What follows belongs to an exercise in optimizing a design on an open flow for small area; a production flow would make more cautious choices. Function was checked by simulation only, so behaviour that the tests miss may differ from the original. Some runs may be left out. An edit can pass the tests and still lose a function that they never use. Power is estimated from default activity; no workload was simulated.

**Run 1: power grid**

Pins as bars on the die edge.
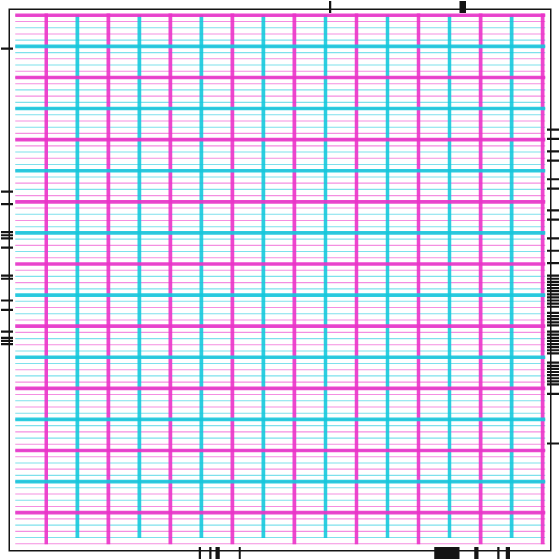
**Run 1: placement by cell class**

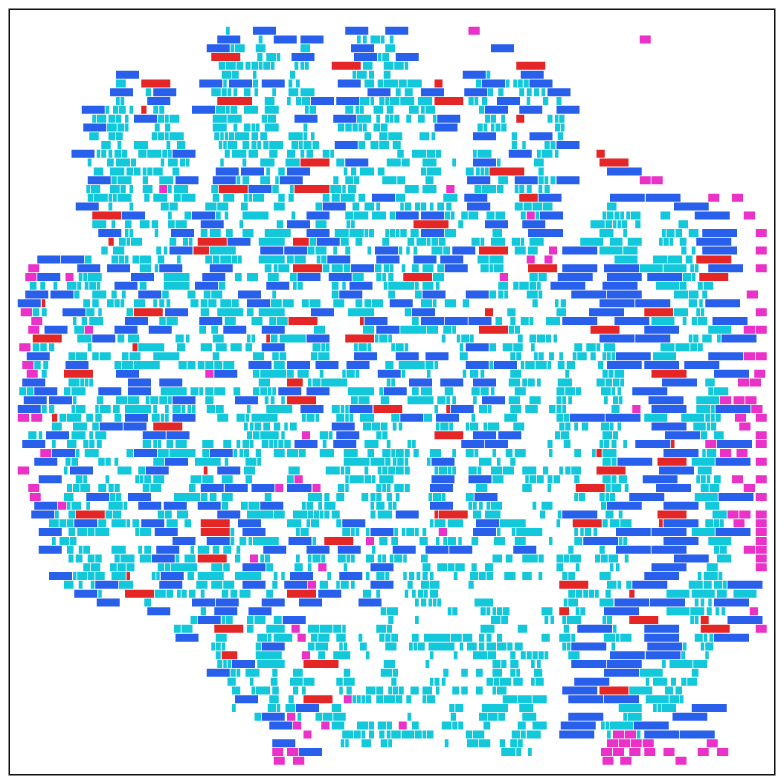
**Run 1: clock distribution**

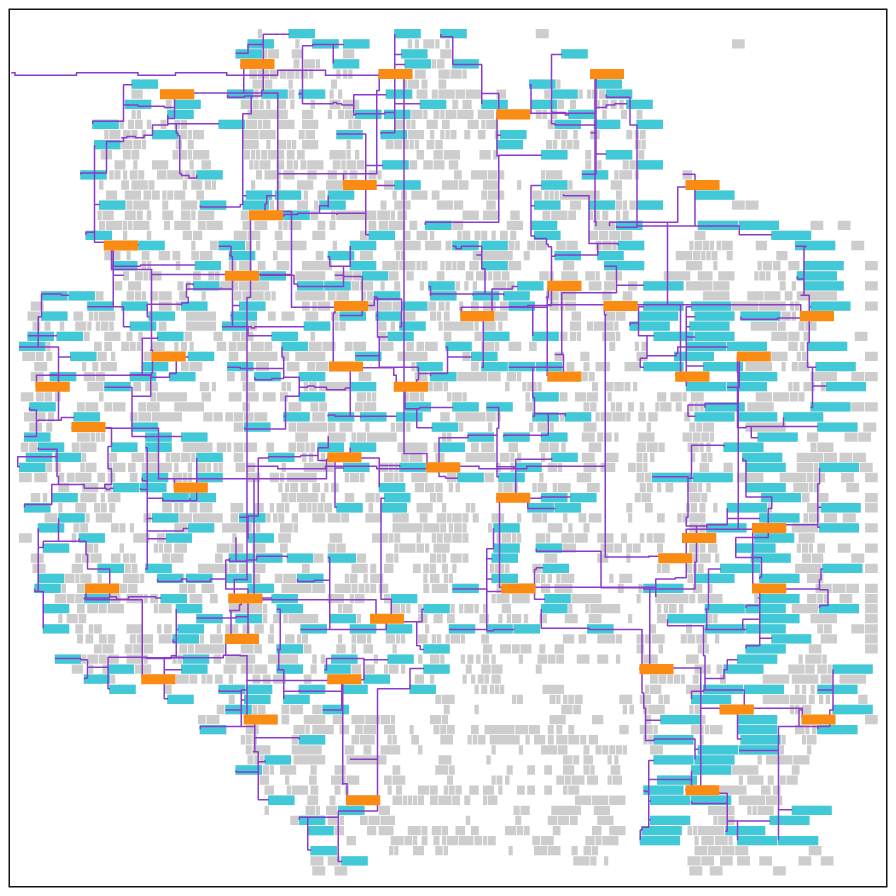
**Run 1: routed metal, one color a layer**

Bar = 50 um. Two of the layers only.
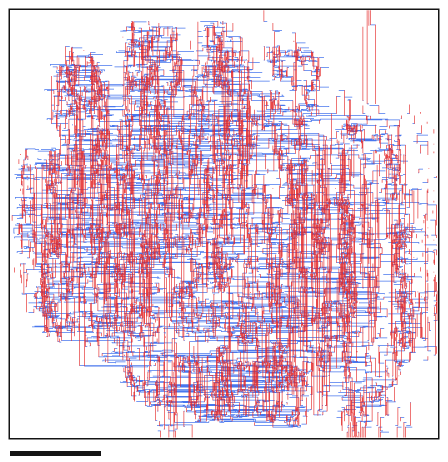
$ cat design/flow/constraint.sdc
create_clock -name core_clock -period 10.0 [get_ports {clk_i}]
set_input_delay 2.0000 -clock core_clock [delete_from_list [all_inputs] [get_ports {clk_i}]]
set_output_delay 2.0000 -clock core_clock [all_outputs]
set_load 0.01 [all_outputs]
$ cat design/flow/run.sh
#!/bin/bash
# synth_recipe.tcl (not shown) runs the flow's synth.tcl, then flattens the netlist and writes it again
# the make line also repeats each setting of config.mk as NAME=value (left out here)
make -C /OpenROAD-flow-scripts/flow DESIGN_CONFIG=/design/flow/config.mk WORK_HOME=/design/flow/orfs CLKGATE_MAP_FILE= SYNTH_SCRIPT=/design/flow/synth_recipe.tcl finish
$ cat design/flow/design.v
module ym2149_audio
  (input  clk_i,
   input  en_clk_psg_i,
   input  sel_n_i,
   input  reset_n_i,
   input  bc_i,
   input  bdir_i,
   input  [7:0] data_i,
   output [7:0] data_r_o,
   output [11:0] ch_a_o,
   output [11:0] ch_b_o,
   output [11:0] ch_c_o,
   output [13:0] mix_audio_o,
   output [13:0] pcm14s_o);
  reg [3:0] reg_addr_r;
  wire [3:0] reg_addr_x;
  reg [7:0] data_i_r;
  reg [7:0] data_o_r;
  reg [1:0] busctl_r;
  reg sel_n_r;
  reg sel_ff_r;
  wire sel_ff_x;
  wire en_int_clk_psg_s;
  reg [127:0] reg_file_ar;
  wire en_data_rd_s;
  wire en_data_wr_s;
  reg [11:0] ch_a_level_r;
  wire [11:0] ch_a_level_x;
  reg [11:0] ch_b_level_r;
  wire [11:0] ch_b_level_x;
  reg [11:0] ch_c_level_r;
  wire [11:0] ch_c_level_x;
  reg [11:0] ch_a_period_s;
  wire ch_a_tone_en_n_s;
  wire ch_a_noise_en_n_s;
  wire ch_a_mode_s;
  reg [11:0] ch_b_period_s;
  wire ch_b_tone_en_n_s;
  wire ch_b_noise_en_n_s;
  wire ch_b_mode_s;
  reg [11:0] ch_c_period_s;
  wire ch_c_tone_en_n_s;
  wire ch_c_noise_en_n_s;
  wire ch_c_mode_s;
  reg [4:0] noise_period_s;
  wire [15:0] env_period_s;
  wire env_continue_s;
  wire env_attack_s;
  wire env_alternate_s;
  wire env_hold_s;
  reg [2:0] clk_div8_r;
  wire [2:0] clk_div8_x;
  reg en_cnt_r;
  wire en_cnt_x;
  reg [11:0] ch_a_cnt_r;
  wire [11:0] ch_a_cnt_x;
  wire flatline_a_s;
  reg tone_a_r;
  wire tone_a_x;
  reg [11:0] ch_b_cnt_r;
  wire [11:0] ch_b_cnt_x;
  wire flatline_b_s;
  reg tone_b_r;
  wire tone_b_x;
  reg [11:0] ch_c_cnt_r;
  wire [11:0] ch_c_cnt_x;
  wire flatline_c_s;
  reg tone_c_r;
  wire tone_c_x;
  reg [4:0] noise_cnt_r;
  wire [4:0] noise_cnt_x;
  wire flatline_n_s;
  reg noise_ff_r;
  wire noise_ff_x;
  reg [16:0] noise_lfsr_r;
  wire [16:0] noise_lfsr_x;
  wire noise_fb_s;
  wire noise_s;
  wire mix_a_s;
  wire mix_b_s;
  wire mix_c_s;
  reg env_shape_wr_r;
  wire env_shape_wr_x;
  wire env_rst_s;
  reg [15:0] env_cnt_r;
  wire [15:0] env_cnt_x;
  reg env_ff_r;
  wire env_ff_x;
  reg [4:0] shape_cnt_r;
  wire [4:0] shape_cnt_x;
  reg continue_ff_r;
  wire continue_ff_x;
  reg attack_ff_r;
  wire attack_ff_x;
  reg hold_ff_r;
  wire hold_ff_x;
  wire env_sel_s;
  reg [4:0] env_out_s;
  wire [11:0] level_a_s;
  wire [11:0] level_b_s;
  wire [11:0] level_c_s;
  reg [11:0] dac_a_r;
  reg [11:0] dac_b_r;
  reg [11:0] dac_c_r;
  reg [13:0] sum_audio_r;
  reg dac_reg_bit0_s;
  wire [11:0] dac_reg_level_s;
  wire [11:0] dac_env_level_s;
  reg [11:0] sign_a_r;
  wire [11:0] sign_a_x;
  wire [11:0] level_a_env_s;
  reg [11:0] sign_b_r;
  wire [11:0] sign_b_x;
  wire [11:0] level_b_env_s;
  reg [11:0] sign_c_r;
  wire [11:0] sign_c_x;
  wire [11:0] level_c_env_s;
  reg [13:0] pcm14s_r;
  wire [1:0] n52_o;
  wire n60_o;
  wire n62_o;
  wire n64_o;
  wire [3:0] n65_o;
  wire n67_o;
  wire [3:0] n68_o;
  wire [3:0] n69_o;
  wire [2:0] n70_o;
  reg [3:0] n71_o;
  reg n74_o;
  reg n78_o;
  wire n82_o;
  wire n83_o;
  wire [3:0] n86_o;
  wire n88_o;
  wire n89_o;
  wire [3:0] n91_o;
  wire [4:0] n92_o;
  wire [4:0] n95_o;
  wire n99_o;
  wire [11:0] n100_o;
  wire n102_o;
  wire [11:0] n103_o;
  wire n105_o;
  wire [11:0] n106_o;
  wire n110_o;
  wire [3:0] n129_o;
  wire [3:0] n134_o;
  wire [127:0] n137_o;
  wire [11:0] n138_o;
  wire [11:0] n139_o;
  wire [11:0] n140_o;
  wire [7:0] n141_o;
  wire [127:0] n142_o;
  wire [11:0] n143_o;
  wire [11:0] n144_o;
  wire [11:0] n145_o;
  wire [3:0] n146_o;
  wire n147_o;
  wire [127:0] n148_o;
  wire [11:0] n149_o;
  wire [11:0] n150_o;
  wire [11:0] n151_o;
  wire n152_o;
  wire [3:0] n154_o;
  wire [7:0] n156_o;
  wire [127:0] n157_o;
  wire [127:0] n158_o;
  wire [11:0] n160_o;
  wire [11:0] n162_o;
  wire [11:0] n164_o;
  wire n166_o;
  wire [3:0] n175_o;
  wire [7:0] n176_o;
  wire [11:0] n177_o;
  wire n178_o;
  wire n179_o;
  wire n180_o;
  wire [3:0] n181_o;
  wire [7:0] n182_o;
  wire [11:0] n183_o;
  wire n184_o;
  wire n185_o;
  wire n186_o;
  wire [3:0] n187_o;
  wire [7:0] n188_o;
  wire [11:0] n189_o;
  wire n190_o;
  wire n191_o;
  wire n192_o;
  wire [4:0] n193_o;
  wire [7:0] n194_o;
  wire [7:0] n195_o;
  wire [15:0] n196_o;
  wire n197_o;
  wire n198_o;
  wire n199_o;
  wire n200_o;
  wire n201_o;
  wire n202_o;
  wire n203_o;
  wire n204_o;
  wire [2:0] n212_o;
  wire n215_o;
  wire n216_o;
  wire n221_o;
  wire [2:0] n222_o;
  wire n223_o;
  wire [2:0] n225_o;
  wire n227_o;
  wire n232_o;
  wire n233_o;
  wire [11:0] n234_o;
  wire [11:0] n236_o;
  wire [11:0] n237_o;
  wire n240_o;
  wire n241_o;
  wire n244_o;
  wire n245_o;
  wire n246_o;
  wire n247_o;
  wire n248_o;
  wire n250_o;
  wire n251_o;
  wire [11:0] n252_o;
  wire [11:0] n254_o;
  wire [11:0] n255_o;
  wire n258_o;
  wire n259_o;
  wire n262_o;
  wire n263_o;
  wire n264_o;
  wire n265_o;
  wire n266_o;
  wire n268_o;
  wire n269_o;
  wire [11:0] n270_o;
  wire [11:0] n272_o;
  wire [11:0] n273_o;
  wire n276_o;
  wire n277_o;
  wire n280_o;
  wire n281_o;
  wire n282_o;
  wire n283_o;
  wire n284_o;
  wire n288_o;
  wire [11:0] n289_o;
  wire n290_o;
  wire [11:0] n291_o;
  wire n292_o;
  wire [11:0] n293_o;
  wire n294_o;
  wire [11:0] n296_o;
  wire n298_o;
  wire [11:0] n300_o;
  wire n302_o;
  wire [11:0] n304_o;
  wire n306_o;
  wire n315_o;
  wire n316_o;
  wire [4:0] n317_o;
  wire [4:0] n319_o;
  wire [4:0] n320_o;
  wire n323_o;
  wire n324_o;
  wire n327_o;
  wire n328_o;
  wire n329_o;
  wire n330_o;
  wire n331_o;
  wire n332_o;
  wire n333_o;
  wire n334_o;
  wire [15:0] n335_o;
  wire [16:0] n336_o;
  wire n337_o;
  wire n341_o;
  wire n342_o;
  wire n343_o;
  wire [16:0] n344_o;
  wire [4:0] n345_o;
  wire n346_o;
  wire n347_o;
  wire [4:0] n349_o;
  wire n351_o;
  wire [16:0] n353_o;
  wire n358_o;
  wire n359_o;
  wire n360_o;
  wire n361_o;
  wire n362_o;
  wire n363_o;
  wire n364_o;
  wire n365_o;
  wire n366_o;
  wire n368_o;
  wire n369_o;
  wire [15:0] n370_o;
  wire [15:0] n372_o;
  wire [15:0] n373_o;
  wire n374_o;
  wire n375_o;
  wire n376_o;
  wire n377_o;
  wire n378_o;
  wire n379_o;
  wire [4:0] n381_o;
  wire [4:0] n383_o;
  wire n387_o;
  wire n388_o;
  wire n389_o;
  wire [4:0] n390_o;
  wire [15:0] n391_o;
  wire n392_o;
  wire n393_o;
  wire [15:0] n395_o;
  wire n397_o;
  wire [4:0] n399_o;
  wire n405_o;
  wire n406_o;
  wire n407_o;
  wire n408_o;
  wire n409_o;
  wire n411_o;
  wire n412_o;
  wire n413_o;
  wire n415_o;
  wire n416_o;
  wire n418_o;
  wire [4:0] n419_o;
  wire [4:0] n420_o;
  wire n421_o;
  wire [4:0] n422_o;
  wire [4:0] n425_o;
  wire n431_o;
  wire n432_o;
  wire n433_o;
  wire n434_o;
  wire n435_o;
  wire n436_o;
  wire n437_o;
  wire n438_o;
  wire n439_o;
  wire n441_o;
  wire n443_o;
  wire n445_o;
  wire n451_o;
  wire [11:0] n452_o;
  wire n453_o;
  wire [11:0] n454_o;
  wire n456_o;
  wire [11:0] n457_o;
  wire n458_o;
  wire [11:0] n459_o;
  wire n461_o;
  wire [11:0] n462_o;
  wire n463_o;
  wire [11:0] n464_o;
  wire [13:0] n469_o;
  wire [13:0] n471_o;
  wire [13:0] n472_o;
  wire [13:0] n474_o;
  wire [13:0] n475_o;
  wire n485_o;
  wire [11:0] n486_o;
  wire n487_o;
  wire [11:0] n488_o;
  wire n489_o;
  wire [11:0] n490_o;
  wire [11:0] n492_o;
  wire n493_o;
  wire n494_o;
  wire n495_o;
  wire n496_o;
  wire n497_o;
  wire [11:0] n498_o;
  wire [10:0] n499_o;
  wire [10:0] n500_o;
  wire [11:0] n502_o;
  wire [11:0] n504_o;
  wire n505_o;
  wire [11:0] n506_o;
  wire [10:0] n507_o;
  wire [11:0] n509_o;
  wire [11:0] n511_o;
  wire n512_o;
  wire n513_o;
  wire n514_o;
  wire n515_o;
  wire n516_o;
  wire [11:0] n517_o;
  wire [10:0] n518_o;
  wire [10:0] n519_o;
  wire [11:0] n521_o;
  wire [11:0] n523_o;
  wire n524_o;
  wire [11:0] n525_o;
  wire [10:0] n526_o;
  wire [11:0] n528_o;
  wire [11:0] n530_o;
  wire n531_o;
  wire n532_o;
  wire n533_o;
  wire n534_o;
  wire n535_o;
  wire [11:0] n536_o;
  wire [10:0] n537_o;
  wire [10:0] n538_o;
  wire [11:0] n540_o;
  wire [11:0] n542_o;
  wire n543_o;
  wire [11:0] n544_o;
  wire [10:0] n545_o;
  wire [11:0] n547_o;
  wire n551_o;
  wire n552_o;
  wire [1:0] n553_o;
  wire [13:0] n554_o;
  wire n555_o;
  wire n556_o;
  wire [1:0] n557_o;
  wire [13:0] n558_o;
  wire [13:0] n559_o;
  wire n560_o;
  wire n561_o;
  wire [1:0] n562_o;
  wire [13:0] n563_o;
  wire [13:0] n564_o;
  reg [3:0] n574_q;
  reg [7:0] n575_q;
  reg [7:0] n576_q;
  reg [1:0] n577_q;
  reg n578_q;
  wire n579_o;
  reg n580_q;
  reg [127:0] n581_q;
  reg [11:0] n582_q;
  reg [11:0] n583_q;
  reg [11:0] n584_q;
  reg [2:0] n585_q;
  reg n586_q;
  reg [11:0] n587_q;
  reg n588_q;
  reg [11:0] n589_q;
  reg n590_q;
  reg [11:0] n591_q;
  reg n592_q;
  reg [4:0] n593_q;
  reg n594_q;
  reg [16:0] n595_q;
  reg n596_q;
  reg [15:0] n597_q;
  reg n598_q;
  reg [4:0] n599_q;
  reg n600_q;
  reg n601_q;
  reg n602_q;
  wire [11:0] n603_o;
  reg [11:0] n604_q;
  wire [11:0] n605_o;
  reg [11:0] n606_q;
  wire [11:0] n607_o;
  reg [11:0] n608_q;
  wire [13:0] n609_o;
  reg [13:0] n610_q;
  wire [11:0] n611_o;
  reg [11:0] n612_q;
  wire [11:0] n613_o;
  reg [11:0] n614_q;
  wire [11:0] n615_o;
  reg [11:0] n616_q;
  wire [13:0] n617_o;
  reg [13:0] n618_q;
  wire [11:0] n620_data;  
  wire [11:0] n621_data;  
  wire [7:0] n622_o;
  wire [7:0] n623_o;
  wire [7:0] n624_o;
  wire [7:0] n625_o;
  wire [7:0] n626_o;
  wire [7:0] n627_o;
  wire [7:0] n628_o;
  wire [7:0] n629_o;
  wire [7:0] n630_o;
  wire [7:0] n631_o;
  wire [7:0] n632_o;
  wire [7:0] n633_o;
  wire [7:0] n634_o;
  wire [7:0] n635_o;
  wire [7:0] n636_o;
  wire [7:0] n637_o;
  wire [1:0] n638_o;
  reg [7:0] n639_o;
  wire [1:0] n640_o;
  reg [7:0] n641_o;
  wire [1:0] n642_o;
  reg [7:0] n643_o;
  wire [1:0] n644_o;
  reg [7:0] n645_o;
  wire [1:0] n646_o;
  reg [7:0] n647_o;
  wire n648_o;
  wire n649_o;
  wire n650_o;
  wire n651_o;
  wire n652_o;
  wire n653_o;
  wire n654_o;
  wire n655_o;
  wire n656_o;
  wire n657_o;
  wire n658_o;
  wire n659_o;
  wire n660_o;
  wire n661_o;
  wire n662_o;
  wire n663_o;
  wire n664_o;
  wire n665_o;
  wire n666_o;
  wire n667_o;
  wire n668_o;
  wire n669_o;
  wire n670_o;
  wire n671_o;
  wire n672_o;
  wire n673_o;
  wire n674_o;
  wire n675_o;
  wire n676_o;
  wire n677_o;
  wire n678_o;
  wire n679_o;
  wire n680_o;
  wire n681_o;
  wire n682_o;
  wire n683_o;
  wire [7:0] n684_o;
  wire [7:0] n685_o;
  wire [7:0] n686_o;
  wire [7:0] n687_o;
  wire [7:0] n688_o;
  wire [7:0] n689_o;
  wire [7:0] n690_o;
  wire [7:0] n691_o;
  wire [7:0] n692_o;
  wire [7:0] n693_o;
  wire [7:0] n694_o;
  wire [7:0] n695_o;
  wire [7:0] n696_o;
  wire [7:0] n697_o;
  wire [7:0] n698_o;
  wire [7:0] n699_o;
  wire [7:0] n700_o;
  wire [7:0] n701_o;
  wire [7:0] n702_o;
  wire [7:0] n703_o;
  wire [7:0] n704_o;
  wire [7:0] n705_o;
  wire [7:0] n706_o;
  wire [7:0] n707_o;
  wire [7:0] n708_o;
  wire [7:0] n709_o;
  wire [7:0] n710_o;
  wire [7:0] n711_o;
  wire [7:0] n712_o;
  wire [7:0] n713_o;
  wire [7:0] n714_o;
  wire [7:0] n715_o;
  wire [127:0] n716_o;
  assign data_r_o = data_o_r;
  assign ch_a_o = dac_a_r;
  assign ch_b_o = dac_b_r;
  assign ch_c_o = dac_c_r;
  assign mix_audio_o = sum_audio_r;
  assign pcm14s_o = pcm14s_r;
  always @*
    reg_addr_r = n574_q;  
  assign reg_addr_x = n71_o;  
  always @*
    data_i_r = n575_q;  
  always @*
    data_o_r = n576_q;  
  always @*
    busctl_r = n577_q;  
  always @*
    sel_n_r = n578_q;  
  always @*
    sel_ff_r = n580_q;  
  assign sel_ff_x = n201_o;  
  assign en_int_clk_psg_s = n204_o;  
  always @*
    reg_file_ar = n581_q;  
  assign en_data_rd_s = n74_o;  
  assign en_data_wr_s = n78_o;  
  always @*
    ch_a_level_r = n582_q;  
  assign ch_a_level_x = n100_o;  
  always @*
    ch_b_level_r = n583_q;  
  assign ch_b_level_x = n103_o;  
  always @*
    ch_c_level_r = n584_q;  
  assign ch_c_level_x = n106_o;  
  always @*
    ch_a_period_s = n177_o;  
  assign ch_a_tone_en_n_s = n178_o;  
  assign ch_a_noise_en_n_s = n179_o;  
  assign ch_a_mode_s = n180_o;  
  always @*
    ch_b_period_s = n183_o;  
  assign ch_b_tone_en_n_s = n184_o;  
  assign ch_b_noise_en_n_s = n185_o;  
  assign ch_b_mode_s = n186_o;  
  always @*
    ch_c_period_s = n189_o;  
  assign ch_c_tone_en_n_s = n190_o;  
  assign ch_c_noise_en_n_s = n191_o;  
  assign ch_c_mode_s = n192_o;  
  always @*
    noise_period_s = n193_o;  
  assign env_period_s = n196_o;  
  assign env_continue_s = n197_o;  
  assign env_attack_s = n198_o;  
  assign env_alternate_s = n199_o;  
  assign env_hold_s = n200_o;  
  always @*
    clk_div8_r = n585_q;  
  assign clk_div8_x = n212_o;  
  always @*
    en_cnt_r = n586_q;  
  assign en_cnt_x = n216_o;  
  always @*
    ch_a_cnt_r = n587_q;  
  assign ch_a_cnt_x = n234_o;  
  assign flatline_a_s = n241_o;  
  always @*
    tone_a_r = n588_q;  
  assign tone_a_x = n244_o;  
  always @*
    ch_b_cnt_r = n589_q;  
  assign ch_b_cnt_x = n252_o;  
  assign flatline_b_s = n259_o;  
  always @*
    tone_b_r = n590_q;  
  assign tone_b_x = n262_o;  
  always @*
    ch_c_cnt_r = n591_q;  
  assign ch_c_cnt_x = n270_o;  
  assign flatline_c_s = n277_o;  
  always @*
    tone_c_r = n592_q;  
  assign tone_c_x = n280_o;  
  always @*
    noise_cnt_r = n593_q;  
  assign noise_cnt_x = n317_o;  
  assign flatline_n_s = n324_o;  
  always @*
    noise_ff_r = n594_q;  
  assign noise_ff_x = n327_o;  
  always @*
    noise_lfsr_r = n595_q;  
  assign noise_lfsr_x = n336_o;  
  assign noise_fb_s = n334_o;  
  assign noise_s = n337_o;  
  assign mix_a_s = n360_o;  
  assign mix_b_s = n363_o;  
  assign mix_c_s = n366_o;  
  always @*
    env_shape_wr_r = n596_q;  
  assign env_shape_wr_x = n83_o;  
  assign env_rst_s = n379_o;  
  always @*
    env_cnt_r = n597_q;  
  assign env_cnt_x = n370_o;  
  always @*
    env_ff_r = n598_q;  
  assign env_ff_x = n377_o;  
  always @*
    shape_cnt_r = n599_q;  
  assign shape_cnt_x = n381_o;  
  always @*
    continue_ff_r = n600_q;  
  assign continue_ff_x = n406_o;  
  always @*
    attack_ff_r = n601_q;  
  assign attack_ff_x = n413_o;  
  always @*
    hold_ff_r = n602_q;  
  assign hold_ff_x = n416_o;  
  assign env_sel_s = n408_o;  
  always @*
    env_out_s = n419_o;  
  assign level_a_s = n452_o;  
  assign level_b_s = n457_o;  
  assign level_c_s = n462_o;  
  always @*
    dac_a_r = n604_q;  
  always @*
    dac_b_r = n606_q;  
  always @*
    dac_c_r = n608_q;  
  always @*
    sum_audio_r = n610_q;  
  always @*
    dac_reg_bit0_s = n89_o;  
  assign dac_reg_level_s = n621_data;  
  assign dac_env_level_s = n620_data;  
  always @*
    sign_a_r = n612_q;  
  assign sign_a_x = n498_o;  
  assign level_a_env_s = n486_o;  
  always @*
    sign_b_r = n614_q;  
  assign sign_b_x = n517_o;  
  assign level_b_env_s = n488_o;  
  always @*
    sign_c_r = n616_q;  
  assign sign_c_x = n536_o;  
  assign level_c_env_s = n490_o;  
  always @*
    pcm14s_r = n618_q;  
  assign n52_o = {bdir_i, bc_i};
  assign n60_o = busctl_r == 2'b00;
  assign n62_o = busctl_r == 2'b01;
  assign n64_o = busctl_r == 2'b10;
  assign n65_o = data_i_r[7:4];
  assign n67_o = n65_o == 4'b0000;
  assign n68_o = data_i_r[3:0];
  assign n69_o = n67_o ? n68_o : reg_addr_r;
  assign n70_o = {n64_o, n62_o, n60_o};
  always @*
    case (n70_o)
      3'b100: n71_o = reg_addr_r;
      3'b010: n71_o = reg_addr_r;
      3'b001: n71_o = reg_addr_r;
      default: n71_o = n69_o;
    endcase
  always @*
    case (n70_o)
      3'b100: n74_o = 1'b0;
      3'b010: n74_o = 1'b1;
      3'b001: n74_o = 1'b0;
      default: n74_o = 1'b0;
    endcase
  always @*
    case (n70_o)
      3'b100: n78_o = 1'b1;
      3'b010: n78_o = 1'b0;
      3'b001: n78_o = 1'b0;
      default: n78_o = 1'b0;
    endcase
  assign n82_o = reg_addr_r == 4'b1101;
  assign n83_o = n82_o ? en_data_wr_s : 1'b0;
  assign n86_o = data_i_r[3:0];
  assign n88_o = n86_o == 4'b0000;
  assign n89_o = n88_o ? 1'b0 : 1'b1;
  assign n91_o = data_i_r[3:0];
  assign n92_o = {n91_o, dac_reg_bit0_s};
  assign n95_o = 5'b11111 - n92_o;
  assign n99_o = reg_addr_r == 4'b1000;
  assign n100_o = n99_o ? dac_reg_level_s : ch_a_level_r;
  assign n102_o = reg_addr_r == 4'b1001;
  assign n103_o = n102_o ? dac_reg_level_s : ch_b_level_r;
  assign n105_o = reg_addr_r == 4'b1010;
  assign n106_o = n105_o ? dac_reg_level_s : ch_c_level_r;
  assign n110_o = ~reset_n_i;
  assign n129_o = 4'b1111 - reg_addr_r;
  assign n134_o = 4'b1111 - reg_addr_r;
  assign n137_o = en_data_wr_s ? n716_o : reg_file_ar;
  assign n138_o = en_data_wr_s ? ch_a_level_x : ch_a_level_r;
  assign n139_o = en_data_wr_s ? ch_b_level_x : ch_b_level_r;
  assign n140_o = en_data_wr_s ? ch_c_level_x : ch_c_level_r;
  assign n141_o = n147_o ? n647_o : data_o_r;
  assign n142_o = en_data_rd_s ? reg_file_ar : n137_o;
  assign n143_o = en_data_rd_s ? ch_a_level_r : n138_o;
  assign n144_o = en_data_rd_s ? ch_b_level_r : n139_o;
  assign n145_o = en_data_rd_s ? ch_c_level_r : n140_o;
  assign n146_o = en_clk_psg_i ? reg_addr_x : reg_addr_r;
  assign n147_o = en_clk_psg_i & en_data_rd_s;
  assign n148_o = en_clk_psg_i ? n142_o : reg_file_ar;
  assign n149_o = en_clk_psg_i ? n143_o : ch_a_level_r;
  assign n150_o = en_clk_psg_i ? n144_o : ch_b_level_r;
  assign n151_o = en_clk_psg_i ? n145_o : ch_c_level_r;
  assign n152_o = en_clk_psg_i ? env_shape_wr_x : env_shape_wr_r;
  assign n154_o = n110_o ? 4'b0000 : n146_o;
  assign n156_o = n110_o ? 8'b00000000 : n141_o;
  assign n157_o = {8'b00000000, 8'b00000000, 8'b00000000, 8'b00000000, 8'b00000000, 8'b00000000, 8'b00000000, 8'b00000000, 8'b00000000, 8'b00000000, 8'b00000000, 8'b00000000, 8'b00000000, 8'b00000000, 8'b00000000, 8'b00000000};
  assign n158_o = n110_o ? n157_o : n148_o;
  assign n160_o = n110_o ? 12'b100000000000 : n149_o;
  assign n162_o = n110_o ? 12'b100000000000 : n150_o;
  assign n164_o = n110_o ? 12'b100000000000 : n151_o;
  assign n166_o = n110_o ? 1'b0 : n152_o;
  assign n175_o = reg_file_ar[115:112];
  assign n176_o = reg_file_ar[127:120];
  assign n177_o = {n175_o, n176_o};
  assign n178_o = reg_file_ar[64];
  assign n179_o = reg_file_ar[67];
  assign n180_o = reg_file_ar[60];
  assign n181_o = reg_file_ar[99:96];
  assign n182_o = reg_file_ar[111:104];
  assign n183_o = {n181_o, n182_o};
  assign n184_o = reg_file_ar[65];
  assign n185_o = reg_file_ar[68];
  assign n186_o = reg_file_ar[52];
  assign n187_o = reg_file_ar[83:80];
  assign n188_o = reg_file_ar[95:88];
  assign n189_o = {n187_o, n188_o};
  assign n190_o = reg_file_ar[66];
  assign n191_o = reg_file_ar[69];
  assign n192_o = reg_file_ar[44];
  assign n193_o = reg_file_ar[76:72];
  assign n194_o = reg_file_ar[31:24];
  assign n195_o = reg_file_ar[39:32];
  assign n196_o = {n194_o, n195_o};
  assign n197_o = reg_file_ar[19];
  assign n198_o = reg_file_ar[18];
  assign n199_o = reg_file_ar[17];
  assign n200_o = reg_file_ar[16];
  assign n201_o = ~sel_ff_r;
  assign n202_o = en_clk_psg_i & sel_ff_r;
  assign n203_o = ~sel_n_r;
  assign n204_o = n203_o ? n202_o : en_clk_psg_i;
  assign n212_o = clk_div8_r + 3'b001;
  assign n215_o = clk_div8_r == 3'b011;
  assign n216_o = n215_o ? 1'b1 : 1'b0;
  assign n221_o = ~reset_n_i;
  assign n222_o = en_int_clk_psg_s ? clk_div8_x : clk_div8_r;
  assign n223_o = en_int_clk_psg_s ? en_cnt_x : en_cnt_r;
  assign n225_o = n221_o ? 3'b000 : n222_o;
  assign n227_o = n221_o ? 1'b0 : n223_o;
  assign n232_o = $unsigned(ch_a_cnt_r) >= $unsigned(ch_a_period_s);
  assign n233_o = en_cnt_x & n232_o;
  assign n234_o = n233_o ? 12'b000000000000 : n237_o;
  assign n236_o = ch_a_cnt_r + 12'b000000000001;
  assign n237_o = en_cnt_r ? n236_o : ch_a_cnt_r;
  assign n240_o = $unsigned(ch_a_period_s) < $unsigned(12'b000000000110);
  assign n241_o = n240_o ? 1'b1 : 1'b0;
  assign n244_o = flatline_a_s ? 1'b1 : n248_o;
  assign n245_o = ~tone_a_r;
  assign n246_o = $unsigned(ch_a_cnt_r) >= $unsigned(ch_a_period_s);
  assign n247_o = en_cnt_x & n246_o;
  assign n248_o = n247_o ? n245_o : tone_a_r;
  assign n250_o = $unsigned(ch_b_cnt_r) >= $unsigned(ch_b_period_s);
  assign n251_o = en_cnt_x & n250_o;
  assign n252_o = n251_o ? 12'b000000000000 : n255_o;
  assign n254_o = ch_b_cnt_r + 12'b000000000001;
  assign n255_o = en_cnt_r ? n254_o : ch_b_cnt_r;
  assign n258_o = $unsigned(ch_b_period_s) < $unsigned(12'b000000000110);
  assign n259_o = n258_o ? 1'b1 : 1'b0;
  assign n262_o = flatline_b_s ? 1'b1 : n266_o;
  assign n263_o = ~tone_b_r;
  assign n264_o = $unsigned(ch_b_cnt_r) >= $unsigned(ch_b_period_s);
  assign n265_o = en_cnt_x & n264_o;
  assign n266_o = n265_o ? n263_o : tone_b_r;
  assign n268_o = $unsigned(ch_c_cnt_r) >= $unsigned(ch_c_period_s);
  assign n269_o = en_cnt_x & n268_o;
  assign n270_o = n269_o ? 12'b000000000000 : n273_o;
  assign n272_o = ch_c_cnt_r + 12'b000000000001;
  assign n273_o = en_cnt_r ? n272_o : ch_c_cnt_r;
  assign n276_o = $unsigned(ch_c_period_s) < $unsigned(12'b000000000110);
  assign n277_o = n276_o ? 1'b1 : 1'b0;
  assign n280_o = flatline_c_s ? 1'b1 : n284_o;
  assign n281_o = ~tone_c_r;
  assign n282_o = $unsigned(ch_c_cnt_r) >= $unsigned(ch_c_period_s);
  assign n283_o = en_cnt_x & n282_o;
  assign n284_o = n283_o ? n281_o : tone_c_r;
  assign n288_o = ~reset_n_i;
  assign n289_o = en_int_clk_psg_s ? ch_a_cnt_x : ch_a_cnt_r;
  assign n290_o = en_int_clk_psg_s ? tone_a_x : tone_a_r;
  assign n291_o = en_int_clk_psg_s ? ch_b_cnt_x : ch_b_cnt_r;
  assign n292_o = en_int_clk_psg_s ? tone_b_x : tone_b_r;
  assign n293_o = en_int_clk_psg_s ? ch_c_cnt_x : ch_c_cnt_r;
  assign n294_o = en_int_clk_psg_s ? tone_c_x : tone_c_r;
  assign n296_o = n288_o ? 12'b000000000000 : n289_o;
  assign n298_o = n288_o ? 1'b1 : n290_o;
  assign n300_o = n288_o ? 12'b000000000000 : n291_o;
  assign n302_o = n288_o ? 1'b1 : n292_o;
  assign n304_o = n288_o ? 12'b000000000000 : n293_o;
  assign n306_o = n288_o ? 1'b1 : n294_o;
  assign n315_o = $unsigned(noise_cnt_r) >= $unsigned(noise_period_s);
  assign n316_o = en_cnt_x & n315_o;
  assign n317_o = n316_o ? 5'b00000 : n320_o;
  assign n319_o = noise_cnt_r + 5'b00001;
  assign n320_o = en_cnt_r ? n319_o : noise_cnt_r;
  assign n323_o = $unsigned(noise_period_s) < $unsigned(5'b00101);
  assign n324_o = n323_o ? 1'b1 : 1'b0;
  assign n327_o = flatline_n_s ? 1'b1 : n331_o;
  assign n328_o = ~noise_ff_r;
  assign n329_o = $unsigned(noise_cnt_r) >= $unsigned(noise_period_s);
  assign n330_o = en_cnt_x & n329_o;
  assign n331_o = n330_o ? n328_o : noise_ff_r;
  assign n332_o = noise_lfsr_r[3];
  assign n333_o = noise_lfsr_r[0];
  assign n334_o = n332_o ^ n333_o;
  assign n335_o = noise_lfsr_r[16:1];
  assign n336_o = {noise_fb_s, n335_o};
  assign n337_o = noise_lfsr_r[0];
  assign n341_o = ~reset_n_i;
  assign n342_o = ~noise_ff_r;
  assign n343_o = n342_o & noise_ff_x;
  assign n344_o = n347_o ? noise_lfsr_x : noise_lfsr_r;
  assign n345_o = en_int_clk_psg_s ? noise_cnt_x : noise_cnt_r;
  assign n346_o = en_int_clk_psg_s ? noise_ff_x : noise_ff_r;
  assign n347_o = en_int_clk_psg_s & n343_o;
  assign n349_o = n341_o ? 5'b00000 : n345_o;
  assign n351_o = n341_o ? 1'b1 : n346_o;
  assign n353_o = n341_o ? 17'b10000000000000000 : n344_o;
  assign n358_o = ch_a_tone_en_n_s | tone_a_r;
  assign n359_o = ch_a_noise_en_n_s | noise_s;
  assign n360_o = n358_o & n359_o;
  assign n361_o = ch_b_tone_en_n_s | tone_b_r;
  assign n362_o = ch_b_noise_en_n_s | noise_s;
  assign n363_o = n361_o & n362_o;
  assign n364_o = ch_c_tone_en_n_s | tone_c_r;
  assign n365_o = ch_c_noise_en_n_s | noise_s;
  assign n366_o = n364_o & n365_o;
  assign n368_o = $unsigned(env_cnt_r) >= $unsigned(env_period_s);
  assign n369_o = en_cnt_x & n368_o;
  assign n370_o = n369_o ? 16'b0000000000000000 : n373_o;
  assign n372_o = env_cnt_r + 16'b0000000000000001;
  assign n373_o = en_cnt_r ? n372_o : env_cnt_r;
  assign n374_o = ~env_ff_r;
  assign n375_o = $unsigned(env_cnt_r) >= $unsigned(env_period_s);
  assign n376_o = en_cnt_x & n375_o;
  assign n377_o = n376_o ? n374_o : env_ff_r;
  assign n378_o = ~reset_n_i;
  assign n379_o = n378_o | env_shape_wr_r;
  assign n381_o = hold_ff_x ? 5'b11111 : n383_o;
  assign n383_o = shape_cnt_r + 5'b00001;
  assign n387_o = ~hold_ff_r;
  assign n388_o = env_ff_r != env_ff_x;
  assign n389_o = n387_o & n388_o;
  assign n390_o = n393_o ? shape_cnt_x : shape_cnt_r;
  assign n391_o = en_int_clk_psg_s ? env_cnt_x : env_cnt_r;
  assign n392_o = en_int_clk_psg_s ? env_ff_x : env_ff_r;
  assign n393_o = en_int_clk_psg_s & n389_o;
  assign n395_o = env_rst_s ? 16'b0000000000000000 : n391_o;
  assign n397_o = env_rst_s ? 1'b1 : n392_o;
  assign n399_o = env_rst_s ? 5'b00000 : n390_o;
  assign n405_o = shape_cnt_r == 5'b11111;
  assign n406_o = n405_o ? env_continue_s : continue_ff_r;
  assign n407_o = ~attack_ff_r;
  assign n408_o = env_attack_s ? n407_o : attack_ff_r;
  assign n409_o = ~attack_ff_r;
  assign n411_o = shape_cnt_r == 5'b11111;
  assign n412_o = n411_o & env_alternate_s;
  assign n413_o = n412_o ? n409_o : attack_ff_r;
  assign n415_o = shape_cnt_r == 5'b11111;
  assign n416_o = n415_o ? env_hold_s : hold_ff_r;
  assign n418_o = ~continue_ff_r;
  assign n419_o = n418_o ? 5'b00000 : n422_o;
  assign n420_o = ~shape_cnt_r;
  assign n421_o = ~env_sel_s;
  assign n422_o = n421_o ? n420_o : shape_cnt_r;
  assign n425_o = 5'b11111 - env_out_s;
  assign n431_o = ~hold_ff_r;
  assign n432_o = env_ff_r != env_ff_x;
  assign n433_o = n431_o & n432_o;
  assign n434_o = n437_o ? continue_ff_x : continue_ff_r;
  assign n435_o = n438_o ? attack_ff_x : attack_ff_r;
  assign n436_o = n439_o ? hold_ff_x : hold_ff_r;
  assign n437_o = en_int_clk_psg_s & n433_o;
  assign n438_o = en_int_clk_psg_s & n433_o;
  assign n439_o = en_int_clk_psg_s & n433_o;
  assign n441_o = env_rst_s ? 1'b1 : n434_o;
  assign n443_o = env_rst_s ? 1'b0 : n435_o;
  assign n445_o = env_rst_s ? 1'b0 : n436_o;
  assign n451_o = ~mix_a_s;
  assign n452_o = n451_o ? 12'b000000000000 : n454_o;
  assign n453_o = ~ch_a_mode_s;
  assign n454_o = n453_o ? ch_a_level_r : dac_env_level_s;
  assign n456_o = ~mix_b_s;
  assign n457_o = n456_o ? 12'b000000000000 : n459_o;
  assign n458_o = ~ch_b_mode_s;
  assign n459_o = n458_o ? ch_b_level_r : dac_env_level_s;
  assign n461_o = ~mix_c_s;
  assign n462_o = n461_o ? 12'b000000000000 : n464_o;
  assign n463_o = ~ch_c_mode_s;
  assign n464_o = n463_o ? ch_c_level_r : dac_env_level_s;
  assign n469_o = {2'b00, dac_a_r};
  assign n471_o = {2'b00, dac_b_r};
  assign n472_o = n469_o + n471_o;
  assign n474_o = {2'b00, dac_c_r};
  assign n475_o = n472_o + n474_o;
  assign n485_o = ~ch_a_mode_s;
  assign n486_o = n485_o ? ch_a_level_r : dac_env_level_s;
  assign n487_o = ~ch_b_mode_s;
  assign n488_o = n487_o ? ch_b_level_r : dac_env_level_s;
  assign n489_o = ~ch_c_mode_s;
  assign n490_o = n489_o ? ch_c_level_r : dac_env_level_s;
  assign n492_o = level_a_env_s - 12'b100000000000;
  assign n493_o = ch_a_tone_en_n_s & ch_a_noise_en_n_s;
  assign n494_o = n493_o | flatline_a_s;
  assign n495_o = ~ch_a_noise_en_n_s;
  assign n496_o = n495_o & flatline_n_s;
  assign n497_o = n494_o | n496_o;
  assign n498_o = n497_o ? n492_o : n506_o;
  assign n499_o = level_a_env_s[11:1];
  assign n500_o = ~n499_o;
  assign n502_o = {1'b1, n500_o};
  assign n504_o = n502_o + 12'b000000000001;
  assign n505_o = ~mix_a_s;
  assign n506_o = n505_o ? n504_o : n509_o;
  assign n507_o = level_a_env_s[11:1];
  assign n509_o = {1'b0, n507_o};
  assign n511_o = level_b_env_s - 12'b100000000000;
  assign n512_o = ch_b_tone_en_n_s & ch_b_noise_en_n_s;
  assign n513_o = n512_o | flatline_b_s;
  assign n514_o = ~ch_b_noise_en_n_s;
  assign n515_o = n514_o & flatline_n_s;
  assign n516_o = n513_o | n515_o;
  assign n517_o = n516_o ? n511_o : n525_o;
  assign n518_o = level_b_env_s[11:1];
  assign n519_o = ~n518_o;
  assign n521_o = {1'b1, n519_o};
  assign n523_o = n521_o + 12'b000000000001;
  assign n524_o = ~mix_b_s;
  assign n525_o = n524_o ? n523_o : n528_o;
  assign n526_o = level_b_env_s[11:1];
  assign n528_o = {1'b0, n526_o};
  assign n530_o = level_c_env_s - 12'b100000000000;
  assign n531_o = ch_c_tone_en_n_s & ch_c_noise_en_n_s;
  assign n532_o = n531_o | flatline_c_s;
  assign n533_o = ~ch_c_noise_en_n_s;
  assign n534_o = n533_o & flatline_n_s;
  assign n535_o = n532_o | n534_o;
  assign n536_o = n535_o ? n530_o : n544_o;
  assign n537_o = level_c_env_s[11:1];
  assign n538_o = ~n537_o;
  assign n540_o = {1'b1, n538_o};
  assign n542_o = n540_o + 12'b000000000001;
  assign n543_o = ~mix_c_s;
  assign n544_o = n543_o ? n542_o : n547_o;
  assign n545_o = level_c_env_s[11:1];
  assign n547_o = {1'b0, n545_o};
  assign n551_o = sign_a_r[11];
  assign n552_o = sign_a_r[11];
  assign n553_o = {n551_o, n552_o};
  assign n554_o = {n553_o, sign_a_r};
  assign n555_o = sign_b_r[11];
  assign n556_o = sign_b_r[11];
  assign n557_o = {n555_o, n556_o};
  assign n558_o = {n557_o, sign_b_r};
  assign n559_o = n554_o + n558_o;
  assign n560_o = sign_c_r[11];
  assign n561_o = sign_c_r[11];
  assign n562_o = {n560_o, n561_o};
  assign n563_o = {n562_o, sign_c_r};
  assign n564_o = n559_o + n563_o;
  always @(posedge clk_i)
    n574_q <= n154_o;
  always @(posedge clk_i)
    n575_q <= data_i;
  always @(posedge clk_i)
    n576_q <= n156_o;
  always @(posedge clk_i)
    n577_q <= n52_o;
  always @(posedge clk_i)
    n578_q <= sel_n_i;
  assign n579_o = en_clk_psg_i ? sel_ff_x : sel_ff_r;
  always @(posedge clk_i)
    n580_q <= reset_n_i ? n579_o : 1'b1;    
  always @(posedge clk_i)
    n581_q <= n158_o;
  always @(posedge clk_i)
    n582_q <= n160_o;
  always @(posedge clk_i)
    n583_q <= n162_o;
  always @(posedge clk_i)
    n584_q <= n164_o;
  always @(posedge clk_i)
    n585_q <= n225_o;
  always @(posedge clk_i)
    n586_q <= n227_o;
  always @(posedge clk_i)
    n587_q <= n296_o;
  always @(posedge clk_i)
    n588_q <= n298_o;
  always @(posedge clk_i)
    n589_q <= n300_o;
  always @(posedge clk_i)
    n590_q <= n302_o;
  always @(posedge clk_i)
    n591_q <= n304_o;
  always @(posedge clk_i)
    n592_q <= n306_o;
  always @(posedge clk_i)
    n593_q <= n349_o;
  always @(posedge clk_i)
    n594_q <= n351_o;
  always @(posedge clk_i)
    n595_q <= n353_o;
  always @(posedge clk_i)
    n596_q <= n166_o;
  always @(posedge clk_i)
    n597_q <= n395_o;
  always @(posedge clk_i)
    n598_q <= n397_o;
  always @(posedge clk_i)
    n599_q <= n399_o;
  always @(posedge clk_i)
    n600_q <= n441_o;
  always @(posedge clk_i)
    n601_q <= n443_o;
  always @(posedge clk_i)
    n602_q <= n445_o;
  assign n603_o = en_clk_psg_i ? level_a_s : dac_a_r;
  always @(posedge clk_i)
    n604_q <= n603_o;
  assign n605_o = en_clk_psg_i ? level_b_s : dac_b_r;
  always @(posedge clk_i)
    n606_q <= n605_o;
  assign n607_o = en_clk_psg_i ? level_c_s : dac_c_r;
  always @(posedge clk_i)
    n608_q <= n607_o;
  assign n609_o = en_clk_psg_i ? n475_o : sum_audio_r;
  always @(posedge clk_i)
    n610_q <= n609_o;
  assign n611_o = en_clk_psg_i ? sign_a_x : sign_a_r;
  always @(posedge clk_i)
    n612_q <= n611_o;
  assign n613_o = en_clk_psg_i ? sign_b_x : sign_b_r;
  always @(posedge clk_i)
    n614_q <= n613_o;
  assign n615_o = en_clk_psg_i ? sign_c_x : sign_c_r;
  always @(posedge clk_i)
    n616_q <= n615_o;
  assign n617_o = en_clk_psg_i ? n564_o : pcm14s_r;
  always @(posedge clk_i)
    n618_q <= n617_o;
  function [11:0] n619;
    input [4:0] idx;
    case (idx)
      5'd0: n619 = 12'b111111111111;
      5'd1: n619 = 12'b110101110110;
      5'd2: n619 = 12'b101101010011;
      5'd3: n619 = 12'b100110000111;
      5'd4: n619 = 12'b100000000100;
      5'd5: n619 = 12'b011010111111;
      5'd6: n619 = 12'b010110101101;
      5'd7: n619 = 12'b010011000111;
      5'd8: n619 = 12'b010000000101;
      5'd9: n619 = 12'b001101100001;
      5'd10: n619 = 12'b001011011000;
      5'd11: n619 = 12'b001001100101;
      5'd12: n619 = 12'b001000000100;
      5'd13: n619 = 12'b000110110010;
      5'd14: n619 = 12'b000101101101;
      5'd15: n619 = 12'b000100110011;
      5'd16: n619 = 12'b000100000010;
      5'd17: n619 = 12'b000011011001;
      5'd18: n619 = 12'b000010110111;
      5'd19: n619 = 12'b000010011010;
      5'd20: n619 = 12'b000010000001;
      5'd21: n619 = 12'b000001101101;
      5'd22: n619 = 12'b000001011100;
      5'd23: n619 = 12'b000001001101;
      5'd24: n619 = 12'b000001000001;
      5'd25: n619 = 12'b000000110111;
      5'd26: n619 = 12'b000000101110;
      5'd27: n619 = 12'b000000100111;
      5'd28: n619 = 12'b000000100001;
      5'd29: n619 = 12'b000000011011;
      5'd30: n619 = 12'b000000010111;
      5'd31: n619 = 12'b000000000000;
      default: n619 = 12'b000000000000;
    endcase
  endfunction
  assign n620_data = n619(n425_o);
  assign n621_data = n619(n95_o);
  assign n622_o = reg_file_ar[7:0];
  assign n623_o = reg_file_ar[15:8];
  assign n624_o = reg_file_ar[23:16];
  assign n625_o = reg_file_ar[31:24];
  assign n626_o = reg_file_ar[39:32];
  assign n627_o = reg_file_ar[47:40];
  assign n628_o = reg_file_ar[55:48];
  assign n629_o = reg_file_ar[63:56];
  assign n630_o = reg_file_ar[71:64];
  assign n631_o = reg_file_ar[79:72];
  assign n632_o = reg_file_ar[87:80];
  assign n633_o = reg_file_ar[95:88];
  assign n634_o = reg_file_ar[103:96];
  assign n635_o = reg_file_ar[111:104];
  assign n636_o = reg_file_ar[119:112];
  assign n637_o = reg_file_ar[127:120];
  assign n638_o = n129_o[1:0];
  always @*
    case (n638_o)
      2'b00: n639_o = n622_o;
      2'b01: n639_o = n623_o;
      2'b10: n639_o = n624_o;
      2'b11: n639_o = n625_o;
    endcase
  assign n640_o = n129_o[1:0];
  always @*
    case (n640_o)
      2'b00: n641_o = n626_o;
      2'b01: n641_o = n627_o;
      2'b10: n641_o = n628_o;
      2'b11: n641_o = n629_o;
    endcase
  assign n642_o = n129_o[1:0];
  always @*
    case (n642_o)
      2'b00: n643_o = n630_o;
      2'b01: n643_o = n631_o;
      2'b10: n643_o = n632_o;
      2'b11: n643_o = n633_o;
    endcase
  assign n644_o = n129_o[1:0];
  always @*
    case (n644_o)
      2'b00: n645_o = n634_o;
      2'b01: n645_o = n635_o;
      2'b10: n645_o = n636_o;
      2'b11: n645_o = n637_o;
    endcase
  assign n646_o = n129_o[3:2];
  always @*
    case (n646_o)
      2'b00: n647_o = n639_o;
      2'b01: n647_o = n641_o;
      2'b10: n647_o = n643_o;
      2'b11: n647_o = n645_o;
    endcase
  assign n648_o = n134_o[3];
  assign n649_o = ~n648_o;
  assign n650_o = n134_o[2];
  assign n651_o = ~n650_o;
  assign n652_o = n649_o & n651_o;
  assign n653_o = n649_o & n650_o;
  assign n654_o = n648_o & n651_o;
  assign n655_o = n648_o & n650_o;
  assign n656_o = n134_o[1];
  assign n657_o = ~n656_o;
  assign n658_o = n652_o & n657_o;
  assign n659_o = n652_o & n656_o;
  assign n660_o = n653_o & n657_o;
  assign n661_o = n653_o & n656_o;
  assign n662_o = n654_o & n657_o;
  assign n663_o = n654_o & n656_o;
  assign n664_o = n655_o & n657_o;
  assign n665_o = n655_o & n656_o;
  assign n666_o = n134_o[0];
  assign n667_o = ~n666_o;
  assign n668_o = n658_o & n667_o;
  assign n669_o = n658_o & n666_o;
  assign n670_o = n659_o & n667_o;
  assign n671_o = n659_o & n666_o;
  assign n672_o = n660_o & n667_o;
  assign n673_o = n660_o & n666_o;
  assign n674_o = n661_o & n667_o;
  assign n675_o = n661_o & n666_o;
  assign n676_o = n662_o & n667_o;
  assign n677_o = n662_o & n666_o;
  assign n678_o = n663_o & n667_o;
  assign n679_o = n663_o & n666_o;
  assign n680_o = n664_o & n667_o;
  assign n681_o = n664_o & n666_o;
  assign n682_o = n665_o & n667_o;
  assign n683_o = n665_o & n666_o;
  assign n684_o = reg_file_ar[7:0];
  assign n685_o = n668_o ? data_i_r : n684_o;
  assign n686_o = reg_file_ar[15:8];
  assign n687_o = n669_o ? data_i_r : n686_o;
  assign n688_o = reg_file_ar[23:16];
  assign n689_o = n670_o ? data_i_r : n688_o;
  assign n690_o = reg_file_ar[31:24];
  assign n691_o = n671_o ? data_i_r : n690_o;
  assign n692_o = reg_file_ar[39:32];
  assign n693_o = n672_o ? data_i_r : n692_o;
  assign n694_o = reg_file_ar[47:40];
  assign n695_o = n673_o ? data_i_r : n694_o;
  assign n696_o = reg_file_ar[55:48];
  assign n697_o = n674_o ? data_i_r : n696_o;
  assign n698_o = reg_file_ar[63:56];
  assign n699_o = n675_o ? data_i_r : n698_o;
  assign n700_o = reg_file_ar[71:64];
  assign n701_o = n676_o ? data_i_r : n700_o;
  assign n702_o = reg_file_ar[79:72];
  assign n703_o = n677_o ? data_i_r : n702_o;
  assign n704_o = reg_file_ar[87:80];
  assign n705_o = n678_o ? data_i_r : n704_o;
  assign n706_o = reg_file_ar[95:88];
  assign n707_o = n679_o ? data_i_r : n706_o;
  assign n708_o = reg_file_ar[103:96];
  assign n709_o = n680_o ? data_i_r : n708_o;
  assign n710_o = reg_file_ar[111:104];
  assign n711_o = n681_o ? data_i_r : n710_o;
  assign n712_o = reg_file_ar[119:112];
  assign n713_o = n682_o ? data_i_r : n712_o;
  assign n714_o = reg_file_ar[127:120];
  assign n715_o = n683_o ? data_i_r : n714_o;
  assign n716_o = {n715_o, n713_o, n711_o, n709_o, n707_o, n705_o, n703_o, n701_o, n699_o, n697_o, n695_o, n693_o, n691_o, n689_o, n687_o, n685_o};
endmodule
$ cat design/flow/config.mk
export PLATFORM = sky130hd
export DESIGN_NAME = ym2149_audio
export DESIGN_NICKNAME = ym2149_audio
export VERILOG_FILES = /design/flow/design.v
export SDC_FILE = /design/flow/constraint.sdc
export NUM_CORES = 8
export LEC_CHECK = 0
export CAP_MARGIN = 20
export CORE_MARGIN = 2
export CORE_UTILIZATION = 40
export SLEW_MARGIN = 20
==> notes.md, run 1 <==
cells after synthesis - 2,301
TritonCTS buffer count - 44
CP Max Fanout - 26
largest area contributor in the netlist - dfxtp_1
Unique masters post-synth - 90
leading power group - the clock network
Finished Layout Cells - 3,057
CP top delay family - compound AO/OA/AOI/OAI gates
vias in the first global route - 16,500
Max-cap violations - 0
Post-Syn Nets - 2,453
Cell Area, Synth - 0.0216 mm^2
Routed Antenna Nets - 0
#FFs+latches synth - 379
clk latency of the worst-skew pair - 0.58 ns
most used routing layer - met2
Synth area leaders - dfxtp_1 (26%), edfxtp_1 (14%), ha_1 (6.5%)
P_comb - 248 uW
biggest regs - n581_q: 128 flops, n595_q: 17 flops, n597_q: 16 flops
layout cells sized above 1 - 7.54%
ys async rst share - 0%
post-cts sizing count - 0
die area - 0.0558 mm^2
Pre-antenna DRT Iters - 5
setup_tns - 0 ns
top routing layer used - met4
Post-Syn Area per Cell - 9.38 um^2
Clock Power - 1.72 mW
outcome - no timing/DRC/antenna violations
Multi-input gate area - 0.0121 mm^2
Via density - 5.55
Pleak - 9.18 nW
finished layout cell area - 0.0246 mm^2
filler instances - 5,105
Root Driver - clkbuf_16
largest net degree at the start of global routing - 93
sequential-to-total area share from yosys stat - 39.8%
Synth top area share - 25.9%
CTS tree - built
clock net sink count - 379
DRC - 0
Flop pwr share - 45.3%
Worst path max stage delay - 0.74 ns
synth cell count leaders - dfxtp_1 (279), nand2_1 (236), nor2_1 (200), nor2b_1 (137), mux2i_1 (125)
multiplexer area fraction after synthesis - 10.4%
gr ovfl total - 0
final worst setup slack - 4.58 ns
Max Clock Freq - 185 MHz
r2r startpoint - n581_q[18]
max reg flops - 128
chip width - 236 um
final core occ - 45.8%
met2 Usage GRT - 36.0%
top-count cell post-synth - dfxtp_1
period utilization - 54.2%
## Picture notes: 'power grid'
| color | net |
|---|---|
| magenta | VSS |
| cyan | VDD |
signal pins: 86
met5 straps: 17
met4 straps: 17
rows: 85
Die Y: 236 um
maximum vdd ir drop: 0.127 mV

## Picture notes: 'placement by cell class'
| color | class | cells |
|---|---|---|
| red | clock drivers and dummy loads | 79 |
| blue | flip-flops | 379 |
| cyan | all other logic | 1,789 |
| magenta | other buffers and delay cells | 114 |
fraction of area in registers: 35.0%
area of the core: 0.0536 mm^2

## Picture notes: 'clock distribution'
[purple] clock wires | length: 5,470 um
[cyan] flip-flops | count: 379
[orange] cells driving clock nets | count: 44
flops lie: all over the die

## Picture notes: 'routed metal, one color a layer'
| color | layer | wire length |
|---|---|---|
| blue | met1 | 26.5 mm |
| red | met2 | 28.5 mm |
drt total wl: 59,100 um
WL per Instance: 19.3 um
Overall Global Routing Usage: 21.2%
Vias: 17,000

run 1: how the worst min path moves through the flow:
| stage | from | end | cells past startpoint |
|---|---|---|---|
| 6_report | n595_q[5] | n595_q[5] | 2 |
| 5_1_grt | n595_q[5] | n595_q[5] | 2 |
| 4_1_cts | n595_q[6] | n595_q[6] | 2 |
| 3_5_place_dp | n595_q[6] | n595_q[6] | 2 |
| 3_3_place_gp | n595_q[5] | n595_q[5] | 2 |
| 2_1_floorplan | n595_q[10] | n595_q[10] | 2 |
run 1: layout by cell type (no fill, tap or decap), drive strengths merged, types with 38 or more instances in the layout:
| master | instances |
|---|---|
| a21boi | 60 |
| a21oi | 99 |
| clkbuf | 58 |
| clkdlybuf4s50 | 83 |
| dfxtp | 279 |
| edfxtp | 100 |
| ha | 112 |
| inv | 107 |
| mux2i | 130 |
| nand2 | 236 |
| nand3 | 64 |
| nand4 | 38 |
| nor2 | 200 |
| nor2b | 137 |
| o21ai | 100 |
| xnor2 | 45 |
run 1: cell type report:
type	count	share of cell area, %
multi-input cells	1678	49.2
clock buffers	58	5.03
flip-flops and latches	379	35.0
clock inverters	21	1.25
inverters	111	1.70
well taps	696	3.55
repair buffers	114	4.33
--- run 2 (changed files replaced; the others as in run 1) ---
==> design/flow/design.v <==
module ym2149_audio
  (input  clk_i,
   input  en_clk_psg_i,
   input  sel_n_i,
   input  reset_n_i,
   input  bc_i,
   input  bdir_i,
   input  [7:0] data_i,
   output [7:0] data_r_o,
   output [11:0] ch_a_o,
   output [11:0] ch_b_o,
   output [11:0] ch_c_o,
   output [13:0] mix_audio_o,
   output [13:0] pcm14s_o);
  localparam [31:0] DAC_B0  = 32'h7BB6CBED;
  localparam [31:0] DAC_B1  = 32'h6E0DA0AF;
  localparam [31:0] DAC_B2  = 32'h4EE459FB;
  localparam [31:0] DAC_B3  = 32'h24EA4461;
  localparam [31:0] DAC_B4  = 32'h624EA427;
  localparam [31:0] DAC_B5  = 32'h1E24EA63;
  localparam [31:0] DAC_B6  = 32'h01E24E87;
  localparam [31:0] DAC_B7  = 32'h001E24E9;
  localparam [31:0] DAC_B8  = 32'h0001E24F;
  localparam [31:0] DAC_B9  = 32'h00001E25;
  localparam [31:0] DAC_B10 = 32'h000001E3;
  localparam [31:0] DAC_B11 = 32'h0000001F;
  function [11:0] dac_rom;
    input [4:0] idx;
    dac_rom = {DAC_B11[idx], DAC_B10[idx], DAC_B9[idx], DAC_B8[idx],
               DAC_B7[idx],  DAC_B6[idx],  DAC_B5[idx], DAC_B4[idx],
               DAC_B3[idx],  DAC_B2[idx],  DAC_B1[idx], DAC_B0[idx]};
  endfunction
  function ge16;
    input [15:0] a, b;
    integer k;
    reg c;
    begin
      c = 1'b1;
      for (k = 0; k < 16; k = k + 1)
        c = (a[k] & ~b[k]) | (a[k] & c) | (~b[k] & c);
      ge16 = c;
    end
  endfunction
  function [15:0] cnt_next;
    input [15:0] a;
    input ci, clr;
    integer k;
    reg c;
    begin
      c = ci;
      for (k = 0; k < 16; k = k + 1) begin
        cnt_next[k] = ~clr & (a[k] ^ c);
        c = c & a[k];
      end
    end
  endfunction
  function [13:0] add3;
    input [11:0] a, b, c;
    input ci0, ci1;
    reg [12:0] s, k;
    reg cy;
    integer i;
    begin
      k[0] = ci0;
      for (i = 0; i < 12; i = i + 1) begin
        s[i] = a[i] ^ b[i] ^ c[i];
        k[i+1] = (a[i] & b[i]) | (a[i] & c[i]) | (b[i] & c[i]);
      end
      s[12] = 1'b0;
      cy = ci1;
      for (i = 0; i < 13; i = i + 1) begin
        add3[i] = s[i] ^ k[i] ^ cy;
        cy = (s[i] & k[i]) | (s[i] & cy) | (k[i] & cy);
      end
      add3[13] = cy;
    end
  endfunction
  reg [7:0] data_i_r;
  reg [1:0] busctl_r;
  reg sel_n_r;
  reg sel_ff_r;
  reg [3:0] reg_addr_r;
  reg [7:0] data_o_r;
  reg [127:0] rf;    
  reg [2:0] written_r;
  reg env_shape_wr_r;
  always @(posedge clk_i) begin
    data_i_r <= data_i;
    busctl_r <= {bdir_i, bc_i};
    sel_n_r  <= sel_n_i;
  end
  always @(posedge clk_i)
    if (!reset_n_i)
      sel_ff_r <= 1'b1;
    else if (en_clk_psg_i)
      sel_ff_r <= ~sel_ff_r;
  wire en_int = sel_n_r ? en_clk_psg_i : (en_clk_psg_i & sel_ff_r);
  wire rd_s = (busctl_r == 2'b01);
  wire wr_s = (busctl_r == 2'b10);
  wire la_s = (busctl_r == 2'b11);
  wire [7:0] wdata = data_i_r & {8{reset_n_i}};
  wire wr_e = en_clk_psg_i & wr_s;
  integer r;
  always @(posedge clk_i)
    for (r = 0; r < 16; r = r + 1)
      if (!reset_n_i || (wr_e && reg_addr_r == r))
        rf[8*r +: 8] <= wdata;
  always @(posedge clk_i)
    if (!reset_n_i) begin
      reg_addr_r <= 4'd0;
      data_o_r <= 8'd0;
      written_r <= 3'b000;
      env_shape_wr_r <= 1'b0;
    end else if (en_clk_psg_i) begin
      if (la_s && data_i_r[7:4] == 4'd0)
        reg_addr_r <= data_i_r[3:0];
      if (rd_s)
        data_o_r <= rf[8*reg_addr_r +: 8];
      if (wr_s) begin
        if (reg_addr_r == 4'd8)  written_r[0] <= 1'b1;
        if (reg_addr_r == 4'd9)  written_r[1] <= 1'b1;
        if (reg_addr_r == 4'd10) written_r[2] <= 1'b1;
      end
      env_shape_wr_r <= wr_s && (reg_addr_r == 4'd13);
    end
  assign data_r_o = data_o_r;
  wire [11:0] per_a = rf[11:0];
  wire [11:0] per_b = rf[27:16];
  wire [11:0] per_c = rf[43:32];
  wire [4:0]  per_n = rf[52:48];
  wire [2:0]  tone_en_n  = rf[58:56];
  wire [2:0]  noise_en_n = rf[61:59];
  wire [15:0] per_e = rf[103:88];
  wire env_continue = rf[107];
  wire env_attack   = rf[106];
  wire env_alt      = rf[105];
  wire env_hold     = rf[104];
  reg [2:0] div_r;
  always @(posedge clk_i)
    div_r <= cnt_next({13'd0, div_r}, en_int, !reset_n_i);
  wire cmp_e = en_int & (div_r == 3'd3);
  wire inc_e = en_int & (div_r == 3'd4);
  reg [11:0] cnt_a, cnt_b, cnt_c;
  reg [2:0]  tone_r;
  wire ge_a = ge16({4'd0, cnt_a}, {4'd0, per_a});
  wire ge_b = ge16({4'd0, cnt_b}, {4'd0, per_b});
  wire ge_c = ge16({4'd0, cnt_c}, {4'd0, per_c});
  wire flat_a = (per_a[11:3] == 9'd0) & ~(per_a[2] & per_a[1]);
  wire flat_b = (per_b[11:3] == 9'd0) & ~(per_b[2] & per_b[1]);
  wire flat_c = (per_c[11:3] == 9'd0) & ~(per_c[2] & per_c[1]);
  always @(posedge clk_i) begin
    cnt_a <= cnt_next({4'd0, cnt_a}, inc_e, !reset_n_i || (cmp_e && ge_a));
    cnt_b <= cnt_next({4'd0, cnt_b}, inc_e, !reset_n_i || (cmp_e && ge_b));
    cnt_c <= cnt_next({4'd0, cnt_c}, inc_e, !reset_n_i || (cmp_e && ge_c));
  end
  always @(posedge clk_i)
    if (!reset_n_i)
      tone_r <= 3'b111;
    else if (en_int) begin
      if (flat_a) tone_r[0] <= 1'b1; else if (cmp_e && ge_a) tone_r[0] <= ~tone_r[0];
      if (flat_b) tone_r[1] <= 1'b1; else if (cmp_e && ge_b) tone_r[1] <= ~tone_r[1];
      if (flat_c) tone_r[2] <= 1'b1; else if (cmp_e && ge_c) tone_r[2] <= ~tone_r[2];
    end
  reg [4:0]  cnt_n;
  reg        noise_ff_r;
  reg [16:0] lfsr_r;
  wire ge_n = ge16({11'd0, cnt_n}, {11'd0, per_n});
  wire flat_n = (per_n[4:3] == 2'd0) & ~(per_n[2] & (per_n[1] | per_n[0]));
  wire noise_ff_x = flat_n | (noise_ff_r ^ (cmp_e & ge_n));
  always @(posedge clk_i)
    cnt_n <= cnt_next({11'd0, cnt_n}, inc_e, !reset_n_i || (cmp_e && ge_n));
  always @(posedge clk_i)
    if (!reset_n_i) begin
      noise_ff_r <= 1'b1;
      lfsr_r <= 17'h10000;
    end else if (en_int) begin
      noise_ff_r <= noise_ff_x;
      if (!noise_ff_r && noise_ff_x)
        lfsr_r <= {lfsr_r[3] ^ lfsr_r[0], lfsr_r[16:1]};
    end
  wire noise_s = lfsr_r[0];
  wire [2:0] mix_s = (tone_en_n | tone_r) & (noise_en_n | {3{noise_s}});
  reg [15:0] cnt_e;
  reg        env_ff_r;
  reg [4:0]  shape_r;
  reg        cont_r, att_r, hold_r;
  wire ge_e = ge16(cnt_e, per_e);
  wire env_tgl = cmp_e & ge_e;
  wire shape_end = (shape_r == 5'd31);
  wire hold_x = shape_end ? env_hold : hold_r;
  wire env_step = ~hold_r & env_tgl;
  always @(posedge clk_i)
    cnt_e <= cnt_next(cnt_e, inc_e, !reset_n_i || env_shape_wr_r || env_tgl);
  always @(posedge clk_i)
    if (!reset_n_i || env_shape_wr_r) begin
      env_ff_r <= 1'b1;
      shape_r <= 5'd0;
      cont_r <= 1'b1;
      att_r <= 1'b0;
      hold_r <= 1'b0;
    end else begin
      if (env_tgl) env_ff_r <= ~env_ff_r;
      if (env_step) begin
        shape_r <= hold_x ? 5'd31 : cnt_next({11'd0, shape_r}, 1'b1, 1'b0);
        if (shape_end) begin
          cont_r <= env_continue;
          hold_r <= env_hold;
          if (env_alt) att_r <= ~att_r;
        end
      end
    end
  wire env_sel = env_attack ^ att_r;
  wire [4:0] env_idx = ~cont_r ? 5'd31 : (env_sel ? ~shape_r : shape_r);
  wire [2:0] mode_s = {rf[84], rf[76], rf[68]};
  wire [2:0] flat_s = {flat_c, flat_b, flat_a};
  wire [2:0] cond_s = (tone_en_n & noise_en_n) | flat_s | (~noise_en_n & {3{flat_n}});
  function [4:0] reg_idx;
    input [3:0] v;
    reg_idx = ~{v, |v};
  endfunction
  reg [4:0] idx_a, idx_b, idx_c;
  reg [2:0] mid_r, mix_r, cond_r;
  always @(posedge clk_i)
    if (en_clk_psg_i) begin
      idx_a <= mode_s[0] ? env_idx : reg_idx(rf[67:64]);
      idx_b <= mode_s[1] ? env_idx : reg_idx(rf[75:72]);
      idx_c <= mode_s[2] ? env_idx : reg_idx(rf[83:80]);
      mid_r <= ~mode_s & ~written_r;
      mix_r <= mix_s;
      cond_r <= cond_s;
    end
  wire [11:0] lvl_a = mid_r[0] ? 12'h800 : dac_rom(idx_a);
  wire [11:0] lvl_b = mid_r[1] ? 12'h800 : dac_rom(idx_b);
  wire [11:0] lvl_c = mid_r[2] ? 12'h800 : dac_rom(idx_c);
  wire [11:0] dac_a = lvl_a & {12{mix_r[0]}};
  wire [11:0] dac_b = lvl_b & {12{mix_r[1]}};
  wire [11:0] dac_c = lvl_c & {12{mix_r[2]}};
  assign ch_a_o = dac_a;
  assign ch_b_o = dac_b;
  assign ch_c_o = dac_c;
  function [10:0] sign_op;
    input [11:0] l;
    input cond, mix;
    sign_op = cond ? l[10:0] : (l[11:1] ^ {11{~mix}});
  endfunction
  wire [10:0] op_a = sign_op(lvl_a, cond_r[0], mix_r[0]);
  wire [10:0] op_b = sign_op(lvl_b, cond_r[1], mix_r[1]);
  wire [10:0] op_c = sign_op(lvl_c, cond_r[2], mix_r[2]);
  wire [2:0] neg_s = ~cond_r & ~mix_r;
  wire [2:0] lvl_hi = {lvl_c[11], lvl_b[11], lvl_a[11]};
  wire [2:0] t_s = (cond_r & ~lvl_hi) | neg_s;
  wire [13:0] s_lo = add3({1'b0, op_a}, {1'b0, op_b}, {1'b0, op_c}, neg_s[0], neg_s[1]);
  wire [15:0] s_lo1 = cnt_next({2'b00, s_lo}, neg_s[2], 1'b0);
  wire [1:0] n_t = {(t_s[0] & t_s[1]) | (t_s[0] & t_s[2]) | (t_s[1] & t_s[2]),
                    t_s[0] ^ t_s[1] ^ t_s[2]};
  wire [2:0] pcm_hi = {1'b0, s_lo1[12:11]} - {1'b0, n_t};
  reg [13:0] sum_r, pcm_r;
  always @(posedge clk_i)
    if (en_clk_psg_i) begin
      sum_r <= add3(dac_a, dac_b, dac_c, 1'b0, 1'b0);
      pcm_r <= {pcm_hi, s_lo1[10:0]};
    end
  assign mix_audio_o = sum_r;
  assign pcm14s_o = pcm_r;
endmodule
**Run 2: placement by cell class**

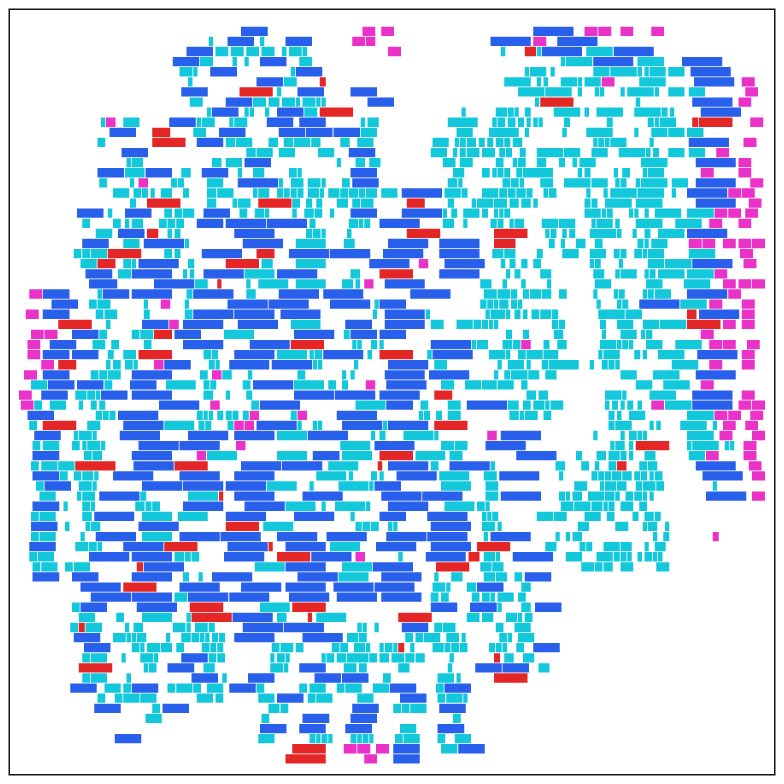
| color | class | cells |
|---|---|---|
| magenta | other buffers and delay cells | 105 |
| blue | flip-flops | 297 |
| red | clock drivers and dummy loads | 61 |
| cyan | all other logic | 1,036 |

**Run 2: top view of the die**

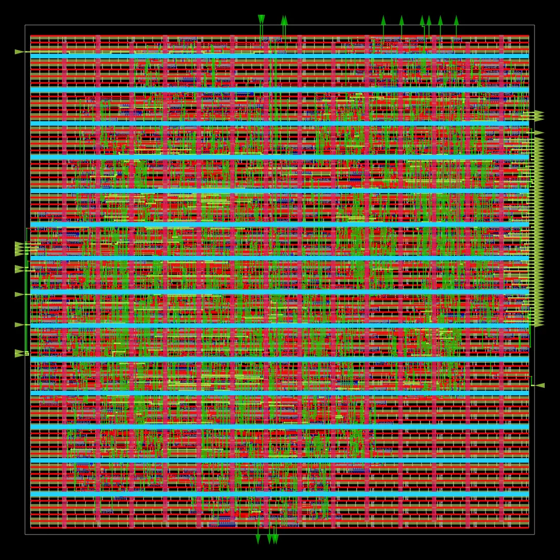
final core occ: 47.1%
Die Y: 206 um
finished layout cell area: 0.0188 mm^2

==> run 2 against run 1 <==
  * Worst setup slack got worse by 3.5 ns
  * Global-route usage decreased by 2.2 points
  * Wire length decreased by 34%
  * Flip-flop and latch count decreased by 82
  * Maximum frequency decreased by 39%
  * Synthesized area decreased by 25%
  * Largest cell class unchanged
==> notes.md, run 2 <==
min-delay worst type - reg -> reg
biggest regs - rf: 128 flops, lfsr_r: 17 flops, cnt_e: 16 flops
Port Buffer Count - 85
filler instances - 3,619 (-29%)
most used routing layer - met2
r2r startpoint - idx_c[0]
top routing layer used - met4
Max Clock Freq - 112 MHz (-39%)
Post-Synth Simple-Gate Area - 11.6%
clk latency of the worst-skew pair - 0.55 ns (-0.03 ns)
CTS clock-pin slew for the worst setup and hold paths - 0.06 ns
post-place setup slack - 1.06 ns
#FFs+latches synth - 297 (-22%)
final worst setup slack - 1.07 ns (-3.51 ns)
Cell Area, Synth - 0.0163 mm^2 (-25%)
H-tree levels - 2
Routed Antenna Nets - 0 (unchanged)
Pre-antenna DRT Iters - 5 (unchanged)
period utilization - 89.3% (+35 points)
Met2 Routed Length - 19,400 um
chip width - 206 um (-13%)
leading cell type in the layout, fill and taps excluded - edfxtp_1
final slew viol count - 0
synth cell count leaders - edfxtp_1 (180), ha_1 (125), dfxtp_1 (117), nor2_1 (111), inv_1 (108)
# setup viols final - 0
sequential-to-total area share from yosys stat - 47.6% (+7.8 points)
die area - 0.0423 mm^2 (-24%)
fin crit period - 8.93 ns
Worst setup SP type - flop
Unique masters post-synth - 67 (-26%)
Compound-Gate Fraction of Synth Area - 10.1%
ys async rst share - 0% (unchanged)
synthesis-to-finish area growth - 15.5%
first-pass GRT wire length - 61,100 um
Worst path max stage delay - 0.60 ns (-0.14 ns)
crit path buf inv count - 7
WL per Instance - 19.3 um (-0.20%)
Layout Nets - 1,660
Hold-fix buffers, CTS - 0
Post-synth EDFFs - 180
CTS tree - built
Post-Place Cell Area - 0.0177 mm^2
largest area contributor in the netlist - edfxtp_1
vias in the first global route - 10,700 (-35%)
setup repair bufs after CTS - 0
Synth area leaders - edfxtp_1 (33%), dfxtp_1 (14%), ha_1 (9.6%)
met1 Use GR - 24.0%
post-cts sizing count - 0 (unchanged)
multiplexer area fraction after synthesis - 9.25% (-1.1 points)
TritonCTS buffer count - 34 (-23%)
cells after synthesis - 1,401 (-39%)
CP Max Fanout - 12 (-54%)
Overall Global Routing Usage - 19.0% (-2.2 points)
Max-cap violations - 0 (unchanged)
gr ovfl total - 0 (unchanged)
CP max-delay cell - edfxtp_1
Finished Layout Cells - 2,024 (-34%)
Via density - 5.39 (-2.9%)
layout cells sized above 1 - 9.27% (+1.7 points)
HP Start - lfsr_r[6]
area of the core - 0.0399 mm^2 (-26%)
Post-Syn Nets - 1,587 (-35%)
met3 global-route usage - 3.67%
met3 WL - 2290 um
RSZ-0062 raised after global routing - no
CP top delay family - adder cells
main combinational cell family by area after synthesis - adder cells
top-count cell post-synth - edfxtp_1
drt total wl - 39,100 um (-34%)
Antenna Cells - 0
Post-Syn Area per Cell - 11.6 um^2 (+24%)
outcome - no timing/DRC/antenna violations
clock net sink count - 297 (-22%)
Final Power - 3.24 mW
dpl cells - 1,963
met2 Usage GRT - 32.8% (-3.2 points)
element type at the critical path end - flop
Synth top area share - 33.2% (+7.3 points)
maximum vdd ir drop - 0.115 mV (-9.6%)
ys flop type - edfxtp_1
hold slack - 0.446 ns
Pwr Density - 172 mW/mm^2
commonest non-fill, non-tap cells in the layout - edfxtp_1 (180), ha_1 (125), dfxtp_1 (116)
1st-iter DRT viols - 661
Longest Clk Path Bufs - 3
max reg flops - 128 (unchanged)
HPWL after DPL - 29,000 um
initial antenna violation count - 0
IO Pins - 86
Vias - 10,900 (-36%)
row count - 73
Most common cell on crit path - fa_1
DRC - 0 (unchanged)
WP data arrival - 9.21 ns
xor and xnor area share after synthesis - 0.915%
Pleak - 7.65 nW (-17%)
Root Driver - clkbuf_16
Synth Area in Adders - 16.3%
setup_tns - 0 ns (unchanged)
Metal-1 WL - 16,400 um
Initial Utilization - 40.8%
worst slew pin tran - 1.08 ns
largest net degree at the start of global routing - 55 (-41%)
routability cong. - 0.901
Ys Warns - 1
[run 2: cell count changes in the layout (fill, tap and decap cells not counted), moves of 51 or more]
cell,change
a21boi_0,-56
o21ai_0,-53
mux2i_1,-76
nor2b_1,-110
dfxtp_1,-162
nand3_1,-51
edfxtp_1,+80
nor2_1,-88
nand2_1,-159
[run 2: final timing paths]
path | to | slack (ns) | cells past startpoint
worst max-delay path | pcm_r[12] | 1.07 | 29
worst min-delay path | lfsr_r[5] | 0.45 | 2
worst max register to register | pcm_r[12] | 1.07 | 29
worst min register to register | lfsr_r[5] | 0.45 | 2
[run 2: report_power, final]
part / switching [mW] / total [mW] / internal, mW
logic: 0.275 / 0.512 / 0.237
registers: 0.0632 / 1.47 / 1.40
clock network: 0.505 / 1.26 / 0.758
[run 2: layout make-up]
class	count	area (um^2)	share of cell area [%]
inverters	108	405	2.16
well taps	525	657	3.50
repair buffers	105	996	5.30
flip-flops and latches	297	7750	41.2
clock inverters	17	185	0.985
multi-input cells	928	7840	41.7
clock buffers	44	958	5.10
## Run 3: what changed since run 2
--- a/design/flow/config.mk
+++ b/design/flow/config.mk
@@ -9,3 +9,4 @@
 export CORE_MARGIN = 2
 export CORE_UTILIZATION = 40
+export CTS_BUF_LIST = sky130_fd_sc_hd__clkbuf_1 sky130_fd_sc_hd__clkbuf_2 sky130_fd_sc_hd__clkbuf_4
 export SLEW_MARGIN = 20
**Run 3: power grid**

Pins as bars on the die edge.
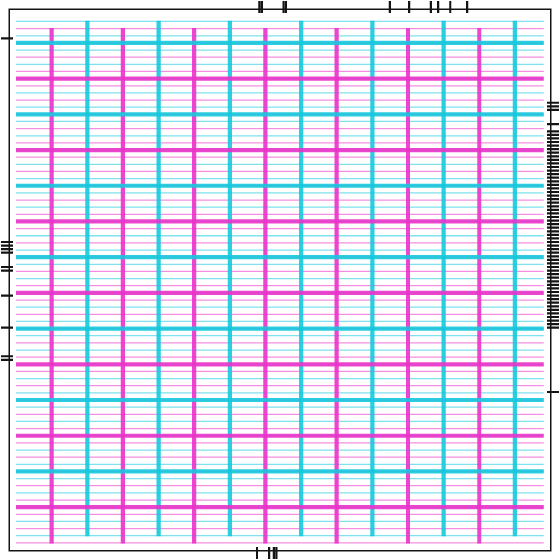
chip width: 206 um
maximum vdd ir drop: 0.0889 mV
area of the core: 0.0399 mm^2

**Run 3: top view of the die**

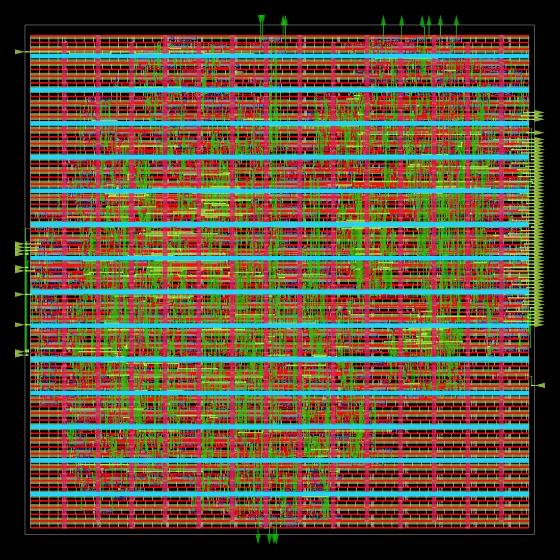
drt total wl: 39,600 um
Finished Layout Cells: 2,112
finished layout cell area: 0.0186 mm^2

==> run 3 against run 2 <==
  * Via count up 2.6%
  * Clock power fell by 19%
  * Worst setup slack worse by 0.0030 ns
  * Largest cell class unchanged
  * Final cell count rose by 4.3%
  * Worst hold slack lost 0.019 ns
  * Synthesized cell count is the same
==> notes.md, run 3 <==
met1 Use GR - 23.8% (-0.20 points)
Flop pwr share - 48.9% (+3.6 points)
internal power - 2.15 mW (-11%)
gr ovfl total - 0 (unchanged)
#FFs+latches synth - 297 (unchanged)
layout cells sized above 1 - 11.0% (+1.7 points)
Pleak - 7.59 nW (-0.82%)
ys flop type - edfxtp_1
post-place setup slack - 1.06 ns (unchanged)
Antenna Cells - 1 (+1)
Pre-antenna DRT Iters - 5 (unchanged)
Storage cell area - 0.00775 mm^2 (unchanged)
Layout Nets - 1,707 (+2.8%)
Worst path max stage delay - 0.61 ns (about the same)
met2 Usage GRT - 32.8% (-0.072 points)
Overall Global Routing Usage - 19.2% (+0.20 points)
most used routing layer - met2
Post-synth EDFFs - 180 (unchanged)
Most common cell on crit path - fa_1
worst slew pin tran - 1.09 ns (+0.00435 ns)
synth cell count leaders - edfxtp_1 (180), ha_1 (125), dfxtp_1 (117), nor2_1 (111), inv_1 (108)
biggest regs - rf: 128 flops, lfsr_r: 17 flops, cnt_e: 16 flops
min-delay worst type - reg -> reg
top-count cell post-synth - edfxtp_1
WL per Instance - 18.8 um (-2.8%)
Hold-fix buffers, CTS - 0 (unchanged)
P_sw - 852 uW (+1.1%)
Initial Utilization - 40.8% (unchanged)
commonest non-fill, non-tap cells in the layout - edfxtp_1 (180), ha_1 (125), dfxtp_1 (116)
setup repair bufs after CTS - 0 (unchanged)
largest area contributor in the netlist - edfxtp_1
largest cell class by area - multi-input gates
sequential-to-total area share from yosys stat - 47.6% (unchanged)
crit path to - pcm_r[12]
inverters - 108 (unchanged)
first-pass GRT wire length - 61,900 um (+1.2%)
Longest Clk Path Bufs - 3 (unchanged)
H-tree levels - 3 (+1)
Post-Syn Area per Cell - 11.6 um^2 (unchanged)
final slew viol count - 0 (unchanged)
final core occ - 46.6% (-0.52 points)
Max-cap violations - 0 (unchanged)
Max Clock Freq - 112 MHz (about the same)
Cell Area, Synth - 0.0163 mm^2 (unchanged)
non-clk buf share - 5.36% (+0.060 points)
ys async rst share - 0% (unchanged)
Pwr Density - 161 mW/mm^2 (-6.5%)
met3 global-route usage - 3.86% (+0.19 points)
HP Start - lfsr_r[6]
row count - 73 (unchanged)
Root Driver - clkbuf_4
Metal-1 WL - 16,600 um (+1.1%)
period utilization - 89.3% (about the same)
Post-Place Cell Area - 0.0177 mm^2 (unchanged)
Vias - 11,200 (+2.6%)
setup_tns - 0 ns (unchanged)
outcome - no timing/DRC/antenna violations
initial antenna violation count - 2 (+2)
comb_multi_in - 928 (unchanged)
Synth area leaders - edfxtp_1 (33%), dfxtp_1 (14%), ha_1 (9.6%)
fraction of area in registers - 41.7% (+0.46 points)
==> run 3: cell counts after synthesis <==
Identical to the previous run, type by type.
==> run 3: kinds of logic after synthesis <==
group / after synthesis / share of synthesized area (%)
buffers and inverters: 176 / 4.18
and+or+nand+nor: 380 / 11.6
xor gates and xnor gates: 17 / 0.915
AOI/OAI and AO/OA: 249 / 10.1
muxes: 95 / 9.25
DFF: 297 / 47.6
adders and majority gates: 187 / 16.3
==> run 3: power groups by stage <==
stage / logic [mW] / registers (mW) / clock network, mW
detailed placement: 0.517 / 1.49 / 0
finish: 0.512 / 1.47 / 1.02
global placement: 0.514 / 1.49 / 0
floorplan: 0.308 / 1.48 / 0
global route: 0.586 / 1.48 / 1.13
CTS: 0.522 / 1.47 / 1.06
==> run 3: worst max-delay path: cells and delay by family (launching register included) <==
kind | cells | cell delay [ns]
AO/OA/AOI/OAI | 1 | 0.20
adder cells (fa/ha/maj) | 18 | 6.38
flip-flops | 1 | 0.61
buffers and inverters | 7 | 0.64
multiplexers | 2 | 0.74
AND/OR/NAND/NOR | 1 | 0.15
## Run 4: what changed since run 3
--- a/design/flow/config.mk
+++ b/design/flow/config.mk
@@ -9,4 +9,6 @@
 export CORE_MARGIN = 2
 export CORE_UTILIZATION = 40
-export CTS_BUF_LIST = sky130_fd_sc_hd__clkbuf_1 sky130_fd_sc_hd__clkbuf_2 sky130_fd_sc_hd__clkbuf_4
+export CTS_BUF_LIST = sky130_fd_sc_hd__clkbuf_8
+export CTS_CLUSTER_DIAMETER = 50
+export CTS_CLUSTER_SIZE = 16
 export SLEW_MARGIN = 20
**Run 4: clock distribution**

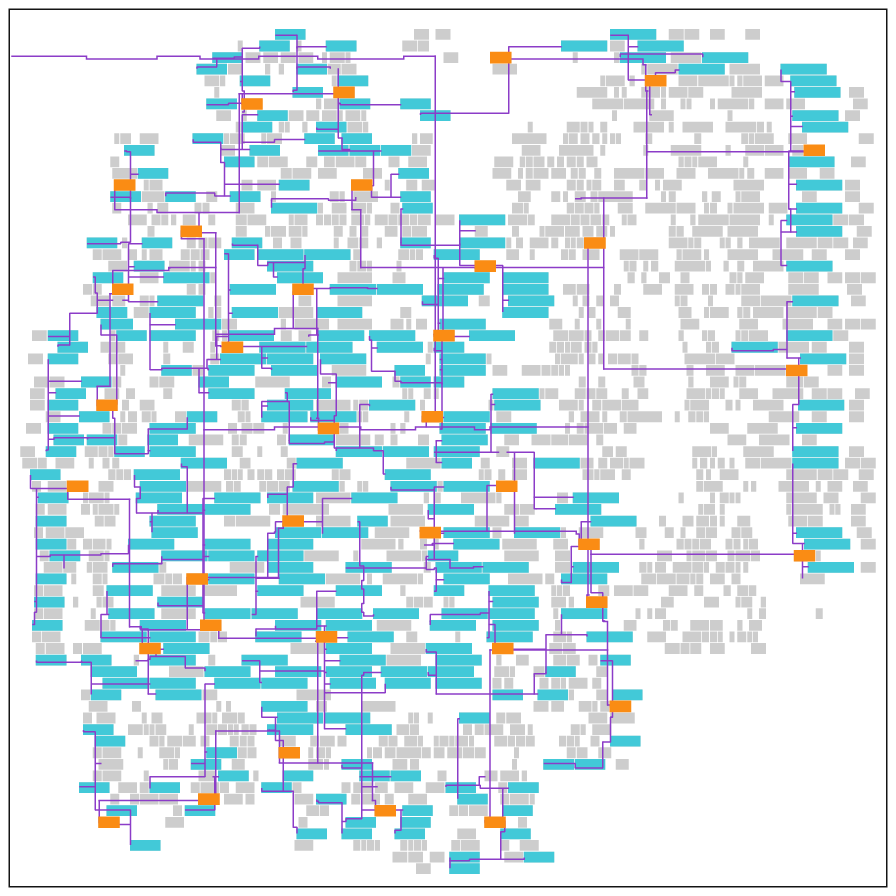
[cyan] flip-flops | count: 297
[orange] cells driving clock nets | count: 36
[purple] clock wires | length: 3,940 um
routed clock nets: 37
clock power share: 32.6%
Clock Power: 956 uW

**Run 4: placement by cell class**

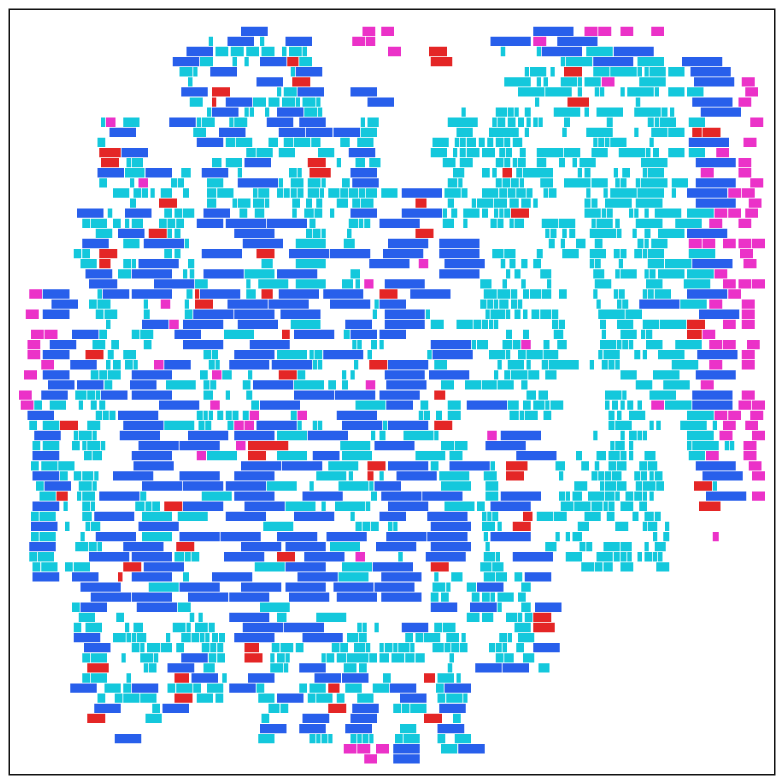
final core occ: 46.3%
fraction of area in registers: 42.0%
row count: 73
finished layout cell area: 0.0185 mm^2

==> run 4 against run 3 <==
  * Clock skew down 0.026 ns
  * Count of clock-buffer cells in the layout decreased by 87
  * Utilization decreased by 0.29 points
  * Via count shrank 3.0%
  * Synthesized cell count unchanged
  * Maximum frequency is essentially flat
  * Worst hold slack better by 0.032 ns
  * Register-to-register slack barely moved
  * Worst setup slack hardly changed
  * Critical path depth unchanged
  * Combinational power hardly changed
==> notes.md, run 4 <==
outcome - no timing/DRC/antenna violations
setup repair bufs after CTS - 0 (unchanged)
P_comb - 513 uW (about the same)
r2r worst-path depth - 29
1st-iter DRT viols - 649
commonest non-fill, non-tap cells in the layout - edfxtp_1 (180), ha_1 (125), dfxtp_1 (116)
P_sw - 877 uW (+3.0%)
Net Sw Frac - 29.9%
Pleak - 7.50 nW (-1.2%)
Final Power - 2.93 mW
Layout Nets - 1,662 (-2.6%)
Synth area leaders - edfxtp_1 (33%), dfxtp_1 (14%), ha_1 (9.6%)
Max-cap violations - 0 (unchanged)
Cell Area, Synth - 0.0163 mm^2 (unchanged)
post-place setup slack - 1.06 ns (unchanged)
Post-Synth Simple-Gate Area - 11.6% (unchanged)
Worst Path Required - 10.36 ns
area of the core - 0.0399 mm^2 (unchanged)
skew final - 0.0353 ns
CP max-delay cell - edfxtp_1
Overall Global Routing Usage - 18.9% (-0.27 points)
crit path to - pcm_r[12]
Pwr Density - 159 mW/mm^2 (-1.6%)
CTS tree - built
layout cells sized above 1 - 9.65% (-1.3 points)
xor and xnor area share after synthesis - 0.915% (unchanged)
internal power - 2.06 mW (-4.2%)
WP data arrival - 9.30 ns
Post-synth EDFFs - 180 (unchanged)
r2r startpoint - idx_c[0]
#FFs+latches synth - 297 (unchanged)
synth cell count leaders - edfxtp_1 (180), ha_1 (125), dfxtp_1 (117), nor2_1 (111), inv_1 (108)
crit path buf inv count - 7 (unchanged)
HPWL after DPL - 29,000 um
met3 global-route usage - 3.36% (-0.51 points)
RSZ-0062 raised after global routing - no
IO Pins - 86
Logic pwr share - 17.5%
Pre-antenna DRT Iters - 5 (unchanged)
H-tree levels - 2 (-1)
period utilization - 89.3% (about the same)
Worst path max stage delay - 0.61 ns (about the same)
sequential power - 1.46 mW (about the same)
multiplexer area fraction after synthesis - 9.25% (unchanged)
Finished Layout Cells - 2,028 (-4.0%)
Unique masters post-synth - 67
maximum vdd ir drop - 0.0932 mV (+4.8%)
Most common cell on crit path - fa_1
met1 Use GR - 23.9% (+0.089 points)
vias in the first global route - 10,700
element type at the critical path end - flop
Flop pwr share - 49.9% (+1.0 points)
met3 WL - 2260 um
Worst setup SP type - flop
gr ovfl total - 0 (unchanged)
Root Driver - clkbuf_8
CTS clock-pin slew for the worst setup and hold paths - 0.09 ns
Compound-Gate Fraction of Synth Area - 10.1% (unchanged)
Vias - 10,900 (-3.0%)
CP top delay family - adder cells
min-delay worst type - reg -> reg
biggest regs - rf: 128 flops, lfsr_r: 17 flops, cnt_e: 16 flops
sequential-to-total area share from yosys stat - 47.6% (unchanged)
chip width - 206 um (unchanged)
setup_tns - 0 ns (unchanged)
reg2reg end - pcm_r[12]
Longest Clk Path Bufs - 3 (unchanged)
die area - 0.0423 mm^2
TritonCTS buffer count - 36
DRC - 0
ys async rst share - 0% (unchanged)
initial antenna violation count - 0 (-2)
Storage cell area - 0.00775 mm^2 (unchanged)
ys flop type - edfxtp_1
WL per Instance - 19.2 um (+2.3%)
Ys Warns - 1
Max Clock Freq - 112 MHz (about the same)
Routed Antenna Nets - 0
Post-Place Cell Area - 0.0177 mm^2 (unchanged)
most used routing layer - met2
main combinational cell family by area after synthesis - adder cells
top-count cell post-synth - edfxtp_1
clk latency of the worst-skew pair - 0.62 ns
Port Buffer Count - 85
met2 Usage GRT - 32.1% (-0.66 points)
synthesis-to-finish area growth - 13.5%
drt total wl - 38,900 um (-1.8%)
Post-Syn Area per Cell - 11.6 um^2 (unchanged)
Initial Utilization - 40.8% (unchanged)
leading power group - registers
largest area contributor in the netlist - edfxtp_1
Synth Area in Adders - 16.3% (unchanged)
Hold-fix buffers, CTS - 0 (unchanged)
first-pass GRT wire length - 60,900 um (-1.5%)
final slew viol count - 0 (unchanged)
worst slew pin tran - 1.13 ns (+0.0434 ns)
Die Y - 206 um
Crit path depth - 29 (unchanged)
Metal-1 WL - 16,400 um (-0.89%)
Antenna Cells - 0 (-1)
==> run 4: cell counts after synthesis <==
Identical to the previous run, type by type.
==> run 4: how the worst min path moves through the flow <==
stage / slack (ns) / startpoint / end / cells past startpoint
detailed placement: 0.45 / data_o_r[5] / data_o_r[5] / 2
CTS: 0.46 / data_o_r[5] / data_o_r[5] / 2
finish: 0.46 / data_o_r[5] / data_o_r[5] / 2
floorplan: 0.44 / lfsr_r[16] / lfsr_r[15] / 2
global route: 0.48 / data_o_r[5] / data_o_r[5] / 2
global placement: 0.45 / data_o_r[4] / data_o_r[4] / 2
==> run 4: area by class of cell <==
cell class,count,share of cell area [%]
clock buffers,37,2.76
clock inverters,28,1.67
inverters,108,2.19
multi-input cells,928,42.5
flip-flops and latches,297,42.0
well taps,525,3.56
repair buffers,105,5.39
==> run 4: cells by family (layout without fill, tap and decap cells) <==
group | count (synthesis) | count (layout)
flip-flops | 297 | 297
AND/OR/NAND/NOR | 380 | 380
AO/OA/AOI/OAI | 249 | 249
adder cells (fa/ha/maj) | 187 | 187
buffers and inverters | 176 | 278
XOR/XNOR | 17 | 17
multiplexers | 95 | 95
## Run 5: what changed since run 4
--- a/design/flow/config.mk
+++ b/design/flow/config.mk
@@ -9,6 +9,6 @@
 export CORE_MARGIN = 2
 export CORE_UTILIZATION = 40
-export CTS_BUF_LIST = sky130_fd_sc_hd__clkbuf_8
-export CTS_CLUSTER_DIAMETER = 50
-export CTS_CLUSTER_SIZE = 16
+export CTS_BUF_LIST = sky130_fd_sc_hd__clkbuf_4 sky130_fd_sc_hd__clkbuf_8
+export CTS_CLUSTER_DIAMETER = 40
+export CTS_CLUSTER_SIZE = 12
 export SLEW_MARGIN = 20
**Run 5: placement by cell class**

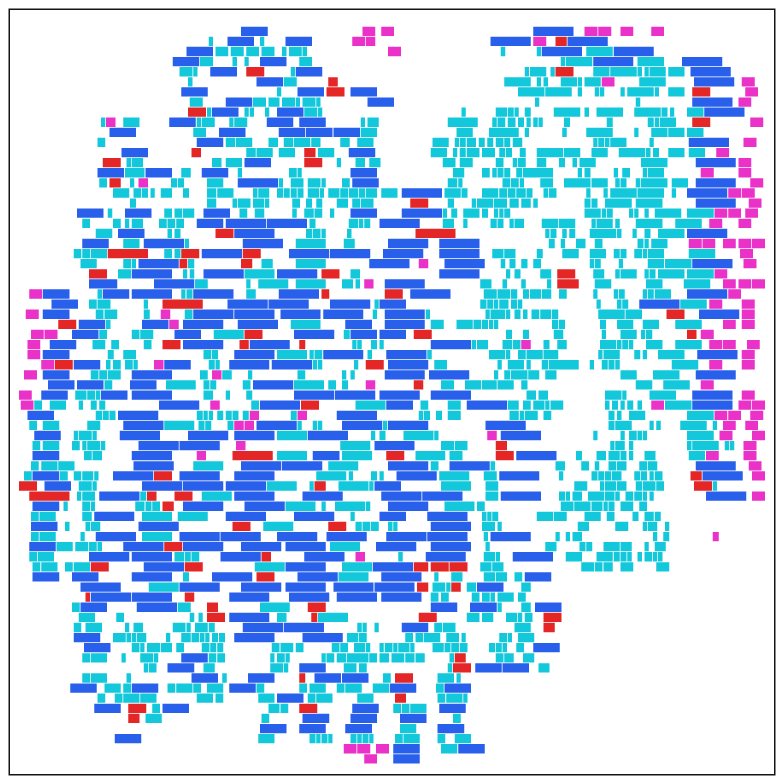
| color | class | cells |
|---|---|---|
| magenta | other buffers and delay cells | 105 |
| red | clock drivers and dummy loads | 82 |
| cyan | all other logic | 1,036 |
| blue | flip-flops | 297 |

**Run 5: clock distribution**

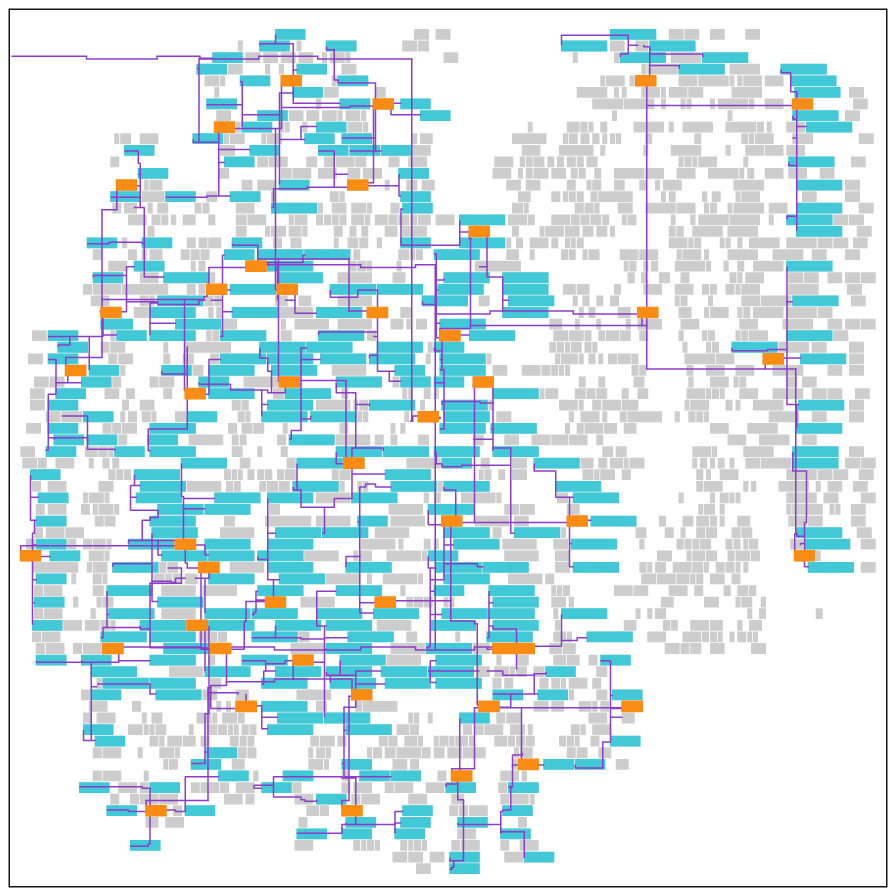
[purple] clock wires | length: 4,000 um
[cyan] flip-flops | count: 297
[orange] cells driving clock nets | count: 44
routed clock nets: 45
skew final: 0.0428 ns
clk latency of the worst-skew pair: 0.63 ns
Clock Power: 1.14 mW
clock power share: 36.6%

==> run 5 against run 4 <==
  * Maximum frequency decreased by 0.35%
  * Utilization increased by 0.54 points
  * Clock skew increased by 0.0076 ns
  * Final area increased by 1.2%
  * Via count increased by 0.91%
  * Register-to-register slack got worse by 0.03 ns
  * Clock power increased by 19%
  * Die area unchanged
  * Global-route usage about the same
  * Critical path depth unchanged
  * Largest cell class unchanged
==> notes.md, run 5 <==
outcome - no timing/DRC/antenna violations
CP top delay family - adder cells
Ys Warns - 1 (unchanged)
H-tree levels - 2 (unchanged)
Logic pwr share - 16.4% (-1.1 points)
top-count cell post-synth - edfxtp_1
Pwr Density - 167 mW/mm^2 (+5.0%)
Worst setup SP type - flop
CP max-delay cell - edfxtp_1
sequential power - 1.47 mW (about the same)
r2r startpoint - idx_c[0]
Port Buffer Count - 85 (unchanged)
Routed Antenna Nets - 0 (unchanged)
Post-Synth Simple-Gate Area - 11.6% (unchanged)
Vias - 11,000 (+0.91%)
layout cells sized above 1 - 10.8% (+1.1 points)
WL per Instance - 19.1 um (-0.50%)
first-pass GRT wire length - 61,000 um (+0.16%)
IO Pins - 86 (unchanged)
die area - 0.0423 mm^2 (unchanged)
Max Clock Freq - 112 MHz (-0.35%)
Post-synth EDFFs - 180 (unchanged)
Antenna Cells - 0 (unchanged)
met3 global-route usage - 3.52% (+0.16 points)
vias in the first global route - 10,800 (+0.32%)
Flop pwr share - 47.0% (-2.9 points)
synth cell count leaders - edfxtp_1 (180), ha_1 (125), dfxtp_1 (117), nor2_1 (111), inv_1 (108)
met1 Use GR - 23.8% (-0.097 points)
WP data arrival - 9.31 ns (about the same)
P_sw - 880 uW (+0.35%)
crit path buf inv count - 7 (unchanged)
HPWL after DPL - 29,000 um (unchanged)
Metal-1 WL - 16,400 um (-0.50%)
gr ovfl total - 0 (unchanged)
worst slew pin tran - 1.07 ns (-0.0595 ns)
row count - 73 (unchanged)
1st-iter DRT viols - 649 (unchanged)
Synth Area in Adders - 16.3% (unchanged)
internal power - 2.24 mW (+8.7%)
multiplexer area fraction after synthesis - 9.25% (unchanged)
initial antenna violation count - 0 (unchanged)
biggest regs - rf: 128 flops, lfsr_r: 17 flops, cnt_e: 16 flops
largest area contributor in the netlist - edfxtp_1
leading power group - registers
Unique masters post-synth - 67 (unchanged)
commonest non-fill, non-tap cells in the layout - edfxtp_1 (180), ha_1 (125), dfxtp_1 (116)
setup repair bufs after CTS - 0 (unchanged)
setup_tns - 0 ns (unchanged)
Layout Nets - 1,670 (+0.48%)
Compound-Gate Fraction of Synth Area - 10.1% (unchanged)
synthesis-to-finish area growth - 14.9%
RSZ-0062 raised after global routing - no
element type at the critical path end - flop
Post-Syn Area per Cell - 11.6 um^2 (unchanged)
HP Start - data_o_r[3]
Worst Path Required - 10.34 ns (-0.02 ns)
met2 Usage GRT - 32.7% (+0.60 points)
P_comb - 511 uW (about the same)
xor and xnor area share after synthesis - 0.915% (unchanged)
Net Sw Frac - 28.2% (-1.7 points)
ys async rst share - 0% (unchanged)
Root Driver - clkbuf_8
drt total wl - 39,100 um (+0.33%)
Worst path max stage delay - 0.61 ns (about the same)
area of the core - 0.0399 mm^2 (unchanged)
min-delay worst type - reg -> reg
Max-cap violations - 0 (unchanged)
period utilization - 89.6% (+0.31 points)
Finished Layout Cells - 2,045 (+0.84%)
Pleak - 7.60 nW (+1.3%)
Longest Clk Path Bufs - 3 (unchanged)
final slew viol count - 0 (unchanged)
Cell Area, Synth - 0.0163 mm^2 (unchanged)
Die Y - 206 um (unchanged)
#FFs+latches synth - 297 (unchanged)
TritonCTS buffer count - 44 (+22%)
Synth area leaders - edfxtp_1 (33%), dfxtp_1 (14%), ha_1 (9.6%)
[run 5: cell counts after synthesis]
Identical to the previous run, type by type.
[run 5: stage by stage]
step | utilization [%] | total power, mW | instance area, um^2 | worst slack [ns] | hold slack [ns]
3_3_place_gp | 44.2 | 2.00 | 17700 | 1.17 | 0.445
4_1_cts | 46.8 | 3.16 | 18700 | 1.05 | 0.463
2_1_floorplan | - | 1.79 | 16300 | 1.53 | 0.435
3_5_place_dp | 44.2 | 2.01 | 17700 | 1.06 | 0.453
5_1_grt | 46.8 | 3.28 | 18700 | 0.547 | 0.482
6_report | 46.8 | 3.12 | 18700 | 1.04 | 0.458
[run 5: final timing paths]
| path | to | cells after the start |
|---|---|---|
| max | pcm_r[12] | 29 |
| min | data_o_r[3] | 2 |
| max reg2reg | pcm_r[12] | 29 |
| min reg2reg | data_o_r[3] | 2 |
[run 5: layout make-up]
cell class / count / area, um^2 / area share [%]
Multi-Input combinational cell: 928 / 7840 / 42.0
Sequential cell: 297 / 7750 / 41.5
Timing Repair Buffer: 105 / 996 / 5.33
Tap cell: 525 / 657 / 3.52
Clock buffer: 48 / 648 / 3.47
Inverter: 108 / 405 / 2.17
Clock inverter: 34 / 384 / 2.06

==> what the ideal ports hide <==
In the flow no input, the clock included, has a driving cell. The finished layouts below were timed again as built, in two steps. Step 1, drivers: a clkbuf_16 drives clk_i and a buf_2 each remaining input, both assumed. Step 2, shift: input delay + t, output delay - t, t = (earliest + latest rising clock arrival at the registers) / 2. This alone moves slack from input paths to output paths. a / b / c = ideal ports / drivers / drivers and shift; a / b = the first two.
run	shift t [ns]	setup WS [ns]	worst setup path at the end
run 1	0.625	4.583 / 4.583 / 4.510	input to register
run 2	0.589	1.070 / 1.070 / 1.070	register to register
run 3	0.768	1.067 / 1.067 / 1.067	register to register
run 4	0.651	1.066 / 1.066 / 1.066	register to register
run 5	0.658	1.035 / 1.035 / 1.035	register to register
After both steps every run listed still meets setup and hold. For run 1, which loses most, drivers alone change the setup slack by 0.000 ns; drivers and shift together by -0.073 ns.
